Background: an optimization exercise with open tools, aiming at small area. Do not read the settings as production practice.
In this exercise RTL edits were held to simulation tests only and were not proved equivalent to the original.
Some runs may be left out. An edit can pass the tests and still lose a function that they never use.

==> flow/config.mk <==
export PLATFORM = sky130hd
export DESIGN_NAME = icarus_core
export DESIGN_NICKNAME = icarus_core
export VERILOG_FILES = /design/flow/design.v
export SDC_FILE = /design/flow/constraint.sdc
export NUM_CORES = 4
export LEC_CHECK = 0
export CAP_MARGIN = 20
export CORE_MARGIN = 2
export CORE_UTILIZATION = 25
export PLACE_DENSITY = 0.45
export SLEW_MARGIN = 20
==> flow/design.v <==
`timescale 1ns / 1ps
module ALU32Bit(ALUControl, A, B, Shamt, RS, ALUResult, HiLoEn, HiLoWrite, HiLoRead, RegWrite);
	input [5:0] ALUControl;  
	input [31:0] A, B;	     
	input [4:0] Shamt, RS;        
    input [63:0] HiLoRead;
    output reg HiLoEn;
    output reg [63:0] HiLoWrite;
    output reg RegWrite;
	output reg [31:0] ALUResult;	 
    localparam [5:0] ADD        = 'b000000,
                     ADDU       = 'b000001,
                     SUB        = 'b000010,
                     MULT       = 'b000011,
                     MULTU      = 'b000100,
                     AND        = 'b000101,
                     OR         = 'b000110,
                     NOR        = 'b000111,
                     XOR        = 'b001000,
                     SLL        = 'b001001,
                     SRL        = 'b001010,
                     SLLV       = 'b001011,
                     SLT        = 'b001100,
                     MOVN       = 'b001101,
                     MOVZ       = 'b001110,
                     SRLV       = 'b001111,
                     SRA        = 'b010000,
                     SRAV       = 'b010001,       
                     SLTU       = 'b010010,
                     MUL        = 'b010011,
                     MADD       = 'b010100,
                     MSUB       = 'b010101,
                     SEH_SEB    = 'b010110,
                     MFHI       = 'b010111,  
                     MFLO       = 'b011000,  
                     MTHI       = 'b011001,  
                     MTLO       = 'b011010,  
                     EQ         = 'b011011,  
                     BLTZ_BGEZ  = 'b011100,  
                     BGTZ       = 'b011101,  
                     BLEZ       = 'b011110,  
                     JR         = 'b011111,  
                     LUI        = 'b100000;
    reg [5:0] Operation;
    reg [31:0] temp_1, temp_2;
    reg [63:0] temp64;
    always @(*) begin
        HiLoEn = 0;
        HiLoWrite = 64'd0;
        RegWrite = 0;
        ALUResult = 32'd0;
        temp_1 = 32'd0;
        temp_2 = 32'd0;
        temp64 = 64'd0;
        case(Operation)
            ADD: begin
                RegWrite = 1;  
                ALUResult = $signed(A) + $signed(B);
            end
            ADDU: begin
                RegWrite = 1;  
                ALUResult = A + B;
            end
            SUB: begin
            	RegWrite = 1;  
                ALUResult = $signed(A) - $signed(B);
            end
            MULT: begin
            	RegWrite = 0;  
            	HiLoEn = 1;
                temp64 = $signed(A) * $signed(B);
                HiLoWrite = temp64;
                ALUResult = 0;  
            end
            MULTU: begin
                RegWrite = 0;  
                HiLoEn = 1;
                temp64 = A * B;
                HiLoWrite = temp64;
                ALUResult = 0;  
            end
            AND: begin
            	RegWrite = 1;  
                ALUResult = A & B;
            end
            OR: begin
            	RegWrite = 1;  
                ALUResult = A | B;
            end
            NOR: begin
            	RegWrite = 1;  
                ALUResult = ~(A | B);
            end
            XOR: begin
            	RegWrite = 1;  
                ALUResult = A ^ B;
            end
            SLL: begin
            	RegWrite = 1;  
                ALUResult = B << Shamt;
            end
            SLLV: begin
                RegWrite = 1;  
                ALUResult = B << A;
            end
            SRL: begin
            	RegWrite = 1;  
                if(RS == 5'd0) begin
                    ALUResult = B >> Shamt;
                end else if(RS == 5'd1) begin
                    temp_1 = B >> Shamt;
                    if(Shamt > 0) begin
                        temp_2 = B << (32 - Shamt);
                        temp_1 = temp_1 | temp_2;
                    end
                    ALUResult = temp_1;
                end
            end
            SRLV: begin
                RegWrite = 1;  
                if(Shamt == 0) begin
                    ALUResult = B >> A;
                end else begin
                    temp_1 = B >> A;
                    if(B > 0) begin
                        temp_2 = B << (32 - A);
                        temp_1 = temp_1 | temp_2;
                    end
                ALUResult = temp_1;
                end
            end
            SLT: begin
            	RegWrite = 1;  
                ALUResult = ($signed(A) < $signed(B)) ? 1 : 0; 
            end
            SLTU: begin
                RegWrite = 1;  
                ALUResult = ($unsigned(A) < $unsigned(B)) ? 1 : 0;
            end
            MOVN: begin
                if(B != 0) begin
                    RegWrite = 1;  
                    ALUResult = A;
                end else begin
                	RegWrite = 0;  
            	end
            end
            MOVZ: begin
                if(B == 0) begin
                    RegWrite = 1;  
                    ALUResult = A;
                end else begin
                    RegWrite = 0;  
                end
            end
            SRA: begin  
                RegWrite = 1;  
                ALUResult = (B[30:0] >> Shamt) | (B[31] << 31);
            end
            SRAV: begin
            	RegWrite = 1;  
                ALUResult = (B[30:0] >> A) | (B[31] << 31);
            end
            MUL: begin
            	RegWrite = 1;  
                ALUResult = ($signed(A) * $signed(B));
            end
            MADD: begin
            	RegWrite = 0;  
            	HiLoEn = 1;
                temp64 = $signed(A) * $signed(B);
                HiLoWrite = temp64 + HiLoRead[63:0];
                ALUResult = 0;  
            end
            MSUB: begin
            	RegWrite = 0;  
            	HiLoEn = 1;
                temp64 = ($signed(A) * $signed(B));
                HiLoWrite =  HiLoRead[63:0] - temp64;
                ALUResult = 0;  
            end
            SEH_SEB: begin
            	RegWrite = 1;  
                if(Shamt == 'b11000) begin
                    ALUResult = {{16{B[15]}},B[15:0]};
                end else if(Shamt == 'b10000) begin
                    ALUResult = {{24{B[7]}},B[7:0]};
                end
            end
            MFHI: begin
                RegWrite = 1;  
                ALUResult = HiLoRead[63:32];
            end
            MFLO: begin
                RegWrite = 1;  
                ALUResult = HiLoRead[31:0];
            end
            MTHI: begin
                RegWrite = 0;  
                HiLoEn = 1;
                HiLoWrite = {A,HiLoRead[31:0]};
                ALUResult = 0;
            end
            MTLO: begin
                RegWrite = 0;
                HiLoEn = 1;
                HiLoWrite = {HiLoRead[63:32],A}; 
                ALUResult = 0;
            end 
            EQ: begin  
                RegWrite = 0;
                if(A != B)
                    ALUResult = 0;
                else
                    ALUResult = 1;
            end
            BLTZ_BGEZ: begin
                RegWrite = 0;
                if(B == 0) begin  
                    if($signed(A) < 0)
                        ALUResult = 1;   
                    else
                        ALUResult = 0;
                end
                else begin  
                      if($signed(A) >= 0)
                          ALUResult = 1;  
                      else
                          ALUResult = 0;
                end
            end
            BGTZ: begin
                RegWrite = 0;
                if($signed(A) > 0)  
                    ALUResult = 0;   
                else
                    ALUResult = 1;   
            end
            BLEZ: begin
                RegWrite = 0;
                if($signed(A) <= 0)  
                    ALUResult = 0;   
                else
                    ALUResult = 1;   
            end
            JR: begin
                RegWrite = 0;
                ALUResult = 0;
            end
            LUI: begin
                RegWrite = 1;
                ALUResult = B << 16;
            end
            default: begin
            	RegWrite = 0;  
                ALUResult = 0;
                HiLoEn = 0;
            end
        endcase
    end
    always @(*) begin
        Operation = ALUControl;
    end
endmodule
`timescale 1ns / 1ps
module ALU_Controller(AluOp, Funct, ALUControl);
    input [4:0] AluOp;            
    input [5:0] Funct;            
    output reg [5:0] ALUControl;  
    localparam [4:0] ALUOP_DC 		= 'b00000,  
                     ALUOP_ADDI 	= 'b00001,  
                     ALUOP_SUBI 	= 'b00010,  
                     ALUOP_ORI 		= 'b00011,  
                     ALUOP_ANDI 	= 'b00100,  
                     ALUOP_XORI 	= 'b00101,  
                     ALUOP_NORI 	= 'b00110,  
                     ALUOP_ADDUI 	= 'b00111,  
                     ALUOP_SUBUI 	= 'b01000,  
                     ALUOP_MULTUI 	= 'b01001,  
                     ALUOP_SLTI 	= 'b01010,  
                     ALUOP_SLTIU 	= 'b01011,  
                     ALUOP_MUL		= 'b01100,  
                     ALUOP_SE 		= 'b01101,  
                     ALUOP_BEQ      = 'b01110,  
                     ALUOP_BNE      = 'b01111,  
                     ALUOP_BLTZ_BGEZ= 'b10000,  
                     ALUOP_BGTZ     = 'b10001,  
                     ALUOP_BLEZ     = 'b10010,  
                     ALUOP_LUI      = 'b10011;  
    localparam [5:0] FC_add  	=  'b100000,	 
                     FC_addu 	=  'b100001,	 
                     FC_sub  	=  'b100010,	 
                     FC_mult 	=  'b011000,	 
                     FC_multu	=  'b011001,	 
                     FC_and  	=  'b100100,	 
                     FC_or   	=  'b100101,	 
                     FC_nor  	=  'b100111,	 
                     FC_xor  	=  'b100110,	 
                     FC_sll  	=  'b000000,	 
                     FC_srl  	=  'b000010,	 
                     FC_sllv 	=  'b000100,	 
                     FC_slt  	=  'b101010,	 
                     FC_movn 	=  'b001011,  	 
                     FC_movz 	=  'b001010,  	 
                     FC_srlv 	=  'b000110,  	 
                     FC_sra  	=  'b000011,  	 
                     FC_srav 	=  'b000111,  	 
                     FC_sltu 	=  'b101011,  	 
                     FC_mul  	=  'b000010,  	 
                     FC_madd 	=  'b000000,  	 
                     FC_msub 	=  'b000100,  	 
                     FC_mfhi 	=  'b010000, 	 
                     FC_mflo 	=  'b010010, 	 
                     FC_mthi 	=  'b010001, 	 
                     FC_mtlo 	=  'b010011, 	 
                     FC_jr      =  'b001000;     
    localparam [5:0] ADD        = 'b000000,  
                     ADDU       = 'b000001,  
                     SUB        = 'b000010,  
                     MULT       = 'b000011,  
                     MULTU      = 'b000100,  
                     AND        = 'b000101,  
                     OR         = 'b000110,  
                     NOR        = 'b000111,  
                     XOR        = 'b001000,  
                     SLL        = 'b001001,  
                     SRL        = 'b001010,  
                     SLLV       = 'b001011,  
                     SLT        = 'b001100,  
                     MOVN       = 'b001101,  
                     MOVZ       = 'b001110,  
                     SRLV       = 'b001111,  
                     SRA        = 'b010000,  
                     SRAV       = 'b010001,  
                     SLTU       = 'b010010,  
                     MUL        = 'b010011,  
                     MADD       = 'b010100,  
                     MSUB       = 'b010101,  
                     SE         = 'b010110,  
                     MFHI       = 'b010111,  
                     MFLO       = 'b011000,  
                     MTHI       = 'b011001,  
                     MTLO       = 'b011010,  
                     EQ         = 'b011011,  
                     BLTZ_BGEZ  = 'b011100,  
                     BGTZ       = 'b011101,  
                     BLEZ       = 'b011110,  
                     JR         = 'b011111,  
                     LUI        = 'b100000;  
    always @(*) begin
        if(AluOp == ALUOP_DC) begin  
            case(Funct)
                FC_add: begin   
                    ALUControl = ADD;
                end
                FC_addu: begin   
                    ALUControl = ADDU;
                end
                FC_sub: begin   
                    ALUControl = SUB;
                end
                FC_mult: begin   
                    ALUControl = MULT;
                end
                FC_multu: begin   
                    ALUControl = MULTU;
                end
                FC_and: begin   
                    ALUControl = AND;
                end
                FC_or: begin   
                    ALUControl = OR;
                end
                FC_nor: begin   
                    ALUControl = NOR;
                end
                FC_xor: begin   
                    ALUControl = XOR;
                end
                FC_sll: begin   
                    ALUControl = SLL;
                end
                FC_srl: begin   
                    ALUControl = SRL;
                end
                FC_sllv: begin   
                    ALUControl = SLLV;
                end
                FC_slt: begin   
                    ALUControl = SLT;
                end
                FC_movn: begin   
                    ALUControl = MOVN;
                end
                FC_movz: begin   
                    ALUControl = MOVZ;
                end
                FC_srlv: begin   
                    ALUControl = SRLV;
                end
                FC_sra: begin   
                    ALUControl = SRA;
                end
                FC_srav: begin   
                    ALUControl = SRAV;
                end
                FC_sltu: begin   
                    ALUControl = SLTU;
                end
                FC_mfhi: begin   
                    ALUControl = MFHI;
                end
                FC_mflo: begin   
                    ALUControl = MFLO;
                end
                FC_mthi: begin   
                    ALUControl = MTHI;
                end
                FC_mtlo: begin   
                    ALUControl = MTLO;
                end
                FC_jr: begin  
                    ALUControl = JR;
                end 
                default: begin
                    ALUControl = ADD;
                end
            endcase
        end else begin  
            case(AluOp)  
                ALUOP_ADDI: begin
                    ALUControl = ADD;
                end
                ALUOP_SUBI: begin
                    ALUControl = SUB;
                end
                ALUOP_ORI: begin
                    ALUControl = OR;
                end
                ALUOP_ANDI: begin
                    ALUControl = AND;
                end
                ALUOP_XORI: begin
                    ALUControl = XOR;
                end
                ALUOP_NORI: begin
                    ALUControl = NOR;
                end
                ALUOP_ADDUI: begin
                    ALUControl = ADDU;
                end
                ALUOP_SUBUI: begin
                    ALUControl = SUB;
                end
                ALUOP_MULTUI: begin
                    ALUControl = MULT;
                end
                ALUOP_SLTI: begin
                    ALUControl = SLT;
                end
                ALUOP_SLTIU: begin
                    ALUControl = SLTU;
                end
                ALUOP_MUL: begin
                    if(Funct == FC_mul) begin
                    	ALUControl = MUL;
                    end
                    else if(Funct == FC_madd) begin
                    	ALUControl = MADD;
                    end
                    else if(Funct == FC_msub) begin
                        ALUControl = MSUB;
                    end
                    else begin
                        ALUControl = ADD;
                    end
                end
                ALUOP_SE: begin
                    ALUControl = SE;
                end
                ALUOP_BEQ: begin
                    ALUControl = SUB;
                end
                ALUOP_BNE: begin
                    ALUControl = EQ;
                end
                ALUOP_BLTZ_BGEZ: begin  
                    ALUControl = BLTZ_BGEZ;
                end
                ALUOP_BGTZ: begin  
                    ALUControl = BGTZ;
                end
                ALUOP_BLEZ: begin  
                    ALUControl = BLEZ;
                end
                ALUOP_LUI: begin  
                    ALUControl = LUI;
                end
                default: begin
                    ALUControl = ADD;
                end
            endcase
        end 
    end
endmodule
`timescale 1ns / 1ps
module Adder(InA, InB, Out);
    input [31:0] InA, InB;
    output [31:0] Out;
    assign Out = InA + InB;
endmodule
`timescale 1ns / 1ps
module Comparator(Clock, InA, InB, Result, Control);
    input Clock;
    input [31:0] InA, InB;
    input [2:0] Control;
    output reg Result;
    localparam [2:0]    BEQ  = 'b000,  
                        BGEZ = 'b001,
                        BGTZ = 'b010,  
                        BLEZ = 'b011,  
                        BLTZ = 'b100,
                        BNE  = 'b101;  
    always @(*)begin
        Result = 0;
        case (Control)
            BEQ: begin
                Result = (InA == InB) ? 1 : 0;
            end
            BGEZ, BLTZ: begin
                if(InB == 32'd0)begin
                    Result = ($signed(InA) < 0) ? 1 : 0;
                end else if(InB == 32'd1) begin
                    Result = ($signed(InA) >= 0) ? 1 : 0;
                end
            end
            BGTZ: begin
                Result = ($signed(InA) > $signed(InB)) ? 1 : 0;
            end
            BLEZ: begin
                Result = ($signed(InA) <= $signed(InB)) ? 1 : 0;
            end
            BNE: begin
                Result = (InA != InB) ? 1 : 0;
            end
        endcase
    end
endmodule
`timescale 1ns / 1ps
module DatapathController(
    Clock, 
    OpCode, Funct,
    RegDest, RegWrite, AluSrc, AluOp, MemWrite, MemRead, Branch, MemToReg, SignExt, Jump, JumpMux, ByteSel, BCControl, BranchSourceMux, JAL
    );
    input Clock;
    input[5:0] OpCode, Funct;
    output reg RegWrite, AluSrc, MemWrite, MemRead, Branch, SignExt, Jump, JumpMux, BranchSourceMux, JAL;
    output reg [1:0] RegDest, MemToReg, ByteSel;
    output reg [2:0] BCControl;
    output reg [4:0] AluOp;
    localparam [5:0] INITIAL = 'b111111,     
                    OP_000000 = 'b000000,    
                    OP_000001 = 'b000001,    
                    OP_000010 = 'b000010,    
                    OP_000011 = 'b000011,    
                    OP_000100 = 'b000100,    
                    OP_000101 = 'b000101,    
                    OP_000110 = 'b000110,    
                    OP_000111 = 'b000111,    
                    OP_001000 = 'b001000,    
                    OP_001001 = 'b001001,    
                    OP_001010 = 'b001010,    
                    OP_001011 = 'b001011,    
                    OP_001100 = 'b001100,    
                    OP_001101 = 'b001101,    
                    OP_001110 = 'b001110,    
                    OP_001111 = 'b001111,    
                    OP_011100 = 'b011100,    
                    OP_011111 = 'b011111,    
                    OP_100000 = 'b100000,    
                    OP_100001 = 'b100001,	 
                    OP_100011 = 'b100011,	 
                    OP_101000 = 'b101000,	 
                    OP_101001 = 'b101001,	 
                    OP_101011 = 'b101011;    
    reg [5:0] State;
    always @ (*) begin
        case(State)
            INITIAL: begin 
                RegDest = 2'b00; RegWrite = 0; AluSrc = 0; 
                MemWrite = 0; MemRead = 0; Branch = 0; 
                MemToReg = 2'b00; SignExt = 0; AluOp = 'b00001;
                Jump = 0; JumpMux = 0; ByteSel = 2'b00;
                BCControl = 'b000; BranchSourceMux = 0; JAL = 0;
            end
            OP_000000: begin  
                RegDest = 2'b00; RegWrite = 1; AluSrc = 0; 
                MemWrite = 0; MemRead = 0; Branch = 0; 
                MemToReg = 2'b00; SignExt = 1; AluOp = 'b00000;
                JumpMux = 1; ByteSel = 2'b00;
                BCControl = 'b000; BranchSourceMux = 0; JAL = 0;
                Jump = (Funct == 6'b001000) ? 1 : 0;
            end
            OP_000001: begin  
                RegDest = 2'b01; RegWrite = 0; AluSrc = 0;
                MemWrite = 0; MemRead = 0; Branch = 1;
                MemToReg = 2'b11; SignExt = 1; AluOp = 'b10000;
                Jump = 0; JumpMux = 0; ByteSel = 2'b00;
                BCControl = 'b001; BranchSourceMux = 1; JAL = 0;
            end
            OP_000010: begin  
                RegDest = 2'b00; RegWrite = 0; AluSrc = 0; 
                MemWrite = 0; MemRead = 0; Branch = 0; 
                MemToReg = 2'b00; SignExt = 1; AluOp = 'b00000;
                Jump = 1; JumpMux = 0; ByteSel = 2'b00;
                BCControl = 'b000; BranchSourceMux = 0; JAL = 0;
            end
            OP_000011: begin  
                RegDest = 2'b10; RegWrite = 0; AluSrc = 0; 
                MemWrite = 0; MemRead = 0; Branch = 0; 
                MemToReg = 2'b10; SignExt = 1; AluOp = 'b00000;
                Jump = 1; JumpMux = 0; ByteSel = 2'b00;
                BCControl = 'b000; BranchSourceMux = 0; JAL = 1;
            end
            OP_000100: begin  
                RegDest = 2'b01; RegWrite = 0; AluSrc = 0;
                MemWrite = 0; MemRead = 0; Branch = 1;
                MemToReg = 2'b11; SignExt = 1; AluOp = 'b01110;
                Jump = 0; JumpMux = 0; ByteSel = 2'b00;
                BCControl = 'b000; BranchSourceMux = 0; JAL = 0;
            end
            OP_000101: begin  
                RegDest = 2'b01; RegWrite = 0; AluSrc = 0;
                MemWrite = 0; MemRead = 0; Branch = 1;
                MemToReg = 2'b11; SignExt = 1; AluOp = 'b01111;
                Jump = 0; JumpMux = 0; ByteSel = 2'b00;
                BCControl = 'b101; BranchSourceMux = 0; JAL = 0;
            end
            OP_000110: begin  
               RegDest = 2'b01; RegWrite = 0; AluSrc = 0;
                MemWrite = 0; MemRead = 0; Branch = 1;
                MemToReg = 2'b11; SignExt = 1; AluOp = 'b10010;
                Jump = 0; JumpMux = 0; ByteSel = 2'b00;
                BCControl = 'b011; BranchSourceMux = 0; JAL = 0;
            end
            OP_000111: begin  
                RegDest = 2'b01; RegWrite = 0; AluSrc = 0;
                MemWrite = 0; MemRead = 0; Branch = 1;
                MemToReg = 2'b11; SignExt = 1; AluOp = 'b10001;
                Jump = 0; JumpMux = 0; ByteSel = 2'b00;
                BCControl = 'b010; BranchSourceMux = 0; JAL = 0;
            end
            OP_001000: begin  
                RegDest = 2'b01; RegWrite = 1; AluSrc = 1; 
                MemWrite = 0; MemRead = 0; Branch = 0; 
                MemToReg = 2'b00; SignExt = 1; AluOp = 'b00001;
                Jump = 0; JumpMux = 0; ByteSel = 2'b00;
                BCControl = 'b000; BranchSourceMux = 0; JAL = 0;
            end
            OP_001001: begin  
                RegDest = 2'b01; RegWrite = 1; AluSrc = 1; 
                MemWrite = 0; MemRead = 0; Branch = 0; 
                MemToReg = 2'b00; SignExt = 1; AluOp = 'b00111;
                Jump = 0; JumpMux = 0; ByteSel = 2'b00;
                BCControl = 'b000; BranchSourceMux = 0; JAL = 0;
            end
            OP_001010: begin  
                RegDest = 2'b01; RegWrite = 1; AluSrc = 1; 
                MemWrite = 0; MemRead = 0; Branch = 0; 
                MemToReg = 2'b00; SignExt = 1; AluOp = 'b01010;
                Jump = 0; JumpMux = 0; ByteSel = 2'b00;
                BCControl = 'b000; BranchSourceMux = 0; JAL = 0;
            end
            OP_001011: begin  
                RegDest = 2'b01; RegWrite = 1; AluSrc = 1; 
                MemWrite = 0; MemRead = 0; Branch = 0; 
                MemToReg = 2'b00; SignExt = 1; AluOp = 'b01011;
                Jump = 0; JumpMux = 0; ByteSel = 2'b00;
                BCControl = 'b000; BranchSourceMux = 0; JAL = 0;
            end
            OP_001100: begin  
                RegDest = 2'b01; RegWrite = 1; AluSrc = 1; 
                MemWrite = 0; MemRead = 0; Branch = 0; 
                MemToReg = 2'b00; SignExt = 0; AluOp = 'b00100;
                Jump = 0; JumpMux = 0; ByteSel = 2'b00;
                BCControl = 'b000; BranchSourceMux = 0; JAL = 0;
            end
            OP_001101: begin  
                RegDest = 2'b01; RegWrite = 1; AluSrc = 1; 
                MemWrite = 0; MemRead = 0; Branch = 0; 
                MemToReg = 2'b000; SignExt = 0; AluOp = 'b00011;
                Jump = 0; JumpMux = 0; ByteSel = 2'b00;
                BCControl = 'b00; BranchSourceMux = 0; JAL = 0;
            end
            OP_001110: begin  
                RegDest = 2'b01; RegWrite = 1; AluSrc = 1; 
                MemWrite = 0; MemRead = 0; Branch = 0; 
                MemToReg = 2'b00; SignExt = 0; AluOp = 'b00101;
                Jump = 0; JumpMux = 0; ByteSel = 2'b00;
                BCControl = 'b000; BranchSourceMux = 0; JAL = 0;
            end
            OP_001111: begin  
                RegDest = 2'b01; RegWrite = 1; AluSrc = 1;
                MemWrite = 0; MemRead = 0; Branch = 0;
                MemToReg = 2'b00; SignExt = 1; AluOp = 'b01010;
                Jump = 0; JumpMux =0; ByteSel = 2'b00;
                BCControl = 'b000; BranchSourceMux = 0; JAL = 0;
            end
            OP_011100: begin  
                RegDest = 2'b00; RegWrite = 1; AluSrc = 0; 
                MemWrite = 0; MemRead = 0; Branch = 0; 
                MemToReg = 2'b00; SignExt = 1; AluOp = 'b01100;
                Jump = 0; JumpMux = 0; ByteSel = 2'b00;
                BCControl = 'b000; BranchSourceMux = 0; JAL = 0;
            end
            OP_011111: begin  
                RegDest = 2'b00; RegWrite = 1; AluSrc = 0; 
                MemWrite = 0; MemRead = 0; Branch = 0; 
                MemToReg = 2'b00; SignExt = 0; AluOp = 'b01101;
                Jump = 0; JumpMux = 0; ByteSel = 2'b00;
                BCControl = 'b000; BranchSourceMux = 0; JAL = 0;
            end
            OP_100000: begin  
                RegDest = 2'b01; RegWrite = 1; AluSrc = 1;
                MemWrite = 0; MemRead = 1; Branch = 0;
                MemToReg = 2'b01; SignExt = 1; AluOp = 'b00001;  
                Jump = 0; JumpMux = 0; ByteSel = 2'b01;
                BCControl = 'b000; BranchSourceMux = 0; JAL = 0;
            end
            OP_100001: begin  
                RegDest = 2'b01; RegWrite = 1; AluSrc = 1;
                MemWrite = 0; MemRead = 1; Branch = 0;
                MemToReg = 2'b01; SignExt = 1; AluOp = 'b00001;  
                Jump = 0; JumpMux = 0; ByteSel = 2'b11;
                BCControl = 'b000; BranchSourceMux = 0; JAL = 0;
            end
            OP_100011: begin  
                RegDest = 2'b01; RegWrite = 1; AluSrc = 1;
                MemWrite = 0; MemRead = 1; Branch = 0;
                MemToReg = 2'b01; SignExt = 1; AluOp = 'b00001;  
                Jump = 0; JumpMux = 0; ByteSel = 2'b00;
                BCControl = 'b000; BranchSourceMux = 0; JAL = 0;
            end
            OP_101000: begin  
                RegDest = 2'b01; RegWrite = 0; AluSrc = 1;
                MemWrite = 1; MemRead = 0; Branch = 0;
                MemToReg = 2'b11; SignExt = 1; AluOp = 'b00001;  
                Jump = 0; JumpMux = 0; ByteSel = 2'b01;
                BCControl = 'b000; BranchSourceMux = 0; JAL = 0;
            end
            OP_101001: begin  
                RegDest = 2'b01; RegWrite = 0; AluSrc = 1;
                MemWrite = 1; MemRead = 0; Branch = 0;
                MemToReg = 2'b11; SignExt = 1; AluOp = 'b00001;  
                Jump = 0; JumpMux = 0; ByteSel = 2'b11;
                BCControl = 'b000; BranchSourceMux = 0; JAL = 0;
            end
            OP_101011: begin  
            	RegDest = 2'b01; RegWrite = 0; AluSrc = 1;
            	MemWrite = 1; MemRead = 0; Branch = 0;
            	MemToReg = 2'b11; SignExt = 1; AluOp = 'b00001;  
            	Jump = 0; JumpMux = 0; ByteSel = 2'b00;
            	BCControl = 'b000; BranchSourceMux = 0; JAL = 0;
            end
            default: begin  
                RegDest = 2'b00; RegWrite = 0; AluSrc = 0;
                MemWrite = 0; MemRead = 0; Branch = 0;
                MemToReg = 2'b00; SignExt = 0; AluOp = 'b00000;
                Jump = 0; JumpMux = 0; ByteSel = 2'b00;
                BCControl = 'b000; BranchSourceMux = 0; JAL = 0;
            end
        endcase
     end
     always @(*) begin
            State = OpCode;
     end 
endmodule
`timescale 1ns / 1ps
module EX_STAGE(
    Clock, Reset, 
    ALUSrc, RegDestMuxControl, ALUOp,  RegWrite_In, FWMuxAControl, FWMuxBControl,
    PC, Instruction, RF_RD1, RF_RD2, SE_In, FWFromMEM, FWFromWB, MEM_ReadData,
    RegDest, RegWrite_Out,
    ALUResult, FWMuxB_Out);
    input Clock, Reset, ALUSrc, RegWrite_In;
    input [1:0] RegDestMuxControl, FWMuxAControl, FWMuxBControl;
    input [4:0] ALUOp;
    input [31:0] PC, Instruction, RF_RD1, RF_RD2, SE_In, FWFromMEM, FWFromWB, MEM_ReadData;
    output RegWrite_Out;
    output [4:0] RegDest;
    output [31:0] ALUResult;
    output wire [31:0] FWMuxB_Out;
    wire [63:0] HiLoWrite, HiLoRead;
    wire [31:0]  ALUSrc_Out, FWMuxA_Out;
    wire [5:0] ALUControl;
    wire ALURegWrite;
    Mux32Bit4To1 FWMuxA(
        .In0(RF_RD1),
        .In1(FWFromMEM),
        .In2(FWFromWB),
        .In3(MEM_ReadData),
        .Out(FWMuxA_Out),
        .Sel(FWMuxAControl));
    Mux32Bit4To1 FWMuxB(
        .In0(RF_RD2),
        .In1(FWFromMEM),
        .In2(FWFromWB),
        .In3(MEM_ReadData),
        .Out(FWMuxB_Out),
        .Sel(FWMuxBControl));
    ALU_Controller ALUController(
        .AluOp(ALUOp),
        .Funct(Instruction[5:0]),
        .ALUControl(ALUControl));
    Mux32Bit2To1 ALUSrcMux(
        .Out(ALUSrc_Out),
        .In0(FWMuxB_Out),
        .In1(SE_In),
        .Sel(ALUSrc));
    ALU32Bit ALU(
        .ALUControl(ALUControl),
        .A(FWMuxA_Out),
        .B(ALUSrc_Out),
        .Shamt(Instruction[10:6]),
        .RS(Instruction[25:21]),
        .ALUResult(ALUResult),
        .HiLoEn(HiLoEn),
        .HiLoWrite(HiLoWrite), 
        .HiLoRead(HiLoRead),
        .RegWrite(ALURegWrite));
    HiLoRegister HiLo(
        .WriteEnable(HiLoEn) , 
        .WriteData(HiLoWrite), 
        .HiLoReg(HiLoRead), 
        .Clock(Clock), 
        .Reset(Reset));
    Mux32Bit4To1 RegDestMux(
        .In0({27'b0,Instruction[15:11]}),
        .In1({27'b0,Instruction[20:16]}),
        .In2(32'b11111),
        .In3(32'b0),
        .Out(RegDest),
        .Sel(RegDestMuxControl));
    assign RegWrite_Out = RegWrite_In & ALURegWrite;
endmodule
`timescale 1ns / 1ps
module Forwarder(
    Clock,
    Reset,
    RegWriteFromEXMEM, RegWriteFromMEMWB,
    EX_Instruction, ID_Instruction, RegDestFromEXMEM, RegDestFromMEMWB,
    EXFWMuxAControl, EXFWMuxBControl, IDFWMuxAControl, IDFWMuxBControl);
    input Clock, Reset, RegWriteFromEXMEM, RegWriteFromMEMWB;
    input [4:0] RegDestFromEXMEM, RegDestFromMEMWB;
    input [31:0] ID_Instruction, EX_Instruction;
    output reg [1:0] EXFWMuxAControl, EXFWMuxBControl, IDFWMuxAControl, IDFWMuxBControl;
    reg [4:0] EX_RegRS, EX_RegRT, ID_RegRS, ID_RegRT;
    always @(*) begin
        EX_RegRS = EX_Instruction[25:21];
        EX_RegRT = EX_Instruction[20:16];
        ID_RegRS = ID_Instruction[25:21];
        ID_RegRT = ID_Instruction[20:16];
        EXFWMuxAControl = 2'b00;
        EXFWMuxBControl = 2'b00;
        IDFWMuxAControl = 2'b00;
        IDFWMuxBControl = 2'b00;
        if(RegWriteFromMEMWB) begin
            if(EX_RegRS == RegDestFromMEMWB && EX_RegRS != 5'b00000) EXFWMuxAControl = 2'b10;
            if(EX_RegRT == RegDestFromMEMWB) EXFWMuxBControl = 2'b10;
            if(ID_RegRS == RegDestFromMEMWB && ID_RegRS != 5'b00000) IDFWMuxAControl = 2'b10;
            if(ID_RegRT == RegDestFromMEMWB) IDFWMuxBControl = 2'b10;
        end
        if(RegWriteFromEXMEM) begin
            if(EX_RegRS == RegDestFromEXMEM && EX_RegRS != 5'b00000) EXFWMuxAControl = 2'b01;
            if(EX_RegRT == RegDestFromEXMEM && EX_RegRT != 5'b00000) EXFWMuxBControl = 2'b01;
            if(ID_RegRS == RegDestFromEXMEM && ID_RegRS != 5'b00000) IDFWMuxAControl = 2'b01;
            if(ID_RegRT == RegDestFromEXMEM && ID_RegRT != 5'b00000) IDFWMuxBControl = 2'b01;
        end
    end
endmodule
`timescale 1ns / 1ps
module HazardDetectionUnit(
    Reset, MemReadFromEXMEM, MemReadFromIDEX, MemReadFromID, BranchFromController, BranchFromBC, RegWriteFromIDEX, JumpFromController,
    IDInstruction, EXInstruction, MEMInstruction,
    IDEXFlush, PCWriteEnable, IFIDWriteEnable, Branch, Jump);
    input Reset, MemReadFromEXMEM, MemReadFromIDEX, MemReadFromID, BranchFromController, BranchFromBC, RegWriteFromIDEX, JumpFromController;
    input [31:0] IDInstruction, EXInstruction, MEMInstruction;
    output reg IDEXFlush, PCWriteEnable, IFIDWriteEnable, Branch, Jump;
    reg stall;
    always @(*) begin
        if(BranchFromController && MemReadFromEXMEM) begin 
            if((MEMInstruction[31:26] == 6'd0 && MEMInstruction[15:11] == IDInstruction[25:21]) ||
               (MEMInstruction[31:26] != 6'd0 && MEMInstruction[20:16] == IDInstruction[25:21]) ||
               ((IDInstruction[31:26] == 6'b000100 || IDInstruction[31:26] == 6'b000101) && MEMInstruction[31:26] == 6'd0 && MEMInstruction[15:11] == IDInstruction[20:16]) || 
               ((IDInstruction[31:26] == 6'b000100 || IDInstruction[31:26] == 6'b000101) && MEMInstruction[31:26] != 6'd0 && MEMInstruction[20:16] == IDInstruction[20:16])) begin 
                PCWriteEnable = 0;
                IFIDWriteEnable = 0;
                IDEXFlush = 1;
                Branch = 0;
                Jump = JumpFromController;
                stall = 1;
            end else begin
                PCWriteEnable = 1;
                IFIDWriteEnable = 1;
                IDEXFlush = 0;
                Branch = BranchFromController & BranchFromBC;
                Jump = JumpFromController;
                stall = 0;
            end
        end else if(BranchFromController && (RegWriteFromIDEX || MemReadFromIDEX)) begin  
            if((EXInstruction[31:26] == 6'd0 && EXInstruction[15:11] == IDInstruction[25:21]) ||
               (EXInstruction[31:26] != 6'd0 && EXInstruction[20:16] == IDInstruction[25:21]) ||
               ((IDInstruction[31:26] == 6'b000100 || IDInstruction[31:26] == 6'b000101) && EXInstruction[31:26] == 6'd0 && EXInstruction[15:11] == IDInstruction[20:16]) || 
               ((IDInstruction[31:26] == 6'b000100 || IDInstruction[31:26] == 6'b000101) && EXInstruction[31:26] != 6'd0 && EXInstruction[20:16] == IDInstruction[20:16])) begin 
                PCWriteEnable = 0;
                IFIDWriteEnable = 0;
                IDEXFlush = 1;
                Branch = 0;
                Jump = JumpFromController;
                stall = 1;
            end else begin
                PCWriteEnable = 1;
                IFIDWriteEnable = 1;
                IDEXFlush = 0;
                Branch = BranchFromController & BranchFromBC;
                Jump = JumpFromController;
                stall = 0;
            end
        end else if(JumpFromController && RegWriteFromIDEX) begin
            if((EXInstruction[31:26] == 6'd0 && EXInstruction[15:11] == 5'd31) ||
               (EXInstruction[31:26] != 6'd0 && EXInstruction[20:16] == 5'd31))begin
               PCWriteEnable = 0;
               IFIDWriteEnable = 0;
               IDEXFlush = 1;
               Branch = 0;
               Jump = 0;
               stall = 1;
            end else begin
               PCWriteEnable = 1;
               IFIDWriteEnable = 1;
               IDEXFlush = 0;
               Jump = JumpFromController;
               Branch = BranchFromController & BranchFromBC;
               stall = 0;
            end
        end else if((MemReadFromIDEX  )) begin  
            if((EXInstruction[31:26] == 6'd0 && EXInstruction[15:11] == IDInstruction[25:21]) ||  
               (EXInstruction[31:26] == 6'd0 && EXInstruction[15:11] == IDInstruction[20:16]) ||  
               (EXInstruction[31:26] != 6'd0 && EXInstruction[20:16] == IDInstruction[20:16]) ||  
               (EXInstruction[31:26] != 6'd0 && EXInstruction[20:16] == IDInstruction[25:21])) begin  
                PCWriteEnable = 0;
                IFIDWriteEnable = 0;
                IDEXFlush = 1;
                Branch = BranchFromController & BranchFromBC;
                Jump = JumpFromController;
                stall = 1;
            end else begin
                PCWriteEnable = 1;
                IFIDWriteEnable = 1;
                IDEXFlush = 0;
                Branch = BranchFromController & BranchFromBC;
                Jump = JumpFromController;
                stall = 0;
            end
        end else begin
            PCWriteEnable = 1;
            IFIDWriteEnable = 1;
            IDEXFlush = 0;
            Branch = BranchFromController & BranchFromBC;
            Jump = JumpFromController;
            stall = 0;
        end
    end
endmodule
`timescale 1ns / 1ps
module HiLoRegister(WriteEnable , WriteData, HiLoReg, Clock, Reset);
    input Reset, Clock, WriteEnable;
    input [63:0] WriteData;
    output reg [63:0] HiLoReg; 
    always @(posedge Clock) begin
        if(Reset) begin
            HiLoReg <= 64'd0;
        end else if(WriteEnable) begin
            HiLoReg <= WriteData;
        end
    end
endmodule
`timescale 1ns / 1ps
module ID_STAGE(
    Clock, Reset,
    RegWrite_In, MemReadFromEXMEM, MemReadFromIDEX, FWMuxAControl, FWMuxBControl, RegWriteFromIDEX,
    MEM_Instruction_In, EX_Instruction_In, Instruction, PC, WriteAddress, WriteData, FWFromMEM, FWFromWB,  
    IDEXFlush, ALUOp, RegWrite, ALUSrc, MemWrite, MemRead, Branch_Out, MemToReg, ByteSel, RegDestMuxControl, Jump, PC_WriteEnable, IFIDWriteEnable_Out, IFIDFlush,
    SE_Out, RF_RD1, RF_RD2, BranchDest, JumpDest);
    input Clock, Reset, RegWrite_In, MemReadFromIDEX, RegWriteFromIDEX, MemReadFromEXMEM;
    input [1:0] FWMuxAControl, FWMuxBControl;
    input [4:0] WriteAddress;
    input [31:0] Instruction, MEM_Instruction_In, EX_Instruction_In, WriteData, PC, FWFromMEM, FWFromWB;
    output wire [31:0] SE_Out, RF_RD1, RF_RD2, BranchDest;
    output IDEXFlush, RegWrite, ALUSrc, MemWrite, MemRead, Branch_Out, Jump, PC_WriteEnable, IFIDWriteEnable_Out, IFIDFlush;
    output [1:0] ByteSel, RegDestMuxControl, MemToReg;      
    output [4:0] ALUOp;
    output [31:0] JumpDest;
    wire SignExt, LoadMuxControl, Control_WriteEnableMux, Controller_Branch_Out, Controller_Jump_Out, JumpMuxSel, BC_Out, BranchSourceMuxControl, JAL;
    wire [2:0] BCControl;
    wire [31:0] BranchShift_Out, JumpShift_Out, WriteEnable, BranchSourceMux_Out, FWMuxA_Out, FWMuxB_Out;
    HazardDetectionUnit HDU(
        .Reset(Reset),
        .MemReadFromIDEX(MemReadFromIDEX),
        .MemReadFromID(MemRead),
        .MemReadFromEXMEM(MemReadFromEXMEM),
        .BranchFromController(Controller_Branch_Out),
        .BranchFromBC(BC_Out),
        .RegWriteFromIDEX(RegWriteFromIDEX),
        .JumpFromController(Controller_Jump_Out),
        .IDInstruction(Instruction),
        .EXInstruction(EX_Instruction_In),
        .MEMInstruction(MEM_Instruction_In),
        .PCWriteEnable(PC_WriteEnable),
        .IFIDWriteEnable(IFIDWriteEnable_Out),
        .IDEXFlush(IDEXFlush),
        .Branch(Branch_Out),
        .Jump(Jump));
    ShiftLeft JumpShift(
        .In({6'b0,Instruction[25:0]}),
        .Out(JumpShift_Out),
        .Shift(5'd2));
    Mux32Bit2To1 JumpMux(
        .In0({PC[31:28],JumpShift_Out[27:0]}),
        .In1(FWMuxA_Out),
        .Out(JumpDest),
        .Sel(JumpMuxSel));
    Adder BranchAdder(
        .InA(PC+4),
        .InB(BranchShift_Out),
        .Out(BranchDest));
    ShiftLeft BranchShift(
        .In(SE_Out),
        .Out(BranchShift_Out),
        .Shift(5'd2));
    Mux32Bit4To1 FWMuxA(
        .In0(RF_RD1),
        .In1(FWFromMEM),
        .In2(FWFromWB),
        .In3(32'b0),
        .Out(FWMuxA_Out),
        .Sel(FWMuxAControl));
    Mux32Bit4To1 FWMuxB(
        .In0(BranchSourceMux_Out),
        .In1(FWFromMEM),
        .In2(FWFromWB),
        .In3(32'b0),
        .Out(FWMuxB_Out),
        .Sel(FWMuxBControl));
    Mux32Bit2To1 BranchSourceMux(
        .In0(RF_RD2),
        .In1({27'b0,Instruction[20:16]}),
        .Out(BranchSourceMux_Out),
        .Sel(BranchSourceMuxControl));
    Comparator BranchComparator(
        .Clock(Clock),
        .InA(FWMuxA_Out),
        .InB(FWMuxB_Out),
        .Result(BC_Out),
        .Control(BCControl));
    DatapathController Controller(
        .Clock(Clock),
        .OpCode(Instruction[31:26]),
        .Funct(Instruction[5:0]),
        .AluOp(ALUOp),
        .RegDest(RegDestMuxControl),
        .RegWrite(RegWrite),
        .AluSrc(ALUSrc),
        .MemWrite(MemWrite),
        .MemRead(MemRead),
        .Branch(Controller_Branch_Out),
        .MemToReg(MemToReg),
        .SignExt(SignExt),
        .Jump(Controller_Jump_Out),
        .JumpMux(JumpMuxSel),
        .ByteSel(ByteSel),
        .BCControl(BCControl),
        .BranchSourceMux(BranchSourceMuxControl),
        .JAL(JAL));
     RegisterFile RF(
        .ReadRegister1(Instruction[25:21]),
        .ReadRegister2(Instruction[20:16]),
        .WriteRegister1(WriteAddress),
        .WriteRegister2(5'd31),
        .WriteData1(WriteData),
        .WriteData2(PC+4),
        .RegWrite(RegWrite_In),
        .JAL(JAL),
        .Clk(Clock),
        .ReadData1(RF_RD1),
        .ReadData2(RF_RD2),
        .Reset(Reset));
     SignExtension SE(
        .Control(SignExt),
        .In(Instruction[15:0]),
        .Out(SE_Out));
     assign IFIDFlush = Branch_Out | Jump;
endmodule
`timescale 1ns / 1ps
module IF_STAGE(Clock, Reset, Jump, Branch, BranchDest, JumpDest, Instruction_In, Instruction, PC_Out, WriteEnable);
    input Clock, Reset, Jump, Branch, WriteEnable;
    input [31:0] JumpDest, BranchDest;
    input [31:0] Instruction_In;       
    wire [31:0] NewPC, PC_Src_Out, JumpMux_Out;
    output wire [31:0] Instruction, PC_Out;            
    ProgramCounter PC(
        .WriteEnable(WriteEnable),
        .NewPC(PC_Src_Out),
        .PC(PC_Out),
        .Reset(Reset),
        .Clock(Clock)); 
    Adder PC_ADDER(
        .InA(PC_Out),
        .InB(32'd4),
        .Out(NewPC));
    assign Instruction = Instruction_In;
    Mux32Bit4To1 PC_Src_Mux(
        .Out(PC_Src_Out),
        .In0(NewPC),
        .In1(BranchDest),
        .In2(JumpDest),
        .In3(32'b0),
        .Sel({Jump, Branch}));    
endmodule
`timescale 1ns / 1ps
module MEM_STAGE(Clock, PC, WriteData, ReadData, WriteAddress, MemRead, MemWrite, ByteSel, Instruction,
                 DM_Addr, DM_Read, DM_WriteEn, DM_WriteData, DM_ReadData);
    input Clock, MemRead, MemWrite;
    input [1:0] ByteSel;     
    input [31:0] PC, WriteData, WriteAddress, Instruction;
    input [31:0] DM_ReadData;    
    output reg [31:0] ReadData;
    output [7:0] DM_Addr;
    output DM_Read;
    output reg [3:0] DM_WriteEn;
    output reg [31:0] DM_WriteData;
    wire [31:0] word = DM_ReadData;
    assign DM_Addr = WriteAddress[9:2];
    assign DM_Read = MemRead;
    always @(*) begin
        DM_WriteEn = 4'b0000;
        DM_WriteData = WriteData;
        if(MemWrite == 1) begin
            if(ByteSel == 'b00) begin  
                if(WriteAddress[1:0] == 'b00)
                    DM_WriteEn = 4'b1111;
            end else if(ByteSel == 'b01) begin   
                DM_WriteData = {4{WriteData[7:0]}};
                if(WriteAddress[1:0] == 'b00)
                    DM_WriteEn = 4'b0001;
                else if(WriteAddress[1:0] == 'b01)
                    DM_WriteEn = 4'b0010;
                else if(WriteAddress[1:0] == 'b10)
                    DM_WriteEn = 4'b0100;
                else
                    DM_WriteEn = 4'b1000;
            end else if(ByteSel == 'b11) begin  
                DM_WriteData = {2{WriteData[15:0]}};
                if(WriteAddress[1:0] == 'b00)
                    DM_WriteEn = 4'b0011;
                else if(WriteAddress[1:0] == 'b10)
                    DM_WriteEn = 4'b1100;
            end
        end
    end
    always @(*) begin
        ReadData = 32'd0;
        if(MemRead == 1) begin
            if(ByteSel == 'b00) begin
                if(WriteAddress[1:0] == 'b00)  
                    ReadData = word;
            end else if(ByteSel == 'b01) begin  
                if(WriteAddress[1:0] == 'b00)  
                    ReadData = {{24{word[7]}}, word[7:0]};
                else if(WriteAddress[1:0] == 'b01)  
                    ReadData = {{24{word[15]}}, word[15:8]};
                else if(WriteAddress[1:0] == 'b10)  
                    ReadData = {{24{word[15]}}, word[23:16]};
                else  
                    ReadData = {{24{word[15]}}, word[31:24]};
            end else if(ByteSel == 'b11) begin  
                if(WriteAddress[1:0] == 'b00)       
                    ReadData = {{16{word[15]}}, word[15:0]};
                else if(WriteAddress[1:0] == 'b10)  
                    ReadData = {{16{word[15]}}, word[31:16]};
            end
        end
    end
endmodule
`timescale 1ns / 1ps
module Mux32Bit2To1(Out, In0, In1, Sel);
    input [31:0] In0, In1;
    input Sel;
    output [31:0] Out;
    assign Out = (Sel) ? (In1):(In0);
endmodule
`timescale 1ns / 1ps
module Mux32Bit4To1(Out, In0, In1, In2, In3, Sel);
    output reg [31:0] Out;
    input [31:0] In0, In1, In2, In3;
    input [1:0] Sel;
    always @(*) begin
        case(Sel)
            2'b00: Out = In0;
            2'b01: Out = In1; 
            2'b10: Out = In2; 
            2'b11: Out = In3;
        endcase
    end
endmodule
`timescale 1ns / 1ps
 module ProgramCounter(NewPC, PC, Reset, Clock, WriteEnable);
 	input [31:0] NewPC;
 	input Reset, Clock, WriteEnable;
 	output reg [31:0] PC;
    reg hold;
    always @(posedge Clock, posedge Reset) begin
        if(Reset == 1)begin
            PC <= 0;
            hold <= 1;
        end else if(NewPC > 2048)begin
            PC <= 0;
        end else if(hold) begin
            hold <= 0;
            PC <= PC;
        end else if(WriteEnable) begin
            PC <= NewPC;
        end
    end
 endmodule
`timescale 1ns / 1ps
module RegisterFile(
    Clk, Reset,
    RegWrite, JAL,
    ReadRegister1, ReadRegister2, WriteRegister1, WriteRegister2, 
    WriteData1, WriteData2,  ReadData1, ReadData2);
    input [4:0] ReadRegister1, ReadRegister2, WriteRegister1, WriteRegister2;
    input [31:0] WriteData1, WriteData2;
    input RegWrite, Reset, JAL;
    input Clk;
    output reg [31:0] ReadData1, ReadData2;
    reg [31:0] registers [0:31];
    integer i;
    always @(posedge Clk, posedge Reset) begin
        if(Reset) begin
            for (i = 0; i < 32; i = i + 1)
                registers[i] <= 32'd0;
        end else begin
            for (i = 0; i < 32; i = i + 1) begin
                if(JAL && WriteRegister2 == i)
                    registers[i] <= WriteData2;
                else if(RegWrite && WriteRegister1 == i)
                    registers[i] <= WriteData1;
            end
        end
    end
    always @(*) begin
        if(RegWrite && WriteRegister1 == ReadRegister1)
            ReadData1 = WriteData1;
        else
            ReadData1 = registers[ReadRegister1];
        if(RegWrite && WriteRegister1 == ReadRegister2)
            ReadData2 = WriteData1;
        else
            ReadData2 = registers[ReadRegister2];
    end
endmodule
`timescale 1ns / 1ps
module IFID_Reg(Clock, Reset, Flush , WriteEnable, Instruction_In, Instruction_Out, PC_In, PC_Out);
    input Clock, Reset, Flush, WriteEnable;
    input [31:0] Instruction_In, PC_In;
    output reg [31:0] Instruction_Out, PC_Out;
    always @(posedge Clock) begin
        if(Reset || Flush) begin
            Instruction_Out <= 32'b0;
            PC_Out <= 32'b0;
        end else begin
            if(WriteEnable)begin
                PC_Out <= PC_In;
                Instruction_Out <= Instruction_In;
            end
        end
    end
endmodule
`timescale 1ns / 1ps
module IDEX_Reg(
    Clock, Reset,  Flush,
    RegWrite_In, ALUSrc_In, MemWrite_In, MemRead_In, MemToReg_In, ByteSel_In, RegDestMuxControl_In, ALUOp_In,
    Instruction_In,  SE_In, RF_RD1_In, RF_RD2_In, PC_In, 
    RegWrite_Out, ALUSrc_Out, MemWrite_Out, MemRead_Out, MemToReg_Out, ByteSel_Out, RegDestMuxControl_Out, ALUOp_Out,
    Instruction_Out, SE_Out, RF_RD1_Out, RF_RD2_Out, PC_Out);
    input Clock, Reset, Flush;
    input RegWrite_In, ALUSrc_In, MemWrite_In, MemRead_In;
    input [1:0] ByteSel_In, RegDestMuxControl_In, MemToReg_In;
    input [4:0] ALUOp_In;
    input [31:0] Instruction_In, SE_In, RF_RD1_In, RF_RD2_In, PC_In;
    output reg RegWrite_Out, ALUSrc_Out, MemWrite_Out, MemRead_Out;
    output reg [1:0] ByteSel_Out, RegDestMuxControl_Out, MemToReg_Out;
    output reg [4:0] ALUOp_Out;
    output reg [31:0] Instruction_Out, SE_Out, PC_Out, RF_RD1_Out, RF_RD2_Out;
    reg WriteEnable;
    always @(posedge Clock) begin
        if(Reset || Flush) begin
            RegWrite_Out            <= 0; 
            ALUSrc_Out              <= 0;
            MemWrite_Out            <= 0; 
            MemRead_Out             <= 0; 
            MemToReg_Out            <= 0; 
            ByteSel_Out             <= 0; 
            RegDestMuxControl_Out   <= 0; 
            ALUOp_Out               <= 0;
            PC_Out                  <= 0;
            RF_RD1_Out              <= 0;
            RF_RD2_Out              <= 0;
            SE_Out                  <= 0;
            Instruction_Out         <= 0;
        end else begin
                RegWrite_Out            <= RegWrite_In; 
                ALUSrc_Out              <= ALUSrc_In;
                MemWrite_Out            <= MemWrite_In; 
                MemRead_Out             <= MemRead_In; 
                MemToReg_Out            <= MemToReg_In; 
                ByteSel_Out             <= ByteSel_In; 
                RegDestMuxControl_Out   <= RegDestMuxControl_In; 
                ALUOp_Out               <= ALUOp_In;
                PC_Out                  <= PC_In;
                RF_RD1_Out              <= RF_RD1_In;
                RF_RD2_Out              <= RF_RD2_In;
                SE_Out                  <= SE_In;
                Instruction_Out         <= Instruction_In;
        end
    end       
endmodule
`timescale 1ns / 1ps
module EXMEM_Reg(
    Clock, Reset,
    MemRead_In, MemWrite_In,  ByteSel_In,
    ALUResult_In, Instruction_In, MemToReg_In, PC_In, RegDest_In, RegWrite_In, WriteData_In,
    MemRead_Out, MemWrite_Out, ByteSel_Out,
    ALUResult_Out, Instruction_Out, MemToReg_Out, PC_Out, RegDest_Out, RegWrite_Out, WriteData_Out);
    input Clock, Reset, MemRead_In, MemWrite_In, RegWrite_In;
    input [1:0] ByteSel_In, MemToReg_In;
    input [4:0] RegDest_In;
    input [31:0] ALUResult_In, Instruction_In, PC_In, WriteData_In;
    output reg MemRead_Out, MemWrite_Out, RegWrite_Out;
    output reg [1:0] ByteSel_Out, MemToReg_Out;
    output reg [4:0] RegDest_Out;
    output reg [31:0] ALUResult_Out, Instruction_Out, PC_Out, WriteData_Out;
    always @(posedge Clock) begin
        if(Reset) begin
            ALUResult_Out       <= 32'b0;
            ByteSel_Out         <= 2'b0;
            Instruction_Out     <= 32'b0;
            MemToReg_Out        <= 2'b0;
            MemRead_Out         <= 0;
            MemWrite_Out        <= 0;
            PC_Out              <= 32'b0;
            RegDest_Out         <= 5'b0;
            RegWrite_Out        <= 0;
            WriteData_Out       <= 32'b0;
        end else begin
            ALUResult_Out       <= ALUResult_In;
            ByteSel_Out         <= ByteSel_In;
            Instruction_Out     <= Instruction_In;
            MemToReg_Out        <= MemToReg_In;
            MemRead_Out         <= MemRead_In;
            MemWrite_Out        <= MemWrite_In;
            PC_Out              <= PC_In;
            RegDest_Out         <= RegDest_In;
            RegWrite_Out        <= RegWrite_In;
            WriteData_Out       <= WriteData_In;
        end
    end 
endmodule
`timescale 1ns / 1ps
module MEMWB_Reg(
    Clock, Reset,
    MemToReg_In, RegDest_In, RegWrite_In,
    ALUResult_In, PC_In, ReadData_In,  
    MemToReg_Out, RegDest_Out, RegWrite_Out,
    ALUResult_Out, PC_Out, ReadData_Out);
    input Clock, Reset, RegWrite_In;
    input [1:0] MemToReg_In;
    input [4:0] RegDest_In;
    input [31:0] ALUResult_In, PC_In, ReadData_In;
    output reg RegWrite_Out;
    output reg [1:0] MemToReg_Out;
    output reg [4:0] RegDest_Out;
    output reg [31:0] ALUResult_Out, PC_Out, ReadData_Out;
    always @(posedge Clock) begin
        if(Reset) begin
            ALUResult_Out       <= 0;
            MemToReg_Out        <= 0;
            PC_Out             <= 0;
            ReadData_Out        <= 0;
            RegDest_Out         <= 0;
            RegWrite_Out        <= 0;
        end else begin
            ALUResult_Out       <= ALUResult_In;
            MemToReg_Out        <= MemToReg_In;
            PC_Out              <= PC_In;
            ReadData_Out        <= ReadData_In;
            RegDest_Out         <= RegDest_In;
            RegWrite_Out        <= RegWrite_In;
        end
    end
endmodule
`timescale 1ns / 1ps
module ShiftLeft(In, Out, Shift);
    input [31:0] In;
    input [4:0] Shift;
    output [31:0] Out;
    assign Out = In <<< Shift;
endmodule
`timescale 1ns / 1ps
module SignExtension(In, Out, Control);
    input Control;
    input [15:0] In;
    output reg [31:0] Out;
    always @(*) begin
        if(Control) begin
            Out = {{16{In[15]}},In};
        end else begin
            Out = {16'b0, In};
        end
    end
endmodule
`timescale 1ns / 1ps
module WB_STAGE(MemToReg, ALUResult, ReadData, PC, MemToReg_Out);
    input [1:0] MemToReg;
    input [31:0] ALUResult, ReadData, PC;
    output [31:0] MemToReg_Out;
    Mux32Bit4To1 MemToRegMux(
        .Out(MemToReg_Out),
        .In0(ALUResult),
        .In1(ReadData),
        .In2(PC),
        .In3(32'b0),
        .Sel(MemToReg));
endmodule
`timescale 1ns / 1ps
module icarus_core(Clk, Rst, IM_Addr, IM_Data, DM_Addr, DM_Read, DM_WriteEn, DM_WriteData, DM_ReadData, WB_Enable, WB_Reg, WB_Data);
    input Clk, Rst;
    output [31:0] IM_Addr;
    input [31:0] IM_Data;
    output [7:0] DM_Addr;
    output DM_Read;
    output [3:0] DM_WriteEn;
    output [31:0] DM_WriteData;
    input [31:0] DM_ReadData;
    output WB_Enable;
    output [4:0] WB_Reg;
    output [31:0] WB_Data;
    wire ClkOut = Clk;
    wire [1:0] FU_EXFWMuxAControl_Out, FU_EXFWMuxBControl_Out, FU_IDFWMuxAControl_Out, FU_IDFWMuxBControl_Out;
    wire [31:0] IF_Instruction_Out, IF_PC_Out;
    wire [31:0] IFID_Instruction_Out, IFID_PC_Out;
    wire ID_IFIDFlush_Out, ID_Flush_Out, ID_RegWrite_Out, ID_ALUSrc_Out, ID_MemWrite_Out, ID_MemRead_Out, ID_Branch_Out, ID_SignExt_Out, ID_PCWriteEnable_Out, ID_IFIDWriteEnable_Out, ID_Jump_Out;
    wire [1:0] ID_ByteSel_Out, ID_RegDestMuxControl_Out, ID_MemToReg_Out;
    wire [4:0] ID_ALUOp_Out;
    wire [31:0] ID_RF_RD1_Out, ID_RF_RD2_Out, ID_SE_Out, ID_BranchDest_Out, ID_JumpDest_Out;
    wire IDEX_RegWrite_Out, IDEX_ALUSrc_Out, IDEX_MemWrite_Out, IDEX_MemRead_Out, IDEX_Branch_Out, IDEX_SignExt_Out;      
    wire [1:0] IDEX_ByteSel_Out, IDEX_RegDestMuxControl_Out, IDEX_MemToReg_Out;
    wire [4:0] IDEX_ALUOp_Out;
    wire [31:0] IDEX_Instruction_Out, IDEX_SE_Out, IDEX_RF_RD1_Out, IDEX_RF_RD2_Out, IDEX_PC_Out;
    wire EX_RegWrite_Out, EX_Zero_Out, EX_Jump_Out;
    wire [4:0] EX_RegDest_Out;
    wire [31:0] EX_ALUResult_Out, EX_WriteData_Out;
    wire EXMEM_RegWrite_Out, EXMEM_MemRead_Out, EXMEM_MemWrite_Out;
    wire [1:0] EXMEM_ByteSel_Out, EXMEM_MemToReg_Out;
    wire [4:0] EXMEM_RegDest_Out;
    wire [31:0] EXMEM_WriteData_Out, EXMEM_Instruction_Out;
    wire [31:0] EXMEM_ALUResult_Out, EXMEM_PC_Out;
    wire [31:0] MEM_ReadData_Out;
    wire MEMWB_RegWrite_Out;
    wire [1:0] MEMWB_MemToReg_Out;
    wire [4:0] MEMWB_RegDest_Out;
    wire [31:0] MEMWB_ALUResult_Out, MEMWB_ReadData_Out, MEMWB_WriteAddress_Out, MEMWB_PC_Out;
    wire [31:0] WB_MemToReg_Out;
    Forwarder FU(
        .Clock(ClkOut),
        .Reset(Rst),
        .RegWriteFromEXMEM(EXMEM_RegWrite_Out),
        .RegWriteFromMEMWB(MEMWB_RegWrite_Out),
        .RegDestFromMEMWB(MEMWB_RegDest_Out),
        .RegDestFromEXMEM(EXMEM_RegDest_Out),
        .ID_Instruction(IFID_Instruction_Out),
        .EX_Instruction(IDEX_Instruction_Out),
        .IDFWMuxAControl(FU_IDFWMuxAControl_Out),
        .IDFWMuxBControl(FU_IDFWMuxBControl_Out),
        .EXFWMuxAControl(FU_EXFWMuxAControl_Out),
        .EXFWMuxBControl(FU_EXFWMuxBControl_Out));
    IF_STAGE    IF(
        .Clock(ClkOut), 
        .Reset(Rst), 
        .Jump(ID_Jump_Out),
        .Branch(ID_Branch_Out), 
        .BranchDest(ID_BranchDest_Out), 
        .JumpDest(ID_JumpDest_Out),
        .WriteEnable(ID_PCWriteEnable_Out),
        .Instruction_In(IM_Data),
        .Instruction(IF_Instruction_Out),
        .PC_Out(IF_PC_Out));
    IFID_Reg     IFID_SR(
        .Clock(ClkOut), 
        .Reset(Rst),
        .Flush(ID_IFIDFlush_Out),
        .WriteEnable(ID_IFIDWriteEnable_Out),
        .Instruction_In(IF_Instruction_Out),
        .PC_In(IF_PC_Out),
        .Instruction_Out(IFID_Instruction_Out), 
        .PC_Out(IFID_PC_Out));
    ID_STAGE    ID(
        .Clock(ClkOut),
        .Reset(Rst),
        .FWMuxAControl(FU_IDFWMuxAControl_Out),
        .FWMuxBControl(FU_IDFWMuxBControl_Out),
        .RegWrite_In(MEMWB_RegWrite_Out),
        .RegWriteFromIDEX(IDEX_RegWrite_Out),
        .MemReadFromIDEX(IDEX_MemRead_Out),
        .MemReadFromEXMEM(EXMEM_MemRead_Out),
        .Instruction(IFID_Instruction_Out),
        .EX_Instruction_In(IDEX_Instruction_Out),
        .MEM_Instruction_In(EXMEM_Instruction_Out),
        .WriteAddress(MEMWB_RegDest_Out),
        .WriteData(WB_MemToReg_Out),
        .PC(IFID_PC_Out),
        .FWFromMEM(EXMEM_ALUResult_Out),
        .FWFromWB(WB_MemToReg_Out),
        .Jump(ID_Jump_Out),
        .ALUOp(ID_ALUOp_Out),
        .RegWrite(ID_RegWrite_Out),
        .ALUSrc(ID_ALUSrc_Out),
        .MemWrite(ID_MemWrite_Out),
        .MemRead(ID_MemRead_Out), 
        .Branch_Out(ID_Branch_Out),
        .MemToReg(ID_MemToReg_Out),
        .ByteSel(ID_ByteSel_Out), 
        .RegDestMuxControl(ID_RegDestMuxControl_Out),
        .PC_WriteEnable(ID_PCWriteEnable_Out),
        .IFIDWriteEnable_Out(ID_IFIDWriteEnable_Out),
        .IDEXFlush(ID_Flush_Out),
        .SE_Out(ID_SE_Out),
        .RF_RD1(ID_RF_RD1_Out),
        .RF_RD2(ID_RF_RD2_Out),
        .IFIDFlush(ID_IFIDFlush_Out),
        .JumpDest(ID_JumpDest_Out),
        .BranchDest(ID_BranchDest_Out));
     IDEX_Reg    IDEX_SR(
        .Clock(ClkOut),
        .Reset(Rst),
        .Flush(ID_Flush_Out),
        .RegWrite_In(ID_RegWrite_Out),
        .ALUSrc_In(ID_ALUSrc_Out),
        .MemWrite_In(ID_MemWrite_Out),
        .MemRead_In(ID_MemRead_Out),
        .MemToReg_In(ID_MemToReg_Out),
        .ByteSel_In(ID_ByteSel_Out),
        .RegDestMuxControl_In(ID_RegDestMuxControl_Out),
        .ALUOp_In(ID_ALUOp_Out), 
        .Instruction_In(IFID_Instruction_Out),
        .SE_In(ID_SE_Out),
        .PC_In(IFID_PC_Out),
        .RF_RD1_In(ID_RF_RD1_Out),
        .RF_RD2_In(ID_RF_RD2_Out),
        .RegWrite_Out(IDEX_RegWrite_Out),
        .ALUSrc_Out(IDEX_ALUSrc_Out),
        .MemWrite_Out(IDEX_MemWrite_Out),
        .MemRead_Out(IDEX_MemRead_Out),
        .MemToReg_Out(IDEX_MemToReg_Out),
        .ByteSel_Out(IDEX_ByteSel_Out),
        .RegDestMuxControl_Out(IDEX_RegDestMuxControl_Out),
        .ALUOp_Out(IDEX_ALUOp_Out),
        .Instruction_Out(IDEX_Instruction_Out),
        .PC_Out(IDEX_PC_Out),
        .RF_RD1_Out(IDEX_RF_RD1_Out),
        .RF_RD2_Out(IDEX_RF_RD2_Out),
        .SE_Out(IDEX_SE_Out));
    EX_STAGE    EX(
        .Clock(ClkOut),
        .Reset(Rst),
        .ALUSrc(IDEX_ALUSrc_Out),
        .Instruction(IDEX_Instruction_Out),
        .ALUOp(IDEX_ALUOp_Out),
        .RegDestMuxControl(IDEX_RegDestMuxControl_Out),
        .RegWrite_In(IDEX_RegWrite_Out),
        .FWMuxAControl(FU_EXFWMuxAControl_Out),
        .FWMuxBControl(FU_EXFWMuxBControl_Out),
        .PC(IDEX_PC_Out),
        .FWFromMEM(EXMEM_ALUResult_Out),
        .FWFromWB(WB_MemToReg_Out),
        .RF_RD1(IDEX_RF_RD1_Out),
        .RF_RD2(IDEX_RF_RD2_Out),
        .SE_In(IDEX_SE_Out),
        .MEM_ReadData(MEM_ReadData_Out),
        .RegWrite_Out(EX_RegWrite_Out),
        .ALUResult(EX_ALUResult_Out),
        .RegDest(EX_RegDest_Out),
        .FWMuxB_Out(EX_WriteData_Out));
    EXMEM_Reg EXMEM_SR(
        .Clock(ClkOut),
        .Reset(Rst),
        .Instruction_In(IDEX_Instruction_Out),
        .MemToReg_In(IDEX_MemToReg_Out),
        .RegWrite_In(EX_RegWrite_Out),
        .MemRead_In(IDEX_MemRead_Out),
        .MemWrite_In(IDEX_MemWrite_Out),
        .ByteSel_In(IDEX_ByteSel_Out),
        .ALUResult_In(EX_ALUResult_Out),
        .PC_In(IDEX_PC_Out),
        .WriteData_In(EX_WriteData_Out),
        .RegDest_In(EX_RegDest_Out),
        .MemToReg_Out(EXMEM_MemToReg_Out),
        .RegWrite_Out(EXMEM_RegWrite_Out),
        .MemRead_Out(EXMEM_MemRead_Out),
        .MemWrite_Out(EXMEM_MemWrite_Out),
        .ByteSel_Out(EXMEM_ByteSel_Out),
        .ALUResult_Out(EXMEM_ALUResult_Out),
        .Instruction_Out(EXMEM_Instruction_Out),
        .PC_Out(EXMEM_PC_Out),
        .WriteData_Out(EXMEM_WriteData_Out),
        .RegDest_Out(EXMEM_RegDest_Out));
    MEM_STAGE   MEM(
        .Clock(ClkOut),
        .MemRead(EXMEM_MemRead_Out),
        .MemWrite(EXMEM_MemWrite_Out),
        .ByteSel(EXMEM_ByteSel_Out),
        .Instruction(EXMEM_Instruction_Out),
        .PC(EXMEM_PC_Out),
        .WriteData(EXMEM_WriteData_Out),
        .WriteAddress(EXMEM_ALUResult_Out),
        .DM_ReadData(DM_ReadData),
        .ReadData(MEM_ReadData_Out),
        .DM_Addr(DM_Addr),
        .DM_Read(DM_Read),
        .DM_WriteEn(DM_WriteEn),
        .DM_WriteData(DM_WriteData));
    MEMWB_Reg   MEMWB_SR(
        .Clock(ClkOut),
        .Reset(Rst),
        .MemToReg_In(EXMEM_MemToReg_Out),
        .RegWrite_In(EXMEM_RegWrite_Out),
        .ALUResult_In(EXMEM_ALUResult_Out),
        .ReadData_In(MEM_ReadData_Out),
        .PC_In(EXMEM_PC_Out),
        .RegDest_In(EXMEM_RegDest_Out),
        .MemToReg_Out(MEMWB_MemToReg_Out),
        .RegWrite_Out(MEMWB_RegWrite_Out),
        .ALUResult_Out(MEMWB_ALUResult_Out),
        .ReadData_Out(MEMWB_ReadData_Out),
        .RegDest_Out(MEMWB_RegDest_Out),
        .PC_Out(MEMWB_PC_Out));
    WB_STAGE    WB(
        .MemToReg(MEMWB_MemToReg_Out),
        .ALUResult(MEMWB_ALUResult_Out),
        .ReadData(MEMWB_ReadData_Out),
        .PC(MEMWB_PC_Out),
        .MemToReg_Out(WB_MemToReg_Out));
    assign IM_Addr = IF_PC_Out;
    assign WB_Enable = MEMWB_RegWrite_Out;
    assign WB_Reg = MEMWB_RegDest_Out;
    assign WB_Data = WB_MemToReg_Out;
endmodule
==> flow/run.sh <==
#!/bin/bash
# synth_recipe.tcl (not shown) runs the flow's synth.tcl, then flattens the netlist and writes it again
# the make line also repeats each setting of config.mk as NAME=value (left out here)
make -C /OpenROAD-flow-scripts/flow DESIGN_CONFIG=/design/flow/config.mk WORK_HOME=/design/flow/orfs CLKGATE_MAP_FILE= SYNTH_SCRIPT=/design/flow/synth_recipe.tcl finish
==> flow/constraint.sdc <==
create_clock -name core_clock -period 20.0 [get_ports {Clk}]
set_input_delay 4.0000 -clock core_clock [delete_from_list [all_inputs] [get_ports {Clk}]]
set_output_delay 4.0000 -clock core_clock [all_outputs]
set_load 0.01 [all_outputs]
==> impl_metrics.tcl, run 1 <==
set metrics [dict create \
    ys_warn_count 19 \
    outcome "timing/DRC/antenna clean" \
    top_area_cell_class "multi-input gates" \
    regMostFlops "ID.RF.registers" \
    final_common_cell "nor2_1" \
    syn_to_final_growth_pct 13.04 \
    r2r_setup_slack_ns 2.20 \
    detailed_place_hpwl_um 685200 \
    end_kind "flip-flop" \
    rows 284 \
    clkbuf_count 264 \
    finalHoldViolations 0 \
    drt_iter0_markers 21450 \
    synth_top_area_cell "fa_1" \
    path_clk_slew_ns 0.07 \
    via_per_inst 5.741 \
    cts-htree-levels 4 \
    cts_tree "yes" \
    grtUsageTotal_pct 29.84 \
    tap_cells 8008 \
    grt_setup_unrepaired "false" \
    multi_input_area_share_pct 60.59 \
    layout.nets 19979 \
    wl_met3_um 112000 \
    num-nonclk-inverters 1808 \
    drive_gt1_share_pct 8.038 \
    wl_um 933100 \
    clk_share_pct 3.653 \
    use_met1_pct 40.59 \
    synth_area_leaders "fa_1, dfrtp_1, dfxtp_1" \
    gr-total-overflow 0 \
]
run 1: worst max-delay path: cells and delay by family (launching register included):
kind	cells	cell delay (ns)
compound gates	15	5.40
xor+xnor	3	0.64
fa+ha+maj	10	4.60
buf+inv	6	1.59
flops	1	0.84
simple gates	14	4.52
run 1: final timing paths:
check / cells after the start / from / end
min in group asynchronous: 3 / Rst / ID.RF.registers[31][20]
min reg2reg: 1 / EXMEM_SR.PC_Out[20] / MEMWB_SR.PC_Out[20]
min: 1 / EXMEM_SR.PC_Out[20] / MEMWB_SR.PC_Out[20]
max in group asynchronous: 7 / Rst / ID.RF.registers[14][7]
max reg2reg: 48 / MEMWB_SR.RegDest_Out[2] / EX.HiLo.HiLoReg[62]
max: 48 / MEMWB_SR.RegDest_Out[2] / EX.HiLo.HiLoReg[62]
run 1: cells by family after synthesis:
group                    synth area share [%]
flip-flops                              24.44
buffers and inverters                   8.287
adder cells (fa/ha/maj)                 24.94
AO/OA/AOI/OAI                           18.71
XOR/XNOR                                2.502
multiplexers                            2.325
AND/OR/NAND/NOR                         18.80
run 1: cells in the mapped netlist (all sizes together) (39+ instances only):
| library cell | count |
|---|---|
| a22oi | 596 |
| a222oi | 55 |
| o221ai | 46 |
| a22o | 58 |
| o21a | 61 |
| o31ai | 74 |
| dfxtp | 506 |
| dfrtp | 1056 |
| ha | 620 |
| inv | 1788 |
| o211ai | 86 |
| nor4 | 127 |
| o22ai | 72 |
| xor2 | 162 |
| a211oi | 105 |
| nand3 | 726 |
| a2111oi | 39 |
| buf | 343 |
| nand2b | 82 |
| o21ai | 1038 |
| o21bai | 42 |
| nand4 | 293 |
| a21o | 164 |
| nor3 | 275 |
| clkbuf | 1038 |
| xnor2 | 263 |
| and3 | 207 |
| or3 | 45 |
| nand2 | 1883 |
| a21oi | 1421 |
| a221oi | 145 |
| mux2i | 215 |
| fa | 1477 |
| mux2 | 60 |
| nor2 | 2037 |
| a31oi | 104 |
| nor2b | 193 |
| and2 | 112 |
run 1: per-stage QoR:
step | hold slack (ns) | std cells | utilization [%]
finish | 0.4193 | 26053 | 28.33
detailed placement | 0.4204 | 25636 | 27.25
CTS | 0.4253 | 25973 | 28.29
global placement | 0.4169 | 25633 | 27.23
global route | 0.4377 | 26020 | 28.31
floorplan | 0.4138 | 18181 | -
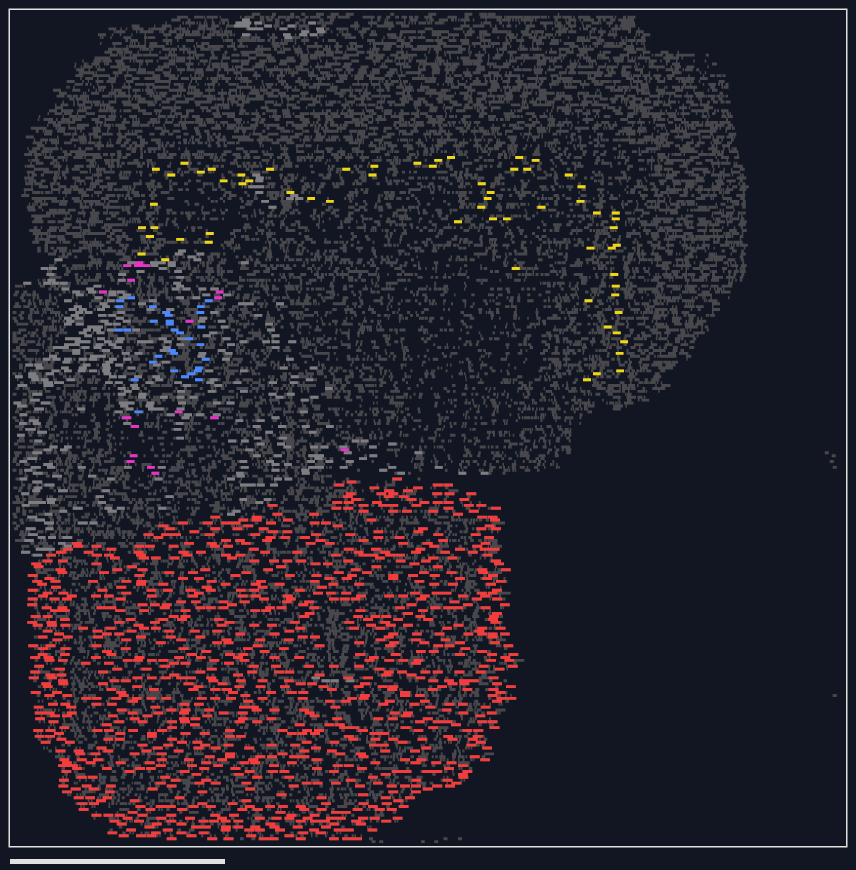
**Above:** run 1 (sequential cells coloured by netlist name).
The bar under the picture is 200 um long. Other sequential cells in the stronger grey, the rest of the logic in the fainter grey.
colour	netlist name	placed flops
blue	MEMWB_SR.ALUResult_Out	32
magenta	IDEX_SR.SE_Out	18
yellow	EX.HiLo.HiLoReg	64
red	ID.RF.registers	1024
not coloured	425
fraction of area in registers: 21.64%
Core Util, Final: 28.33%
register area: 36620 um^2

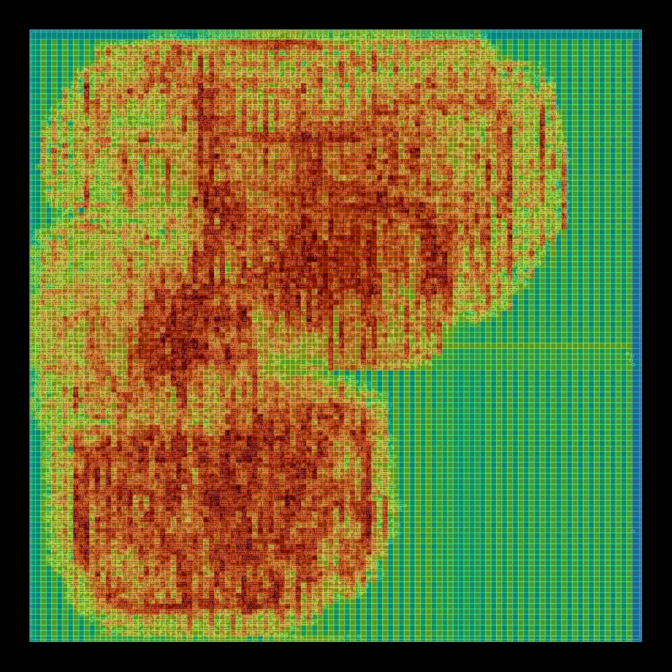
**Above:** run 1 (track usage over the die).
WL/cell: 35.81 um
GR peak layer: met2
M3 GR Usage: 9.193%

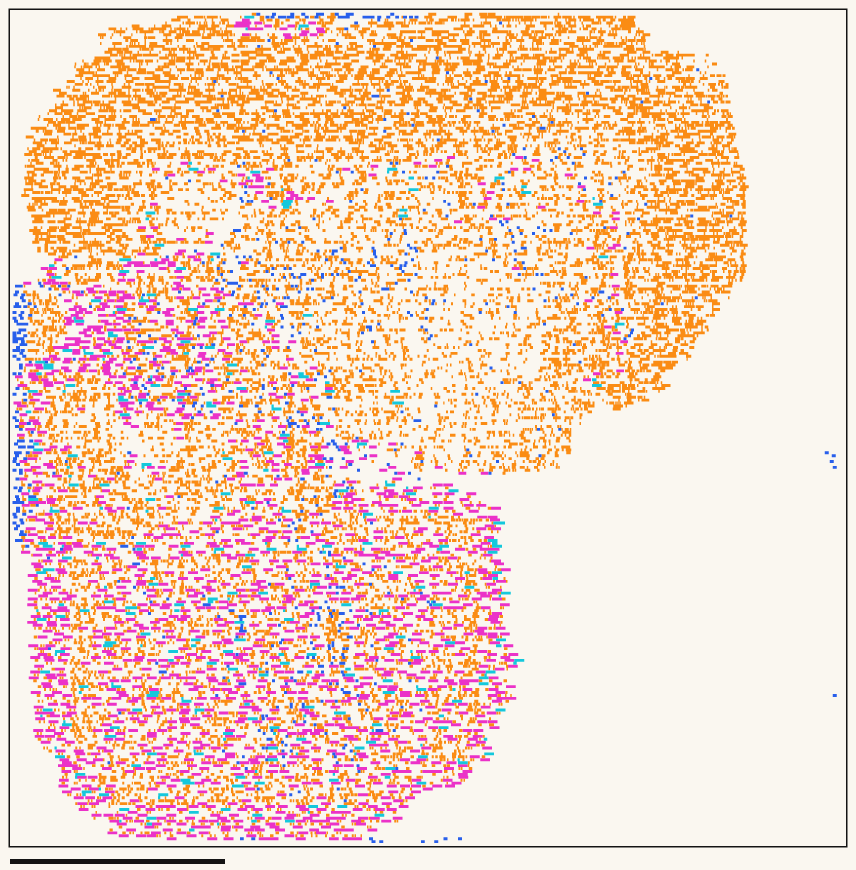
**Above:** run 1 (cells coloured by class).
The bar under the picture is 200 um long.
colour	class	cells	share of their area
blue	remaining buffers and delay cells	828	4.3%
cyan	clock drivers and dummy loads	337	3.9%
magenta	registers	1563	23%
orange	remaining logic cells	15237	69%

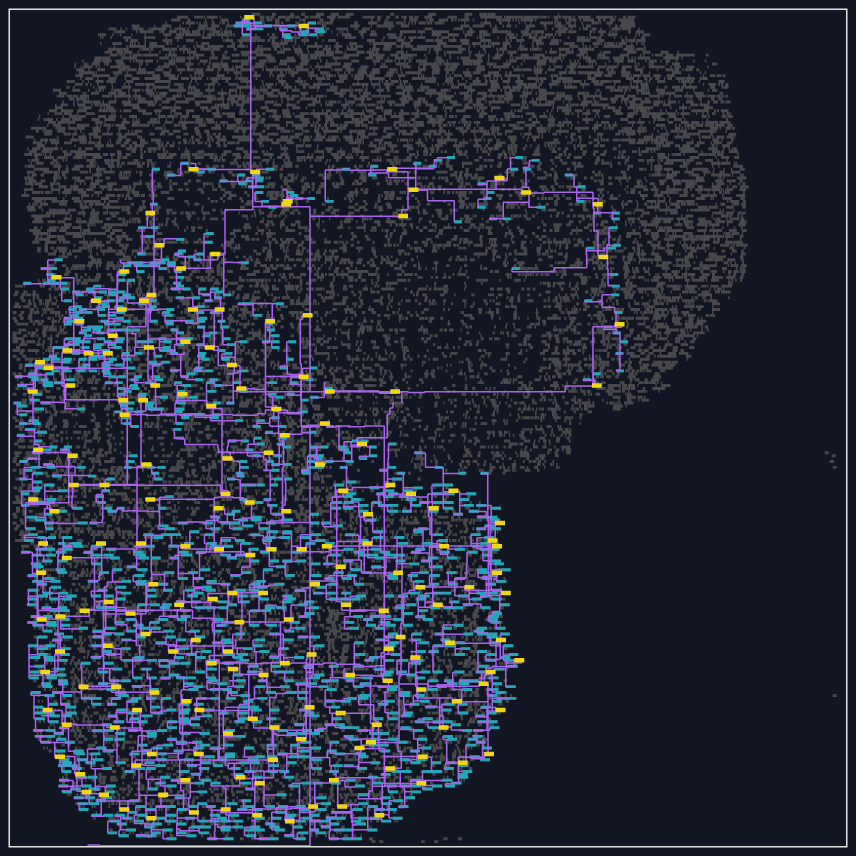
**Above:** run 1 (clock wires, drivers and flops).
[cyan] flip-flops | count: 1563
[purple] clock wires | length: 27.2 mm
[yellow] clock-net drivers | count: 186
routed clock nets	187

**Run 1: the metal 3 layer**

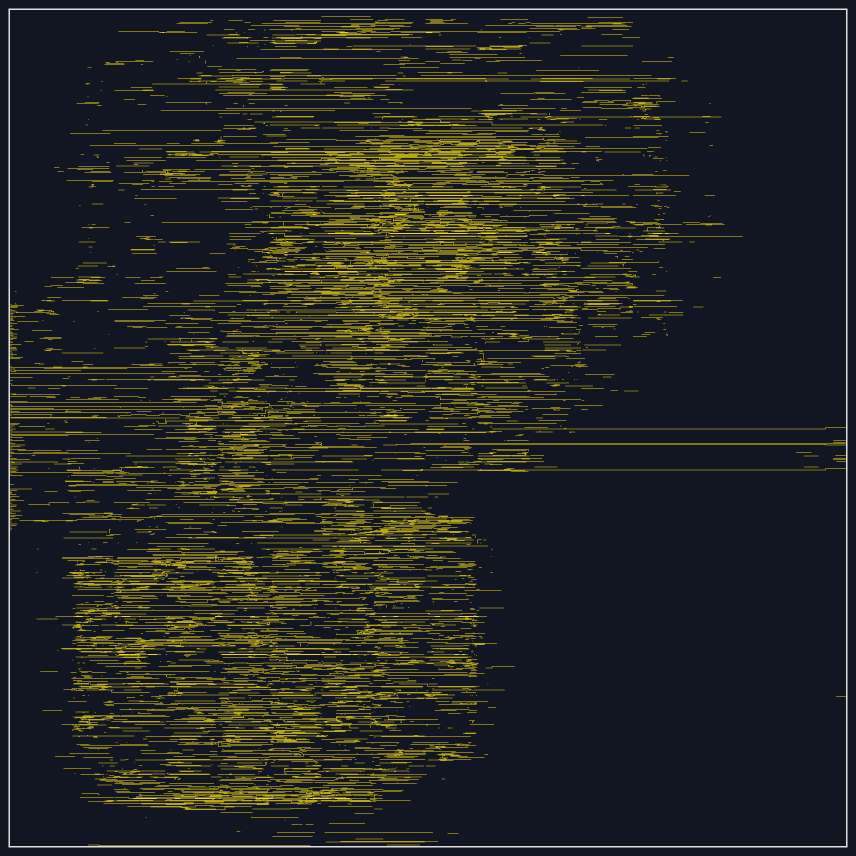

==> run 2: too many edits to list; what changed since run 1 <==
flow/design.v: 1668 -> 2211 lines; modules unchanged: 0
  booth_mac: new, 1819 lines
  mac_fa: new, 6 lines
  mac_ha: new, 6 lines
  rf_rdport: new, 27 lines
  g_aoi222: new, 5 lines
  g_nand4: new, 5 lines
  g_nand3: new, 5 lines
  g_or3: new, 5 lines
  icarus_core: edited, 222 -> 332 lines
  removed: ALU32Bit, ALU_Controller, Adder, Comparator, DatapathController, EX_STAGE, Forwarder, HazardDetectionUnit, HiLoRegister, ID_STAGE, IF_STAGE, MEM_STAGE, Mux32Bit2To1, Mux32Bit4To1, ProgramCounter, RegisterFile, IFID_Reg, IDEX_Reg, EXMEM_Reg, MEMWB_Reg, ShiftLeft, SignExtension, WB_STAGE
==> module mac_fa as of run 2 <==
module mac_fa(a, b, c, s, co);
    input a, b, c;
    output s, co;
    assign s = a ^ b ^ c;
    assign co = (a & b) | (a & c) | (b & c);
endmodule
==> module g_or3 as of run 2 <==
module g_or3(a, b, c, y);
    input a, b, c;
    output y;
    assign y = a | b | c;
endmodule
==> module g_nand3 as of run 2 <==
module g_nand3(a, b, c, y);
    input a, b, c;
    output y;
    assign y = ~(a & b & c);
endmodule
==> module rf_rdport as of run 2 <==
module rf_rdport(q, sel, byp, wd, y);
    input [1023:0] q;
    input [31:0] sel;
    input byp;
    input [31:0] wd;
    output [31:0] y;
    genvar b;
    generate for (b = 0; b < 32; b = b + 1) begin : gb
        wire [10:0] t;
        g_aoi222 u0(.a1(sel[0]), .a2(q[0+b]), .b1(sel[1]), .b2(q[32+b]), .c1(sel[2]), .c2(q[64+b]), .y(t[0]));
        g_aoi222 u1(.a1(sel[3]), .a2(q[96+b]), .b1(sel[4]), .b2(q[128+b]), .c1(sel[5]), .c2(q[160+b]), .y(t[1]));
        g_aoi222 u2(.a1(sel[6]), .a2(q[192+b]), .b1(sel[7]), .b2(q[224+b]), .c1(sel[8]), .c2(q[256+b]), .y(t[2]));
        g_aoi222 u3(.a1(sel[9]), .a2(q[288+b]), .b1(sel[10]), .b2(q[320+b]), .c1(sel[11]), .c2(q[352+b]), .y(t[3]));
        g_aoi222 u4(.a1(sel[12]), .a2(q[384+b]), .b1(sel[13]), .b2(q[416+b]), .c1(sel[14]), .c2(q[448+b]), .y(t[4]));
        g_aoi222 u5(.a1(sel[15]), .a2(q[480+b]), .b1(sel[16]), .b2(q[512+b]), .c1(sel[17]), .c2(q[544+b]), .y(t[5]));
        g_aoi222 u6(.a1(sel[18]), .a2(q[576+b]), .b1(sel[19]), .b2(q[608+b]), .c1(sel[20]), .c2(q[640+b]), .y(t[6]));
        g_aoi222 u7(.a1(sel[21]), .a2(q[672+b]), .b1(sel[22]), .b2(q[704+b]), .c1(sel[23]), .c2(q[736+b]), .y(t[7]));
        g_aoi222 u8(.a1(sel[24]), .a2(q[768+b]), .b1(sel[25]), .b2(q[800+b]), .c1(sel[26]), .c2(q[832+b]), .y(t[8]));
        g_aoi222 u9(.a1(sel[27]), .a2(q[864+b]), .b1(sel[28]), .b2(q[896+b]), .c1(sel[29]), .c2(q[928+b]), .y(t[9]));
        g_aoi222 u10(.a1(sel[30]), .a2(q[960+b]), .b1(sel[31]), .b2(q[992+b]), .c1(byp), .c2(wd[b]), .y(t[10]));
        wire n0, n1, n2;
        g_nand4 v0(.a(t[0]), .b(t[1]), .c(t[2]), .d(t[3]), .y(n0));
        g_nand4 v1(.a(t[4]), .b(t[5]), .c(t[6]), .d(t[7]), .y(n1));
        g_nand3 v2(.a(t[8]), .b(t[9]), .c(t[10]), .y(n2));
        g_or3 v3(.a(n0), .b(n1), .c(n2), .y(y[b]));
    end endgenerate
endmodule
==> module g_nand4 as of run 2 <==
module g_nand4(a, b, c, d, y);
    input a, b, c, d;
    output y;
    assign y = ~(a & b & c & d);
endmodule
==> module g_aoi222 as of run 2 <==
module g_aoi222(a1, a2, b1, b2, c1, c2, y);
    input a1, a2, b1, b2, c1, c2;
    output y;
    assign y = ~((a1 & a2) | (b1 & b2) | (c1 & c2));
endmodule
==> module mac_ha as of run 2 <==
module mac_ha(a, b, s, co);
    input a, b;
    output s, co;
    assign s = a ^ b;
    assign co = a & b;
endmodule
--- a/flow/config.mk
+++ b/flow/config.mk
@@ -8,5 +8,10 @@
 export CAP_MARGIN = 20
 export CORE_MARGIN = 2
-export CORE_UTILIZATION = 25
+export CORE_UTILIZATION = 35
+export CTS_BUF_LIST = sky130_fd_sc_hd__clkbuf_16
+export CTS_CLUSTER_DIAMETER = 100
+export CTS_CLUSTER_SIZE = 20
 export PLACE_DENSITY = 0.45
 export SLEW_MARGIN = 20
+export SYNTH_HIERARCHICAL = 1
+export SYNTH_MINIMUM_KEEP_SIZE = 0
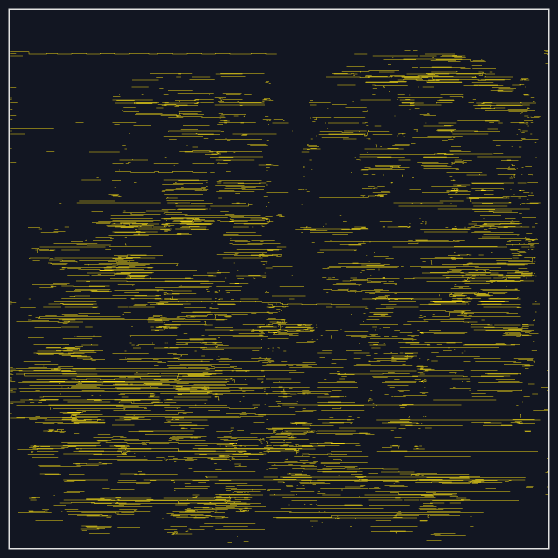
**Above:** run 2 (the metal 3 layer).
longest straight run	198 um
main direction	horizontal

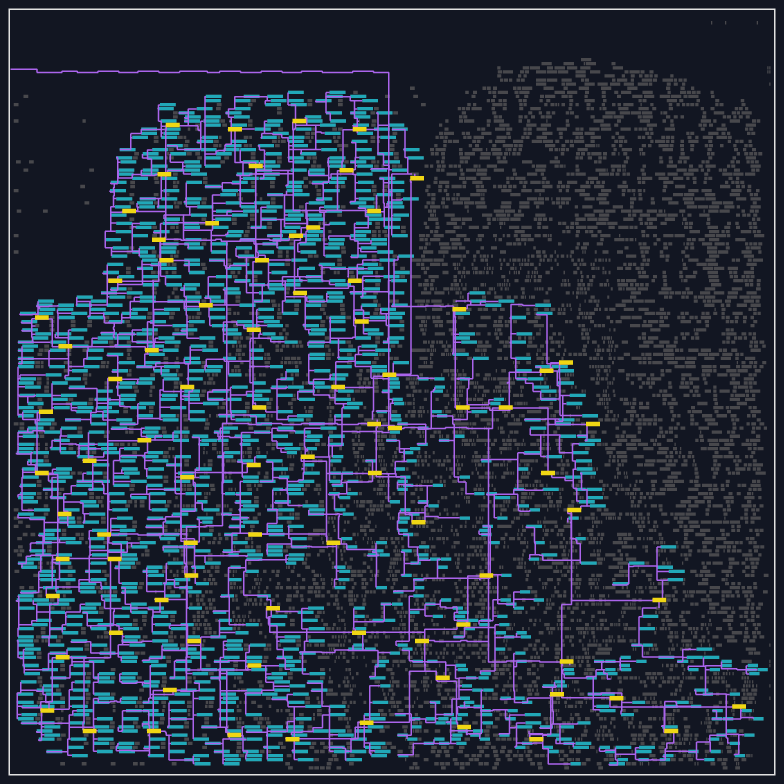
**Above:** run 2 (clock wires, drivers and flops).
[purple] clock wires | length: 18300 um
[yellow] clock-net drivers | count: 84
[cyan] flip-flops | count: 1390
routed clock nets	85

==> run 2 against run 1 <==
Still clean on timing, DRC and antenna. Clock skew decreased by 0.047 ns. Area after synthesis is 41% lower. Setup slack gained 4.9 ns. Global-route usage increased by 2.9 points. Final area down 42%. Synthesized cell count shrank 59%. Register-to-register slack better by 4.9 ns. Fmax up 38%.
==> impl_metrics.tcl, run 2 <==
set metrics [dict create \
    outcome "timing/DRC/antenna clean" \
    synth_area_leaders "edfxtp_1, fa_1, a222oi_1" \
    final_common_cell "edfxtp_1" \
    drt_iter0_markers 13648 \
    cpLargestDelayFamily "simple AND/OR/NAND/NOR gates" \
    dpl.cell_count 10729 \
    wl_met3_um 41900 \
    finalHoldViolations 0 \
    yosysMostFrequentCell "edfxtp_1" \
    path_clk_slew_ns 0.10 \
    detailed_place_hpwl_um 287900 \
    layout.nets 8303 \
    grt_use_met3_pct 6.381 \
    critical_path_buf_inv_count 1 \
    rows 184 \
    ys_warn_count 7 \
    gr-total-overflow 0 \
    wl_um 433700 \
    instances_no_fill 10908 \
    synth_top_area_cell "edfxtp_1" \
    regMostFlops "rf" \
    reg2reg_depth 35 \
    via_per_inst 6.732 \
    grt_setup_unrepaired "false" \
]
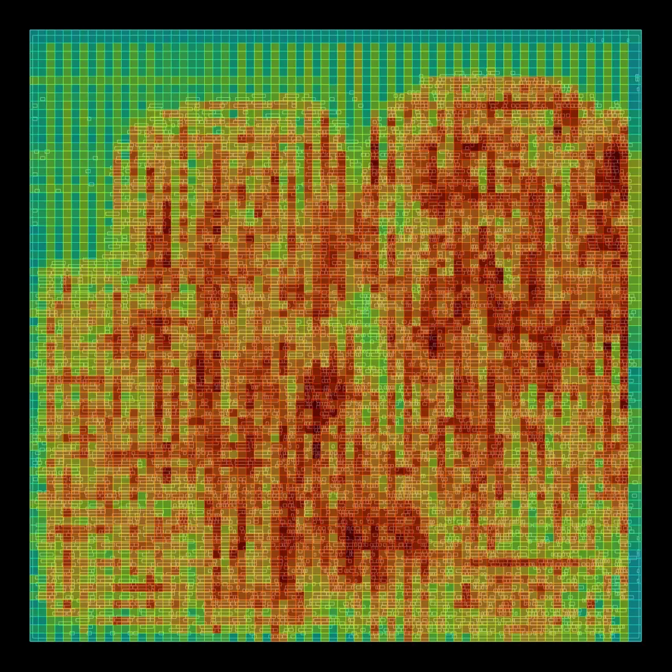
**Above:** run 2 (track usage over the die).
WL/cell: 39.76 um
GR Layer Usage met1: 43.14%
met2 Usage GRT: 50.27%
Core Util, Final: 39.09%

run 2: changes by cell type after synthesis, sizes merged, moves of 395 or more:
cell | before | now
a21oi | 1421 | 189
a222oi | 55 | 704
clkbuf | 1038 | 371
dfrtp | 1056 | 44
edfxtp | 0 | 1080
fa | 1477 | 545
ha | 620 | 225
inv | 1788 | 157
nand2 | 1883 | 437
nand3 | 726 | 140
nor2 | 2037 | 257
o21ai | 1038 | 214
xnor2 | 263 | 670
run 2: area by class of cell:
cell class,count,area (um^2)
Multi-Input combinational cell,5363,48180
Inverter,158,593.1
Sequential cell,1390,38900
Timing Repair Buffer,470,3949
Clock inverter,52,431.7
Fill cell,24264,153400
Tap cell,3348,4189
Clock buffer,84,2102
Antenna cell,43,107.6
run 2: Yosys stat by module, one instance, submodules excluded, excerpt:
| module | times used | flip-flops and latches | cells inside |
|---|---|---|---|
| mac_ha | 48 | 0 | 1 |
| mac_fa | 543 | 0 | 1 |
| g_aoi222 | 704 | 0 | 1 |
| g_or3 | 64 | 0 | 1 |
| g_nand3 | 64 | 0 | 1 |
| icarus_core | 1 | 1390 | 3701 |
run 2: final timing paths:
kind                            startpoint  slack, ns        end
max in group asynchronous              Rst      14.93      rv[0]
worst max register to register   w_dest[1]       7.07  m_alu[29]
worst min register to register     e_bs[0]       0.33    m_bs[0]
worst min-delay path               e_bs[0]       0.33    m_bs[0]
worst max-delay path             w_dest[1]       7.07  m_alu[29]
min in group asynchronous              Rst       4.02      pc[2]
run 2: worst register-to-register path, delay by kind of cell (launching register included):
| kind | cells | cell delay, ns |
|---|---|---|
| buffers and inverters | 1 | 0.56 |
| adders and majority gates | 8 | 3.81 |
| xor gates and xnor gates | 2 | 0.41 |
| muxes | 2 | 0.30 |
| and+or+nand+nor | 12 | 4.37 |
| AOI/OAI and AO/OA | 10 | 2.47 |
| DFF | 1 | 0.83 |
run 2: cell families (layout without fill, tap and decap cells):
logic type	count (synthesis)	in the layout	share of synthesized area, %
AOI/OAI and AO/OA	2087	2087	18.78
xor gates and xnor gates	733	733	7.258
adders and majority gates	770	770	15.46
buffers and inverters	705	764	3.323
DFF	1390	1390	43.79
muxes	218	218	2.674
other	2	79	0.008461
and+or+nand+nor	1519	1519	8.712
**Run 2: sequential cells coloured by netlist name**

The bar under the picture is 200 um long. Other sequential cells in the stronger grey, the rest of the logic in the fainter grey.
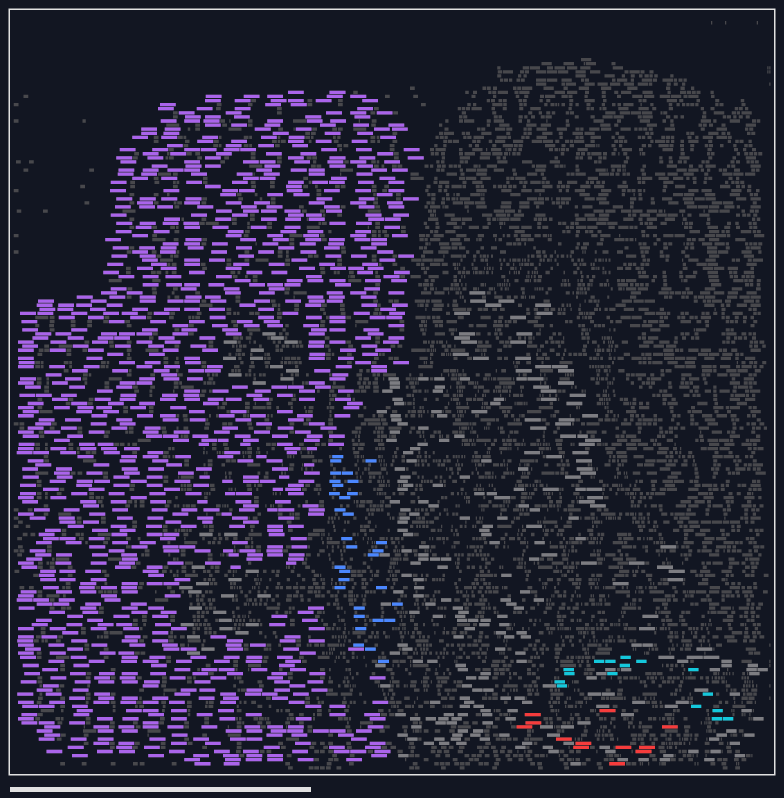

==> run 3: changes to the inputs <==
--- a/flow/config.mk
+++ b/flow/config.mk
@@ -9,3 +9,3 @@
 export CORE_MARGIN = 2
-export CORE_UTILIZATION = 35
+export CORE_UTILIZATION = 45
 export CTS_BUF_LIST = sky130_fd_sc_hd__clkbuf_16
@@ -13,3 +13,3 @@
 export CTS_CLUSTER_SIZE = 20
-export PLACE_DENSITY = 0.45
+export PLACE_DENSITY = 0.55
 export SLEW_MARGIN = 20
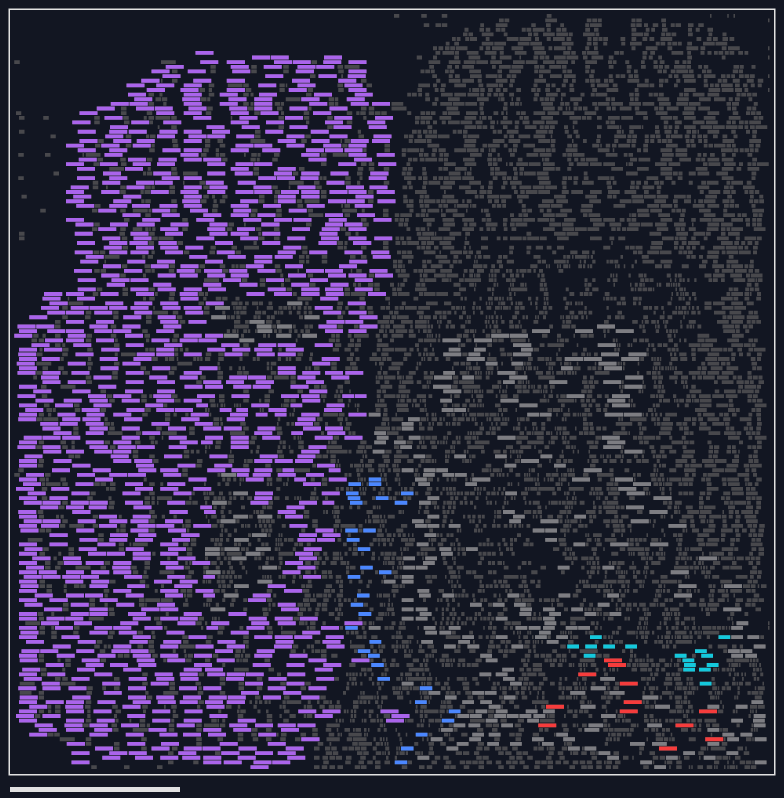
**Above:** run 3 (sequential cells coloured by netlist name).
The bar under the picture is 100 um long. Other sequential cells in the stronger grey, the rest of the logic in the fainter grey.
colour	netlist name	placed flops
blue	w_data	32
red	f_pc4	12
purple	rf	1024
cyan	e_imm	16

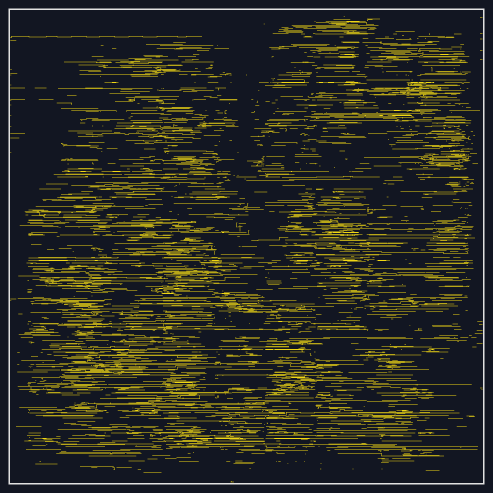
**Above:** run 3 (the metal 3 layer).
share of all routed wire	12%
longest straight run	135 um
main direction	horizontal
wire length on this layer	47.5 mm
nets with wire on the layer	1290

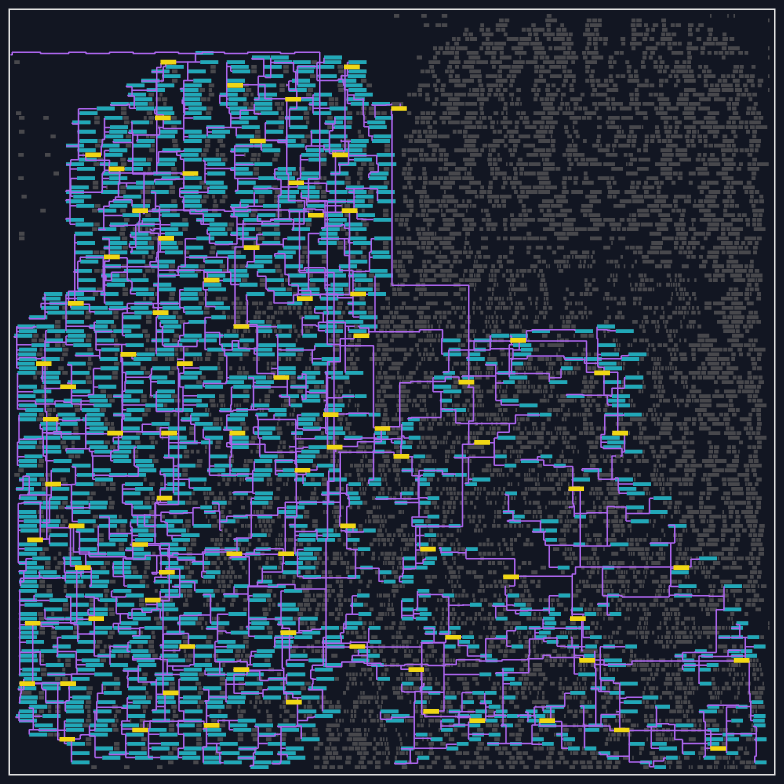
**Above:** run 3 (clock wires, drivers and flops).
[cyan] flip-flops | count: 1390
[yellow] clock-net drivers | count: 82
[purple] clock wires | length: 16900 um
flops lie	spread over the die
routed clock nets	83
clock latency on the worst-skew pair: 0.82 ns

==> run 3 against run 2 <==
Still clean. Synthesized cell count unchanged. Die area fell by 22%. Non-clock buffer count down 13. Critical path type unchanged. Critical endpoint is now m_alu[0]. Largest cell class unchanged. Highest routed layer unchanged.
==> impl_metrics.tcl, run 3 <==
set metrics [dict create \
    finalHoldViolations 0 \
    synth_top_area_cell "edfxtp_1" \
    yosysMostFrequentCell "edfxtp_1" \
    seq_cell_count 1390 \
    grt_setup_unrepaired "false" \
    synthSimpleGateAreaFrac_pct 8.712 \
    multi_input_area_um2 47980 \
    r2r_setup_slack_ns 7.38 \
    final_common_cell "edfxtp_1" \
    netlist_area_um2 88760 \
    rows 163 \
    wl_um 403800 \
    layout.nets 8288 \
    regMostFlops "rf" \
    multi_input_area_share_pct 49.38 \
    num-multi-input-gates 5363 \
    clk_share_pct 2.560 \
    grtUsageTotal_pct 39.43 \
    clk_path_buf_depth 3 \
    critical_path_buf_inv_count 2 \
    seq_share_pct 40.03 \
    path_clk_slew_ns 0.10 \
    diodes 30 \
    synth_area_leaders "edfxtp_1, fa_1, a222oi_1" \
    gr-total-overflow 0 \
    tap_cells 2640 \
    wire_per_inst_um 39.67 \
    layout.nonclk_buf_share_pct 3.943 \
    outcome "timing/DRC/antenna clean" \
    ys_warn_count 7 \
    top_area_cell_class "multi-input gates" \
    synthXorXnorAreaFrac_pct 7.258 \
    num-nonclk-inverters 158 \
    drt_iter0_markers 14241 \
    synthMuxAreaShare_pct 2.674 \
    synth_top_family_by_area "compound AO/OA/AOI/OAI gates" \
    n_all_buffers 457 \
    detailed_place_hpwl_um 263700 \
    fillerInstances 17611 \
    drive_gt1_share_pct 9.907 \
    cpLargestDelayFamily "adder cells" \
]
run 3: cell count changes in the layout (fill, tap and decap cells not counted), sizes merged:
cell | previous run | this run
bufinv | 1 | 0
clkbuf | 84 | 83
clkinvlp | 1 | 0
clkinv | 12 | 7
inv | 196 | 210
buf | 310 | 297
diode | 43 | 30
run 3: cell families (layout without fill, tap and decap cells):
logic type / Yosys count / in the layout
AND/OR/NAND/NOR: 1519 / 1519
other: 2 / 66
XOR/XNOR: 733 / 733
multiplexers: 218 / 218
flip-flops: 1390 / 1390
AO/OA/AOI/OAI: 2087 / 2087
buffers and inverters: 705 / 757
adder cells (fa/ha/maj): 770 / 770
run 3: modules after synthesis, one instance, submodules excluded, a selection:
module / area (um^2) / cells
booth_mac: 15120 / 2172
g_aoi222: 10.01 / 1
g_nand3: 5.005 / 1
g_nand4: 6.256 / 1
g_or3: 6.256 / 1
icarus_core: 53600 / 3701
mac_fa: 20.02 / 1
mac_ha: 12.51 / 1
run 3: metrics by stage:
stage	hold slack (ns)	instance area, um^2	instances	utilization [%]
3_3_place_gp	0.4059	94580	10008	48.11
2_1_floorplan	0.3096	88890	7458	-
6_report	0.4108	97170	10180	49.42
5_1_grt	0.4374	97120	10161	49.40
3_5_place_dp	0.4054	94600	10008	48.12
4_1_cts	0.4161	97080	10150	49.38
run 3: path summary, 6_finish.rpt:
| path | end | cells after the start | startpoint |
|---|---|---|---|
| hold / removal | e_imm[13] | 0 | f_ins[13] |
| min in group asynchronous | pc[5] | 4 | Rst |
| max in group asynchronous | rv[6] | 4 | Rst |
| setup / recovery | m_alu[0] | 37 | w_dest[1] |
| hold reg to reg | e_imm[13] | 0 | f_ins[13] |
| setup reg to reg | m_alu[0] | 37 | w_dest[1] |
run 3: metal layers:
metal | vias up | track usage [%] | part of all wire [%]
met5 | - | 0 | 0.015
met4 | 10 | 28.20 | 8.5
li1 | 29494 | - | -
met2 | 5823 | 58.89 | 44
met1 | 37571 | 50.35 | 36
met3 | 1295 | 9.338 | 12
**Run 3: track usage over the die**

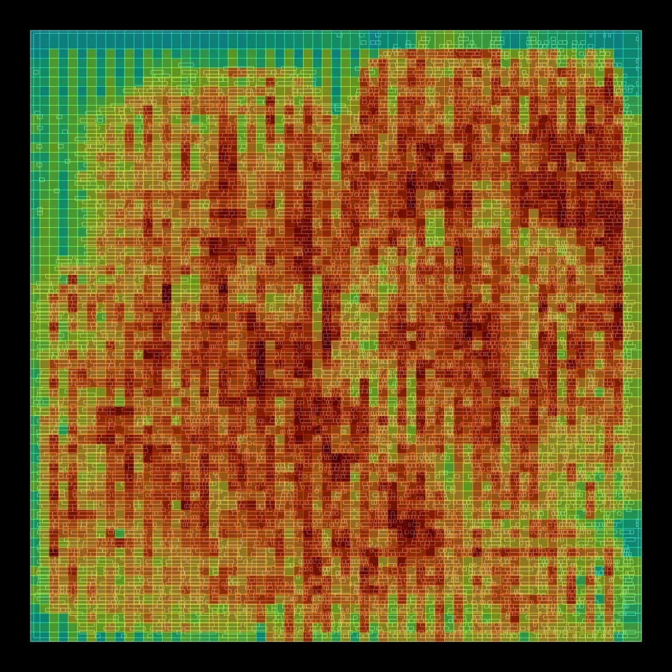

## Run 4: large edit since run 3, in outline
flow/design.v: 2211 -> 3732 lines; modules unchanged: 7
  booth_mac: edited, 1819 -> 3006 lines
  g_oai22: new, 5 lines
  g_nor2: new, 5 lines
  g_xnor2: new, 5 lines
  g_xor2: new, 5 lines
  mac_bk64: new, 256 lines
  icarus_core: edited, 332 -> 370 lines
  g_majn: new, 5 lines
  g_mux3: new, 5 lines
  g_ao221: new, 5 lines
  g_mux4: new, 5 lines
==> module g_ao221 as of run 4 <==
module g_ao221(a1, a2, b1, b2, c, y);
    input a1, a2, b1, b2, c;
    output y;
    assign y = (a1 & a2) | (b1 & b2) | c;
endmodule
==> module g_xor2 as of run 4 <==
module g_xor2(a, b, y);
    input a, b;
    output y;
    assign y = a ^ b;
endmodule
==> module g_majn as of run 4 <==
module g_majn(a, b, c, y);
    input a, b, c;
    output y;
    assign y = (~a & b) | (~a & c) | (b & c);
endmodule
==> module g_mux3 as of run 4 <==
module g_mux3(s0, d0, s1, d1, s2, d2, y);
    input s0, d0, s1, d1, s2, d2;
    output y;
    assign y = (s0 & d0) | (s1 & d1) | (s2 & d2);
endmodule
==> module g_oai22 as of run 4 <==
module g_oai22(a1, a2, b1, b2, y);
    input a1, a2, b1, b2;
    output y;
    assign y = ~((a1 | a2) & (b1 | b2));
endmodule
==> module g_xnor2 as of run 4 <==
module g_xnor2(a, b, y);
    input a, b;
    output y;
    assign y = ~(a ^ b);
endmodule
==> module g_nor2 as of run 4 <==
module g_nor2(a, b, y);
    input a, b;
    output y;
    assign y = ~(a | b);
endmodule
==> module g_mux4 as of run 4 <==
module g_mux4(d0, d1, d2, d3, s0, s1, y);
    input d0, d1, d2, d3, s0, s1;
    output y;
    assign y = s1 ? (s0 ? d3 : d2) : (s0 ? d1 : d0);
endmodule
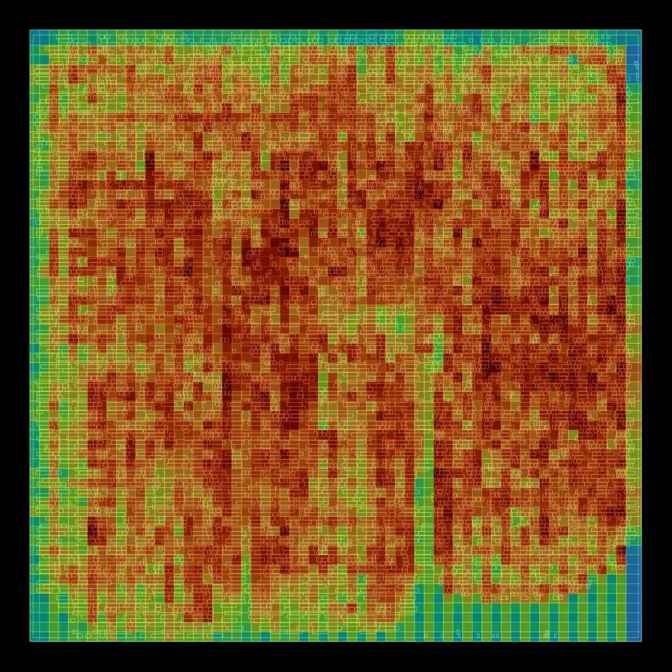
**Above:** run 4 (track usage over the die).
M3 GR Usage: 9.744%
GR Layer Usage met1: 52.10%

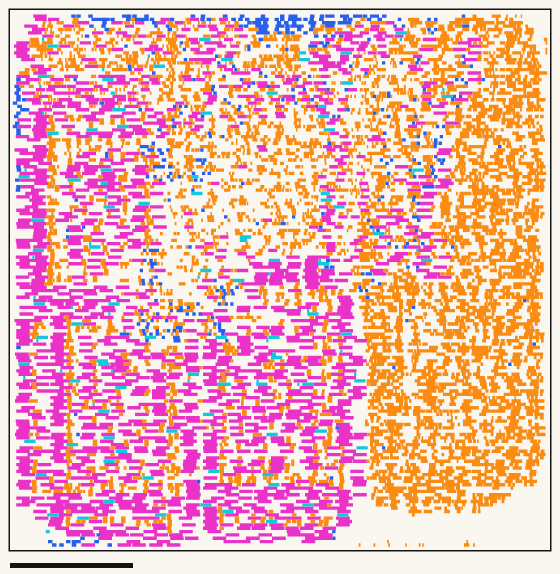
**Above:** run 4 (cells coloured by class).
The bar under the picture is 100 um long.
colour	class	cells	share of their area
blue	remaining buffers and delay cells	452	4.2%
orange	remaining logic cells	5130	51%
magenta	registers	1390	43%
cyan	clock drivers and dummy loads	129	2.6%

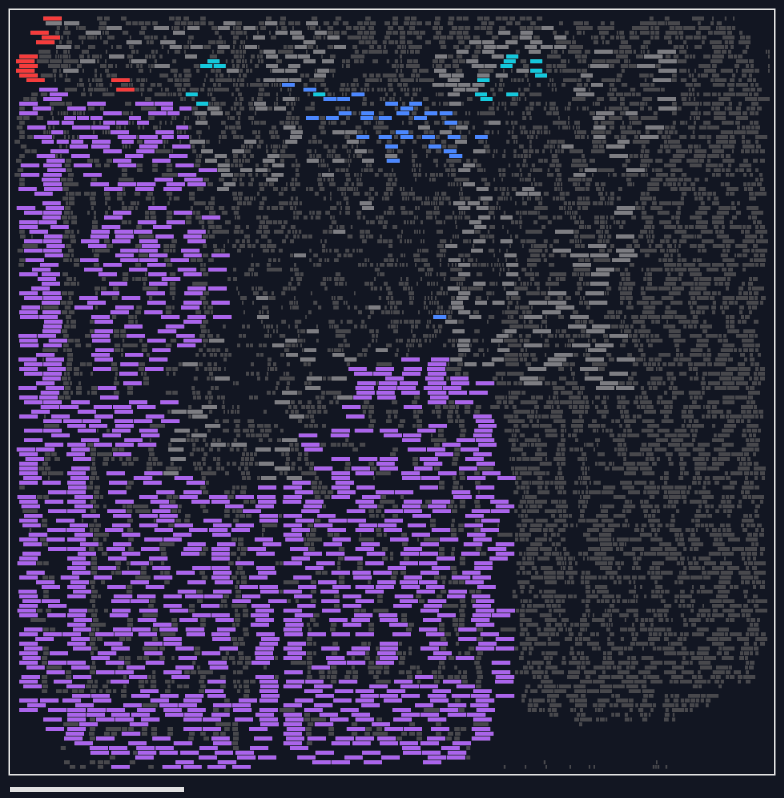
**Above:** run 4 (sequential cells coloured by netlist name).
The bar under the picture is 100 um long. Other sequential cells in the stronger grey, the rest of the logic in the fainter grey.
colour	netlist name	placed flops
blue	w_data	32
cyan	e_imm	16
purple	rf	1024
red	f_pc4	12

==> run 4 against run 3 <==
Final area fell by 2.5%. Sequential cell count unchanged. First-iteration DRC count increased by 0.12%. Via count is 3.0% lower. Clock-buffer cell count stayed put. Core utilization up 1.0 points. Worst hold slack got worse by 0.082 ns. Die area shrank 4.1%. Final cell count shrank 5.4%. Setup slack got worse by 5.3 ns. Critical endpoint is now f_ins[19]. Largest cell class unchanged.
==> impl_metrics.tcl, run 4 <==
set metrics [dict create \
    holdPathEnd "m_bs[1]" \
    worstHoldStart "e_bs[1]" \
    regMostFlops "rf" \
    ys_warn_count 7 \
    synth_top_area_cell "edfxtp_1" \
    dpl.cell_count 9466 \
    detailed_place_hpwl_um 268300 \
    layout.nets 7841 \
    clk_path_buf_depth 3 \
    final_cell_area_um2 94730 \
    finalHoldViolations 0 \
    synth_area_leaders "edfxtp_1, fa_1, a222oi_1" \
    synthXorXnorAreaFrac_pct 7.596 \
    worst_hold_slack_ns 0.3289 \
    wire_per_inst_um 41.76 \
    outcome "timing/DRC/antenna clean" \
    netlist_instances 6664 \
    r2r_start "w_dest[1]" \
    netlist_area_um2 85060 \
    grt_setup_unrepaired "false" \
    rows 159 \
    placed_cell_area_um2 92260 \
    final_util_pct 50.44 \
    worst_pin_slew_ns 1.296 \
    grtUsageTotal_pct 40.87 \
    path_clk_slew_ns 0.09 \
    r2r_setup_slack_ns 2.08 \
    synthSimpleGateAreaFrac_pct 7.643 \
    reg2reg_depth 51 \
    synthMuxAreaShare_pct 2.512 \
    hold_depth 0 \
    timing.rr.end "f_ins[19]" \
    wl_um 402100 \
    yosysMostFrequentCell "edfxtp_1" \
    drt_iter0_markers 14258 \
    clock_latency_ns 0.76 \
    final_common_cell "edfxtp_1" \
]
==> run 4: cell type report <==
class | instances | area, um^2
Clock inverter | 46 | 267.8
Inverter | 190 | 713.2
Clock buffer | 83 | 2077
Multi-Input combinational cell | 4940 | 45700
Sequential cell | 1390 | 38900
Timing Repair Buffer | 452 | 3862
Tap cell | 2495 | 3122
Fill cell | 16481 | 93070
Antenna cell | 32 | 80.08
==> run 4: critical path: cells and delay by family (launching register included) <==
family,cells,cell delay (ns)
AOI/OAI and AO/OA,8,2.87
xor gates and xnor gates,1,0.21
adders and majority gates,31,9.82
DFF,1,0.81
muxes,1,0.35
and+or+nand+nor,10,3.65
==> run 4: cell families (layout without fill, tap and decap cells) <==
group,after synthesis,in the layout
AOI/OAI and AO/OA,1956,1956
DFF,1390,1390
and+or+nand+nor,1270,1270
adders and majority gates,751,751
xor gates and xnor gates,736,736
buffers and inverters,401,771
muxes,158,158
other,2,101
==> run 4: how the worst max path moves through the flow <==
| stage | start | end | slack [ns] | depth (start not counted) |
|---|---|---|---|---|
| global route | w_dest[1] | pc[2] | 1.48 | 51 |
| CTS | w_dest[1] | f_ins[19] | 2.32 | 51 |
| detailed placement | w_dest[1] | f_ins[19] | 2.34 | 51 |
| global placement | w_dest[1] | pc[11] | 2.18 | 51 |
| floorplan | w_dest[1] | pc[10] | 4.24 | 55 |
| finish | w_dest[1] | f_ins[19] | 2.08 | 51 |
==> run 4: layer usage <==
layer / track usage, % / wire [um]
met4: 27.40 / 33550
met2: 61.96 / 176100
met5: 0 / 270
met3: 9.744 / 47420
met1: 52.10 / 144800
==> run 4: per-module statistics from Yosys, one instance, submodules excluded, a selection <==
module     cells inside  area [um^2]  copies in the design
g_nand3               1        5.005                    64
g_ao221               1        10.01                    32
g_aoi222              1        10.01                   704
g_mux3                2        13.76                    64
g_oai22               1        6.256                   559
g_nor2                1        3.754                    17
g_nand4               1        6.256                   128
mac_bk64            245         1708                     1
booth_mac           116        718.2                     1
g_or3                 1        6.256                    64
mac_fa                1        20.02                   553
**Run 4: the metal 3 layer**

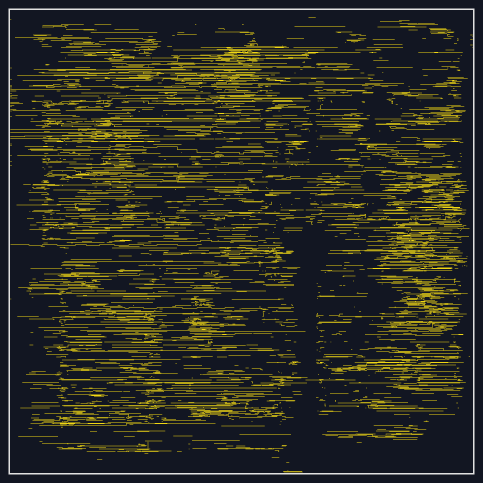

==> run 5: changes to the inputs <==
==> flow/flow/run.sh (new file) <==
#!/bin/bash
# Standard layout flow; the port buffers use the smallest buffer cell.
set -e
export BUFFER_PORTS_ARGS="-buffer_cell sky130_fd_sc_hd__buf_1"
bash standard.sh > standard_flow.log 2>&1
==> flow/standard.sh (new file) <==
#!/bin/bash
# synth_recipe.tcl (not shown) runs the flow's synth.tcl, then flattens the netlist and writes it again
# the make line also repeats each setting of config.mk as NAME=value (left out here)
make -C /OpenROAD-flow-scripts/flow DESIGN_CONFIG=/design/flow/config.mk WORK_HOME=/design/flow/orfs CLKGATE_MAP_FILE= SYNTH_SCRIPT=/design/flow/synth_recipe.tcl "${@:-finish}"
removed: flow/run.sh
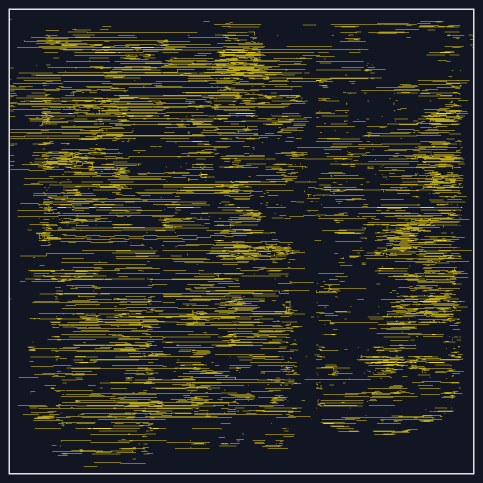
**Above:** run 5 (the metal 3 layer).
main direction	horizontal
share of all routed wire	12%
wire length on this layer	49.2 mm
nets with wire on the layer	1258
M3 GR Usage: 10.70%
final wirelength: 399900 um
vias: 71.58k

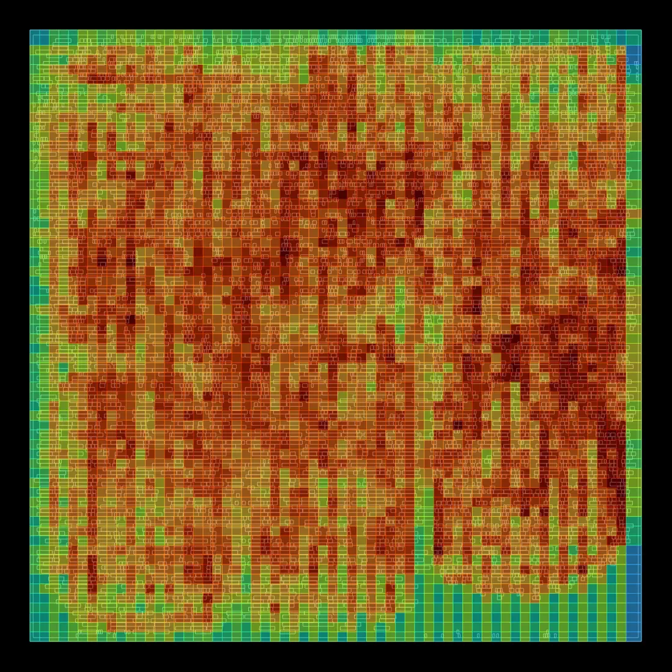
**Above:** run 5 (track usage over the die).
GR Layer Usage met1: 51.18%
total track usage: 40.63%
WL/cell: 41.54 um
met2 Usage GRT: 62.15%

==> run 5 against run 4 <==
Final cell count about the same. Die area unchanged. Largest cell class unchanged. Still clean. Non-clock buffer count decreased by 6. Highest routed layer unchanged. Clock skew increased by 0.0089 ns. Clock-buffer cell count unchanged. Sequential share of layout area increased by 0.47 points. Area after synthesis unchanged.
==> impl_metrics.tcl, run 5 <==
set metrics [dict create \
    synth_area_leaders "edfxtp_1, fa_1, a222oi_1" \
    worst_hold_slack_ns 0.3451 \
    ys_warn_count 7 \
    fillerInstances 16531 \
    dpl.cell_count 9460 \
    detail-route-antenna-nets 0 \
    ys_seq_area_share_pct 45.69 \
    grt_setup_unrepaired "false" \
    synth.top_cell.area_share_pct 38.13 \
    detailed_place_hpwl_um 266500 \
    synthMuxAreaShare_pct 2.512 \
    finalHoldViolations 0 \
    drc_errors 0 \
    clk_path_buf_depth 3 \
    final_cell_mix "edfxtp_1, a222oi_1, xor2_1" \
    synthSimpleGateAreaFrac_pct 7.643 \
    wl_met3_um 49250 \
    synth_top_area_cell "edfxtp_1" \
    yosysMostFrequentCell "edfxtp_1" \
    instances_no_fill 9627 \
    slew_headroom_pct 19.26 \
    netlist_instances 6664 \
    netlist_area_um2 85060 \
    crit_path_start_kind "flip-flop" \
    m1WireLength_um 142600 \
    setup_slack_ns 2.072 \
    clock_latency_ns 0.75 \
    skew_ns 0.03951 \
    wl_met2_um 176400 \
    highest_layer "met5" \
    worst_pin_slew_ns 1.202 \
    placed_cell_area_um2 91180 \
    area.sequential_um2 38900 \
    synthXorXnorAreaFrac_pct 7.596 \
    layout.nets 7835 \
    multi_input_area_um2 45700 \
    final_common_cell "edfxtp_1" \
    end_kind "flip-flop" \
    antenna_found_initial 60 \
    cts-root-buf "clkbuf_16" \
    rows 159 \
    setup-violations-final 0 \
    outcome "timing/DRC/antenna clean" \
    path_clk_slew_ns 0.10 \
    drt_iter0_markers 14924 \
    largest_reg_flops 1024 \
    regMostFlops "rf" \
]
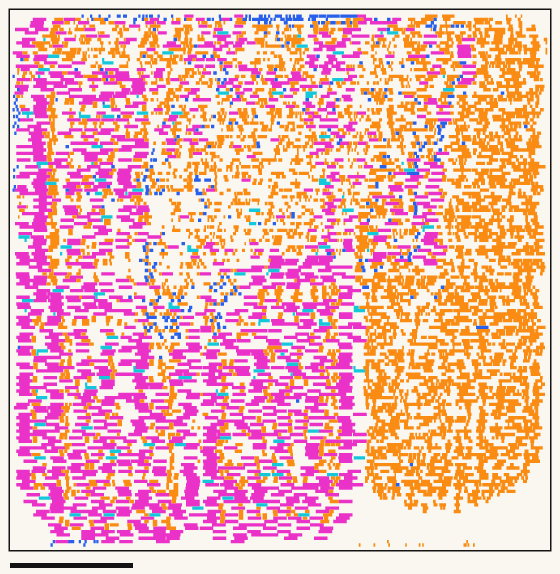
**Above:** run 5 (cells coloured by class).
The bar under the picture is 100 um long.
colour	class	cells	share of their area
orange	remaining logic cells	5130	51%
blue	remaining buffers and delay cells	446	3.1%
magenta	registers	1390	43%
cyan	clock drivers and dummy loads	129	2.6%
final instance area: 93660 um^2
core area: 187800 um^2
Core Util, Final: 49.87%

==> run 5: changes by cell type in the layout (fill, tap and decap cells not counted), sizes merged <==
cell / previous run / this run
clkdlybuf4s50: 160 / 0
clkinv: 5 / 6
diode: 32 / 37
inv: 230 / 229
buf: 292 / 446
==> run 5: worst paths after layout <==
check	startpoint	endpoint	slack, ns	depth (start not counted)
max	w_dest[1]	pc[2]	2.07	51
min	e_bs[1]	m_bs[1]	0.35	0
min reg2reg	e_bs[1]	m_bs[1]	0.35	0
max reg2reg	w_dest[1]	pc[2]	2.07	51
min in group asynchronous	Rst	pc[0]	3.73	4
max in group asynchronous	Rst	rv[15]	15.67	4
==> run 5: critical path, delay by kind of cell, from the launching register on <==
family          cells  cell delay [ns]
compound gates     11             3.86
xor+xnor            1             0.21
fa+ha+maj          31             9.83
flops               1             0.79
mux                 1             0.36
simple gates        7             2.70
==> run 5: cell families (layout without fill, tap and decap cells) <==
group | after synthesis | count (layout)
muxes | 158 | 158
adders and majority gates | 751 | 751
DFF | 1390 | 1390
and+or+nand+nor | 1270 | 1270
buffers and inverters | 401 | 765
other | 2 | 106
AOI/OAI and AO/OA | 1956 | 1956
xor gates and xnor gates | 736 | 736
==> run 5: Yosys stat by module, one instance, submodules excluded, excerpt <==
module   times used  area (um^2)
g_majn           31        15.01
mac_fa          553        20.02
mac_ha          127        12.51
g_mux4           32        22.52
g_nor2           17        3.754
g_mux3           64        13.76
g_xnor2          16        8.758
==> run 5: area by class of cell <==
cell class,instances,area share (%)
Antenna cell,37,0.09886
Clock inverter,46,0.2845
Multi-Input combinational cell,4940,48.79
Timing Repair Buffer,446,2.976
Tap cell,2495,3.333
Inverter,190,0.7615
Sequential cell,1390,41.54
Clock buffer,83,2.218
==> run 5: metal layers <==
| layer | track usage [%] | vias up |
|---|---|---|
| met1 | 51.18 | 36076 |
| met3 | 10.70 | 1337 |
| met4 | 25.92 | 40 |
| met2 | 62.15 | 5924 |
| met5 | 0 | - |
| li1 | - | 28203 |

-- re-timing with driven ports --
How much do the figures lean on ideal ports? The routed layouts below were timed once more, with nothing changed but the port constraints. Step 1 assumes that a clkbuf_16 drives the clock port and a buf_2 every other input. Step 2 adds t to the input delays and takes it off the output delays; t is the mean of the earliest and latest rising clock arrival at the registers after step 1. Input paths then give back, and output paths get back, about the clock's delay inside the block. a / b / c = ideal / step 1 / step 2; a / b = the first two.
run | shift t [ns] | setup slack, ns | worst setup path at the end | slew at the worst register clock pin (ns) | worst data-port slew with drivers (ns)
run 1 | 1.056 | 2.202 / 2.202 / 2.202 | register to register | 0.07 / 0.07 | 0.13
run 2 | 0.855 | 7.070 / 7.070 / 7.070 | register to register | 0.11 / 0.11 | 0.12
run 3 | 0.871 | 7.375 / 7.375 / 7.375 | register to register | 0.11 / 0.11 | 0.10
run 4 | 0.816 | 2.081 / 2.081 / 2.081 | register to register | 0.10 / 0.10 | 0.06
run 5 | 0.821 | 2.072 / 2.072 / 2.072 | register to register | 0.10 / 0.10 | 0.08
After both steps every run listed still meets setup and hold.
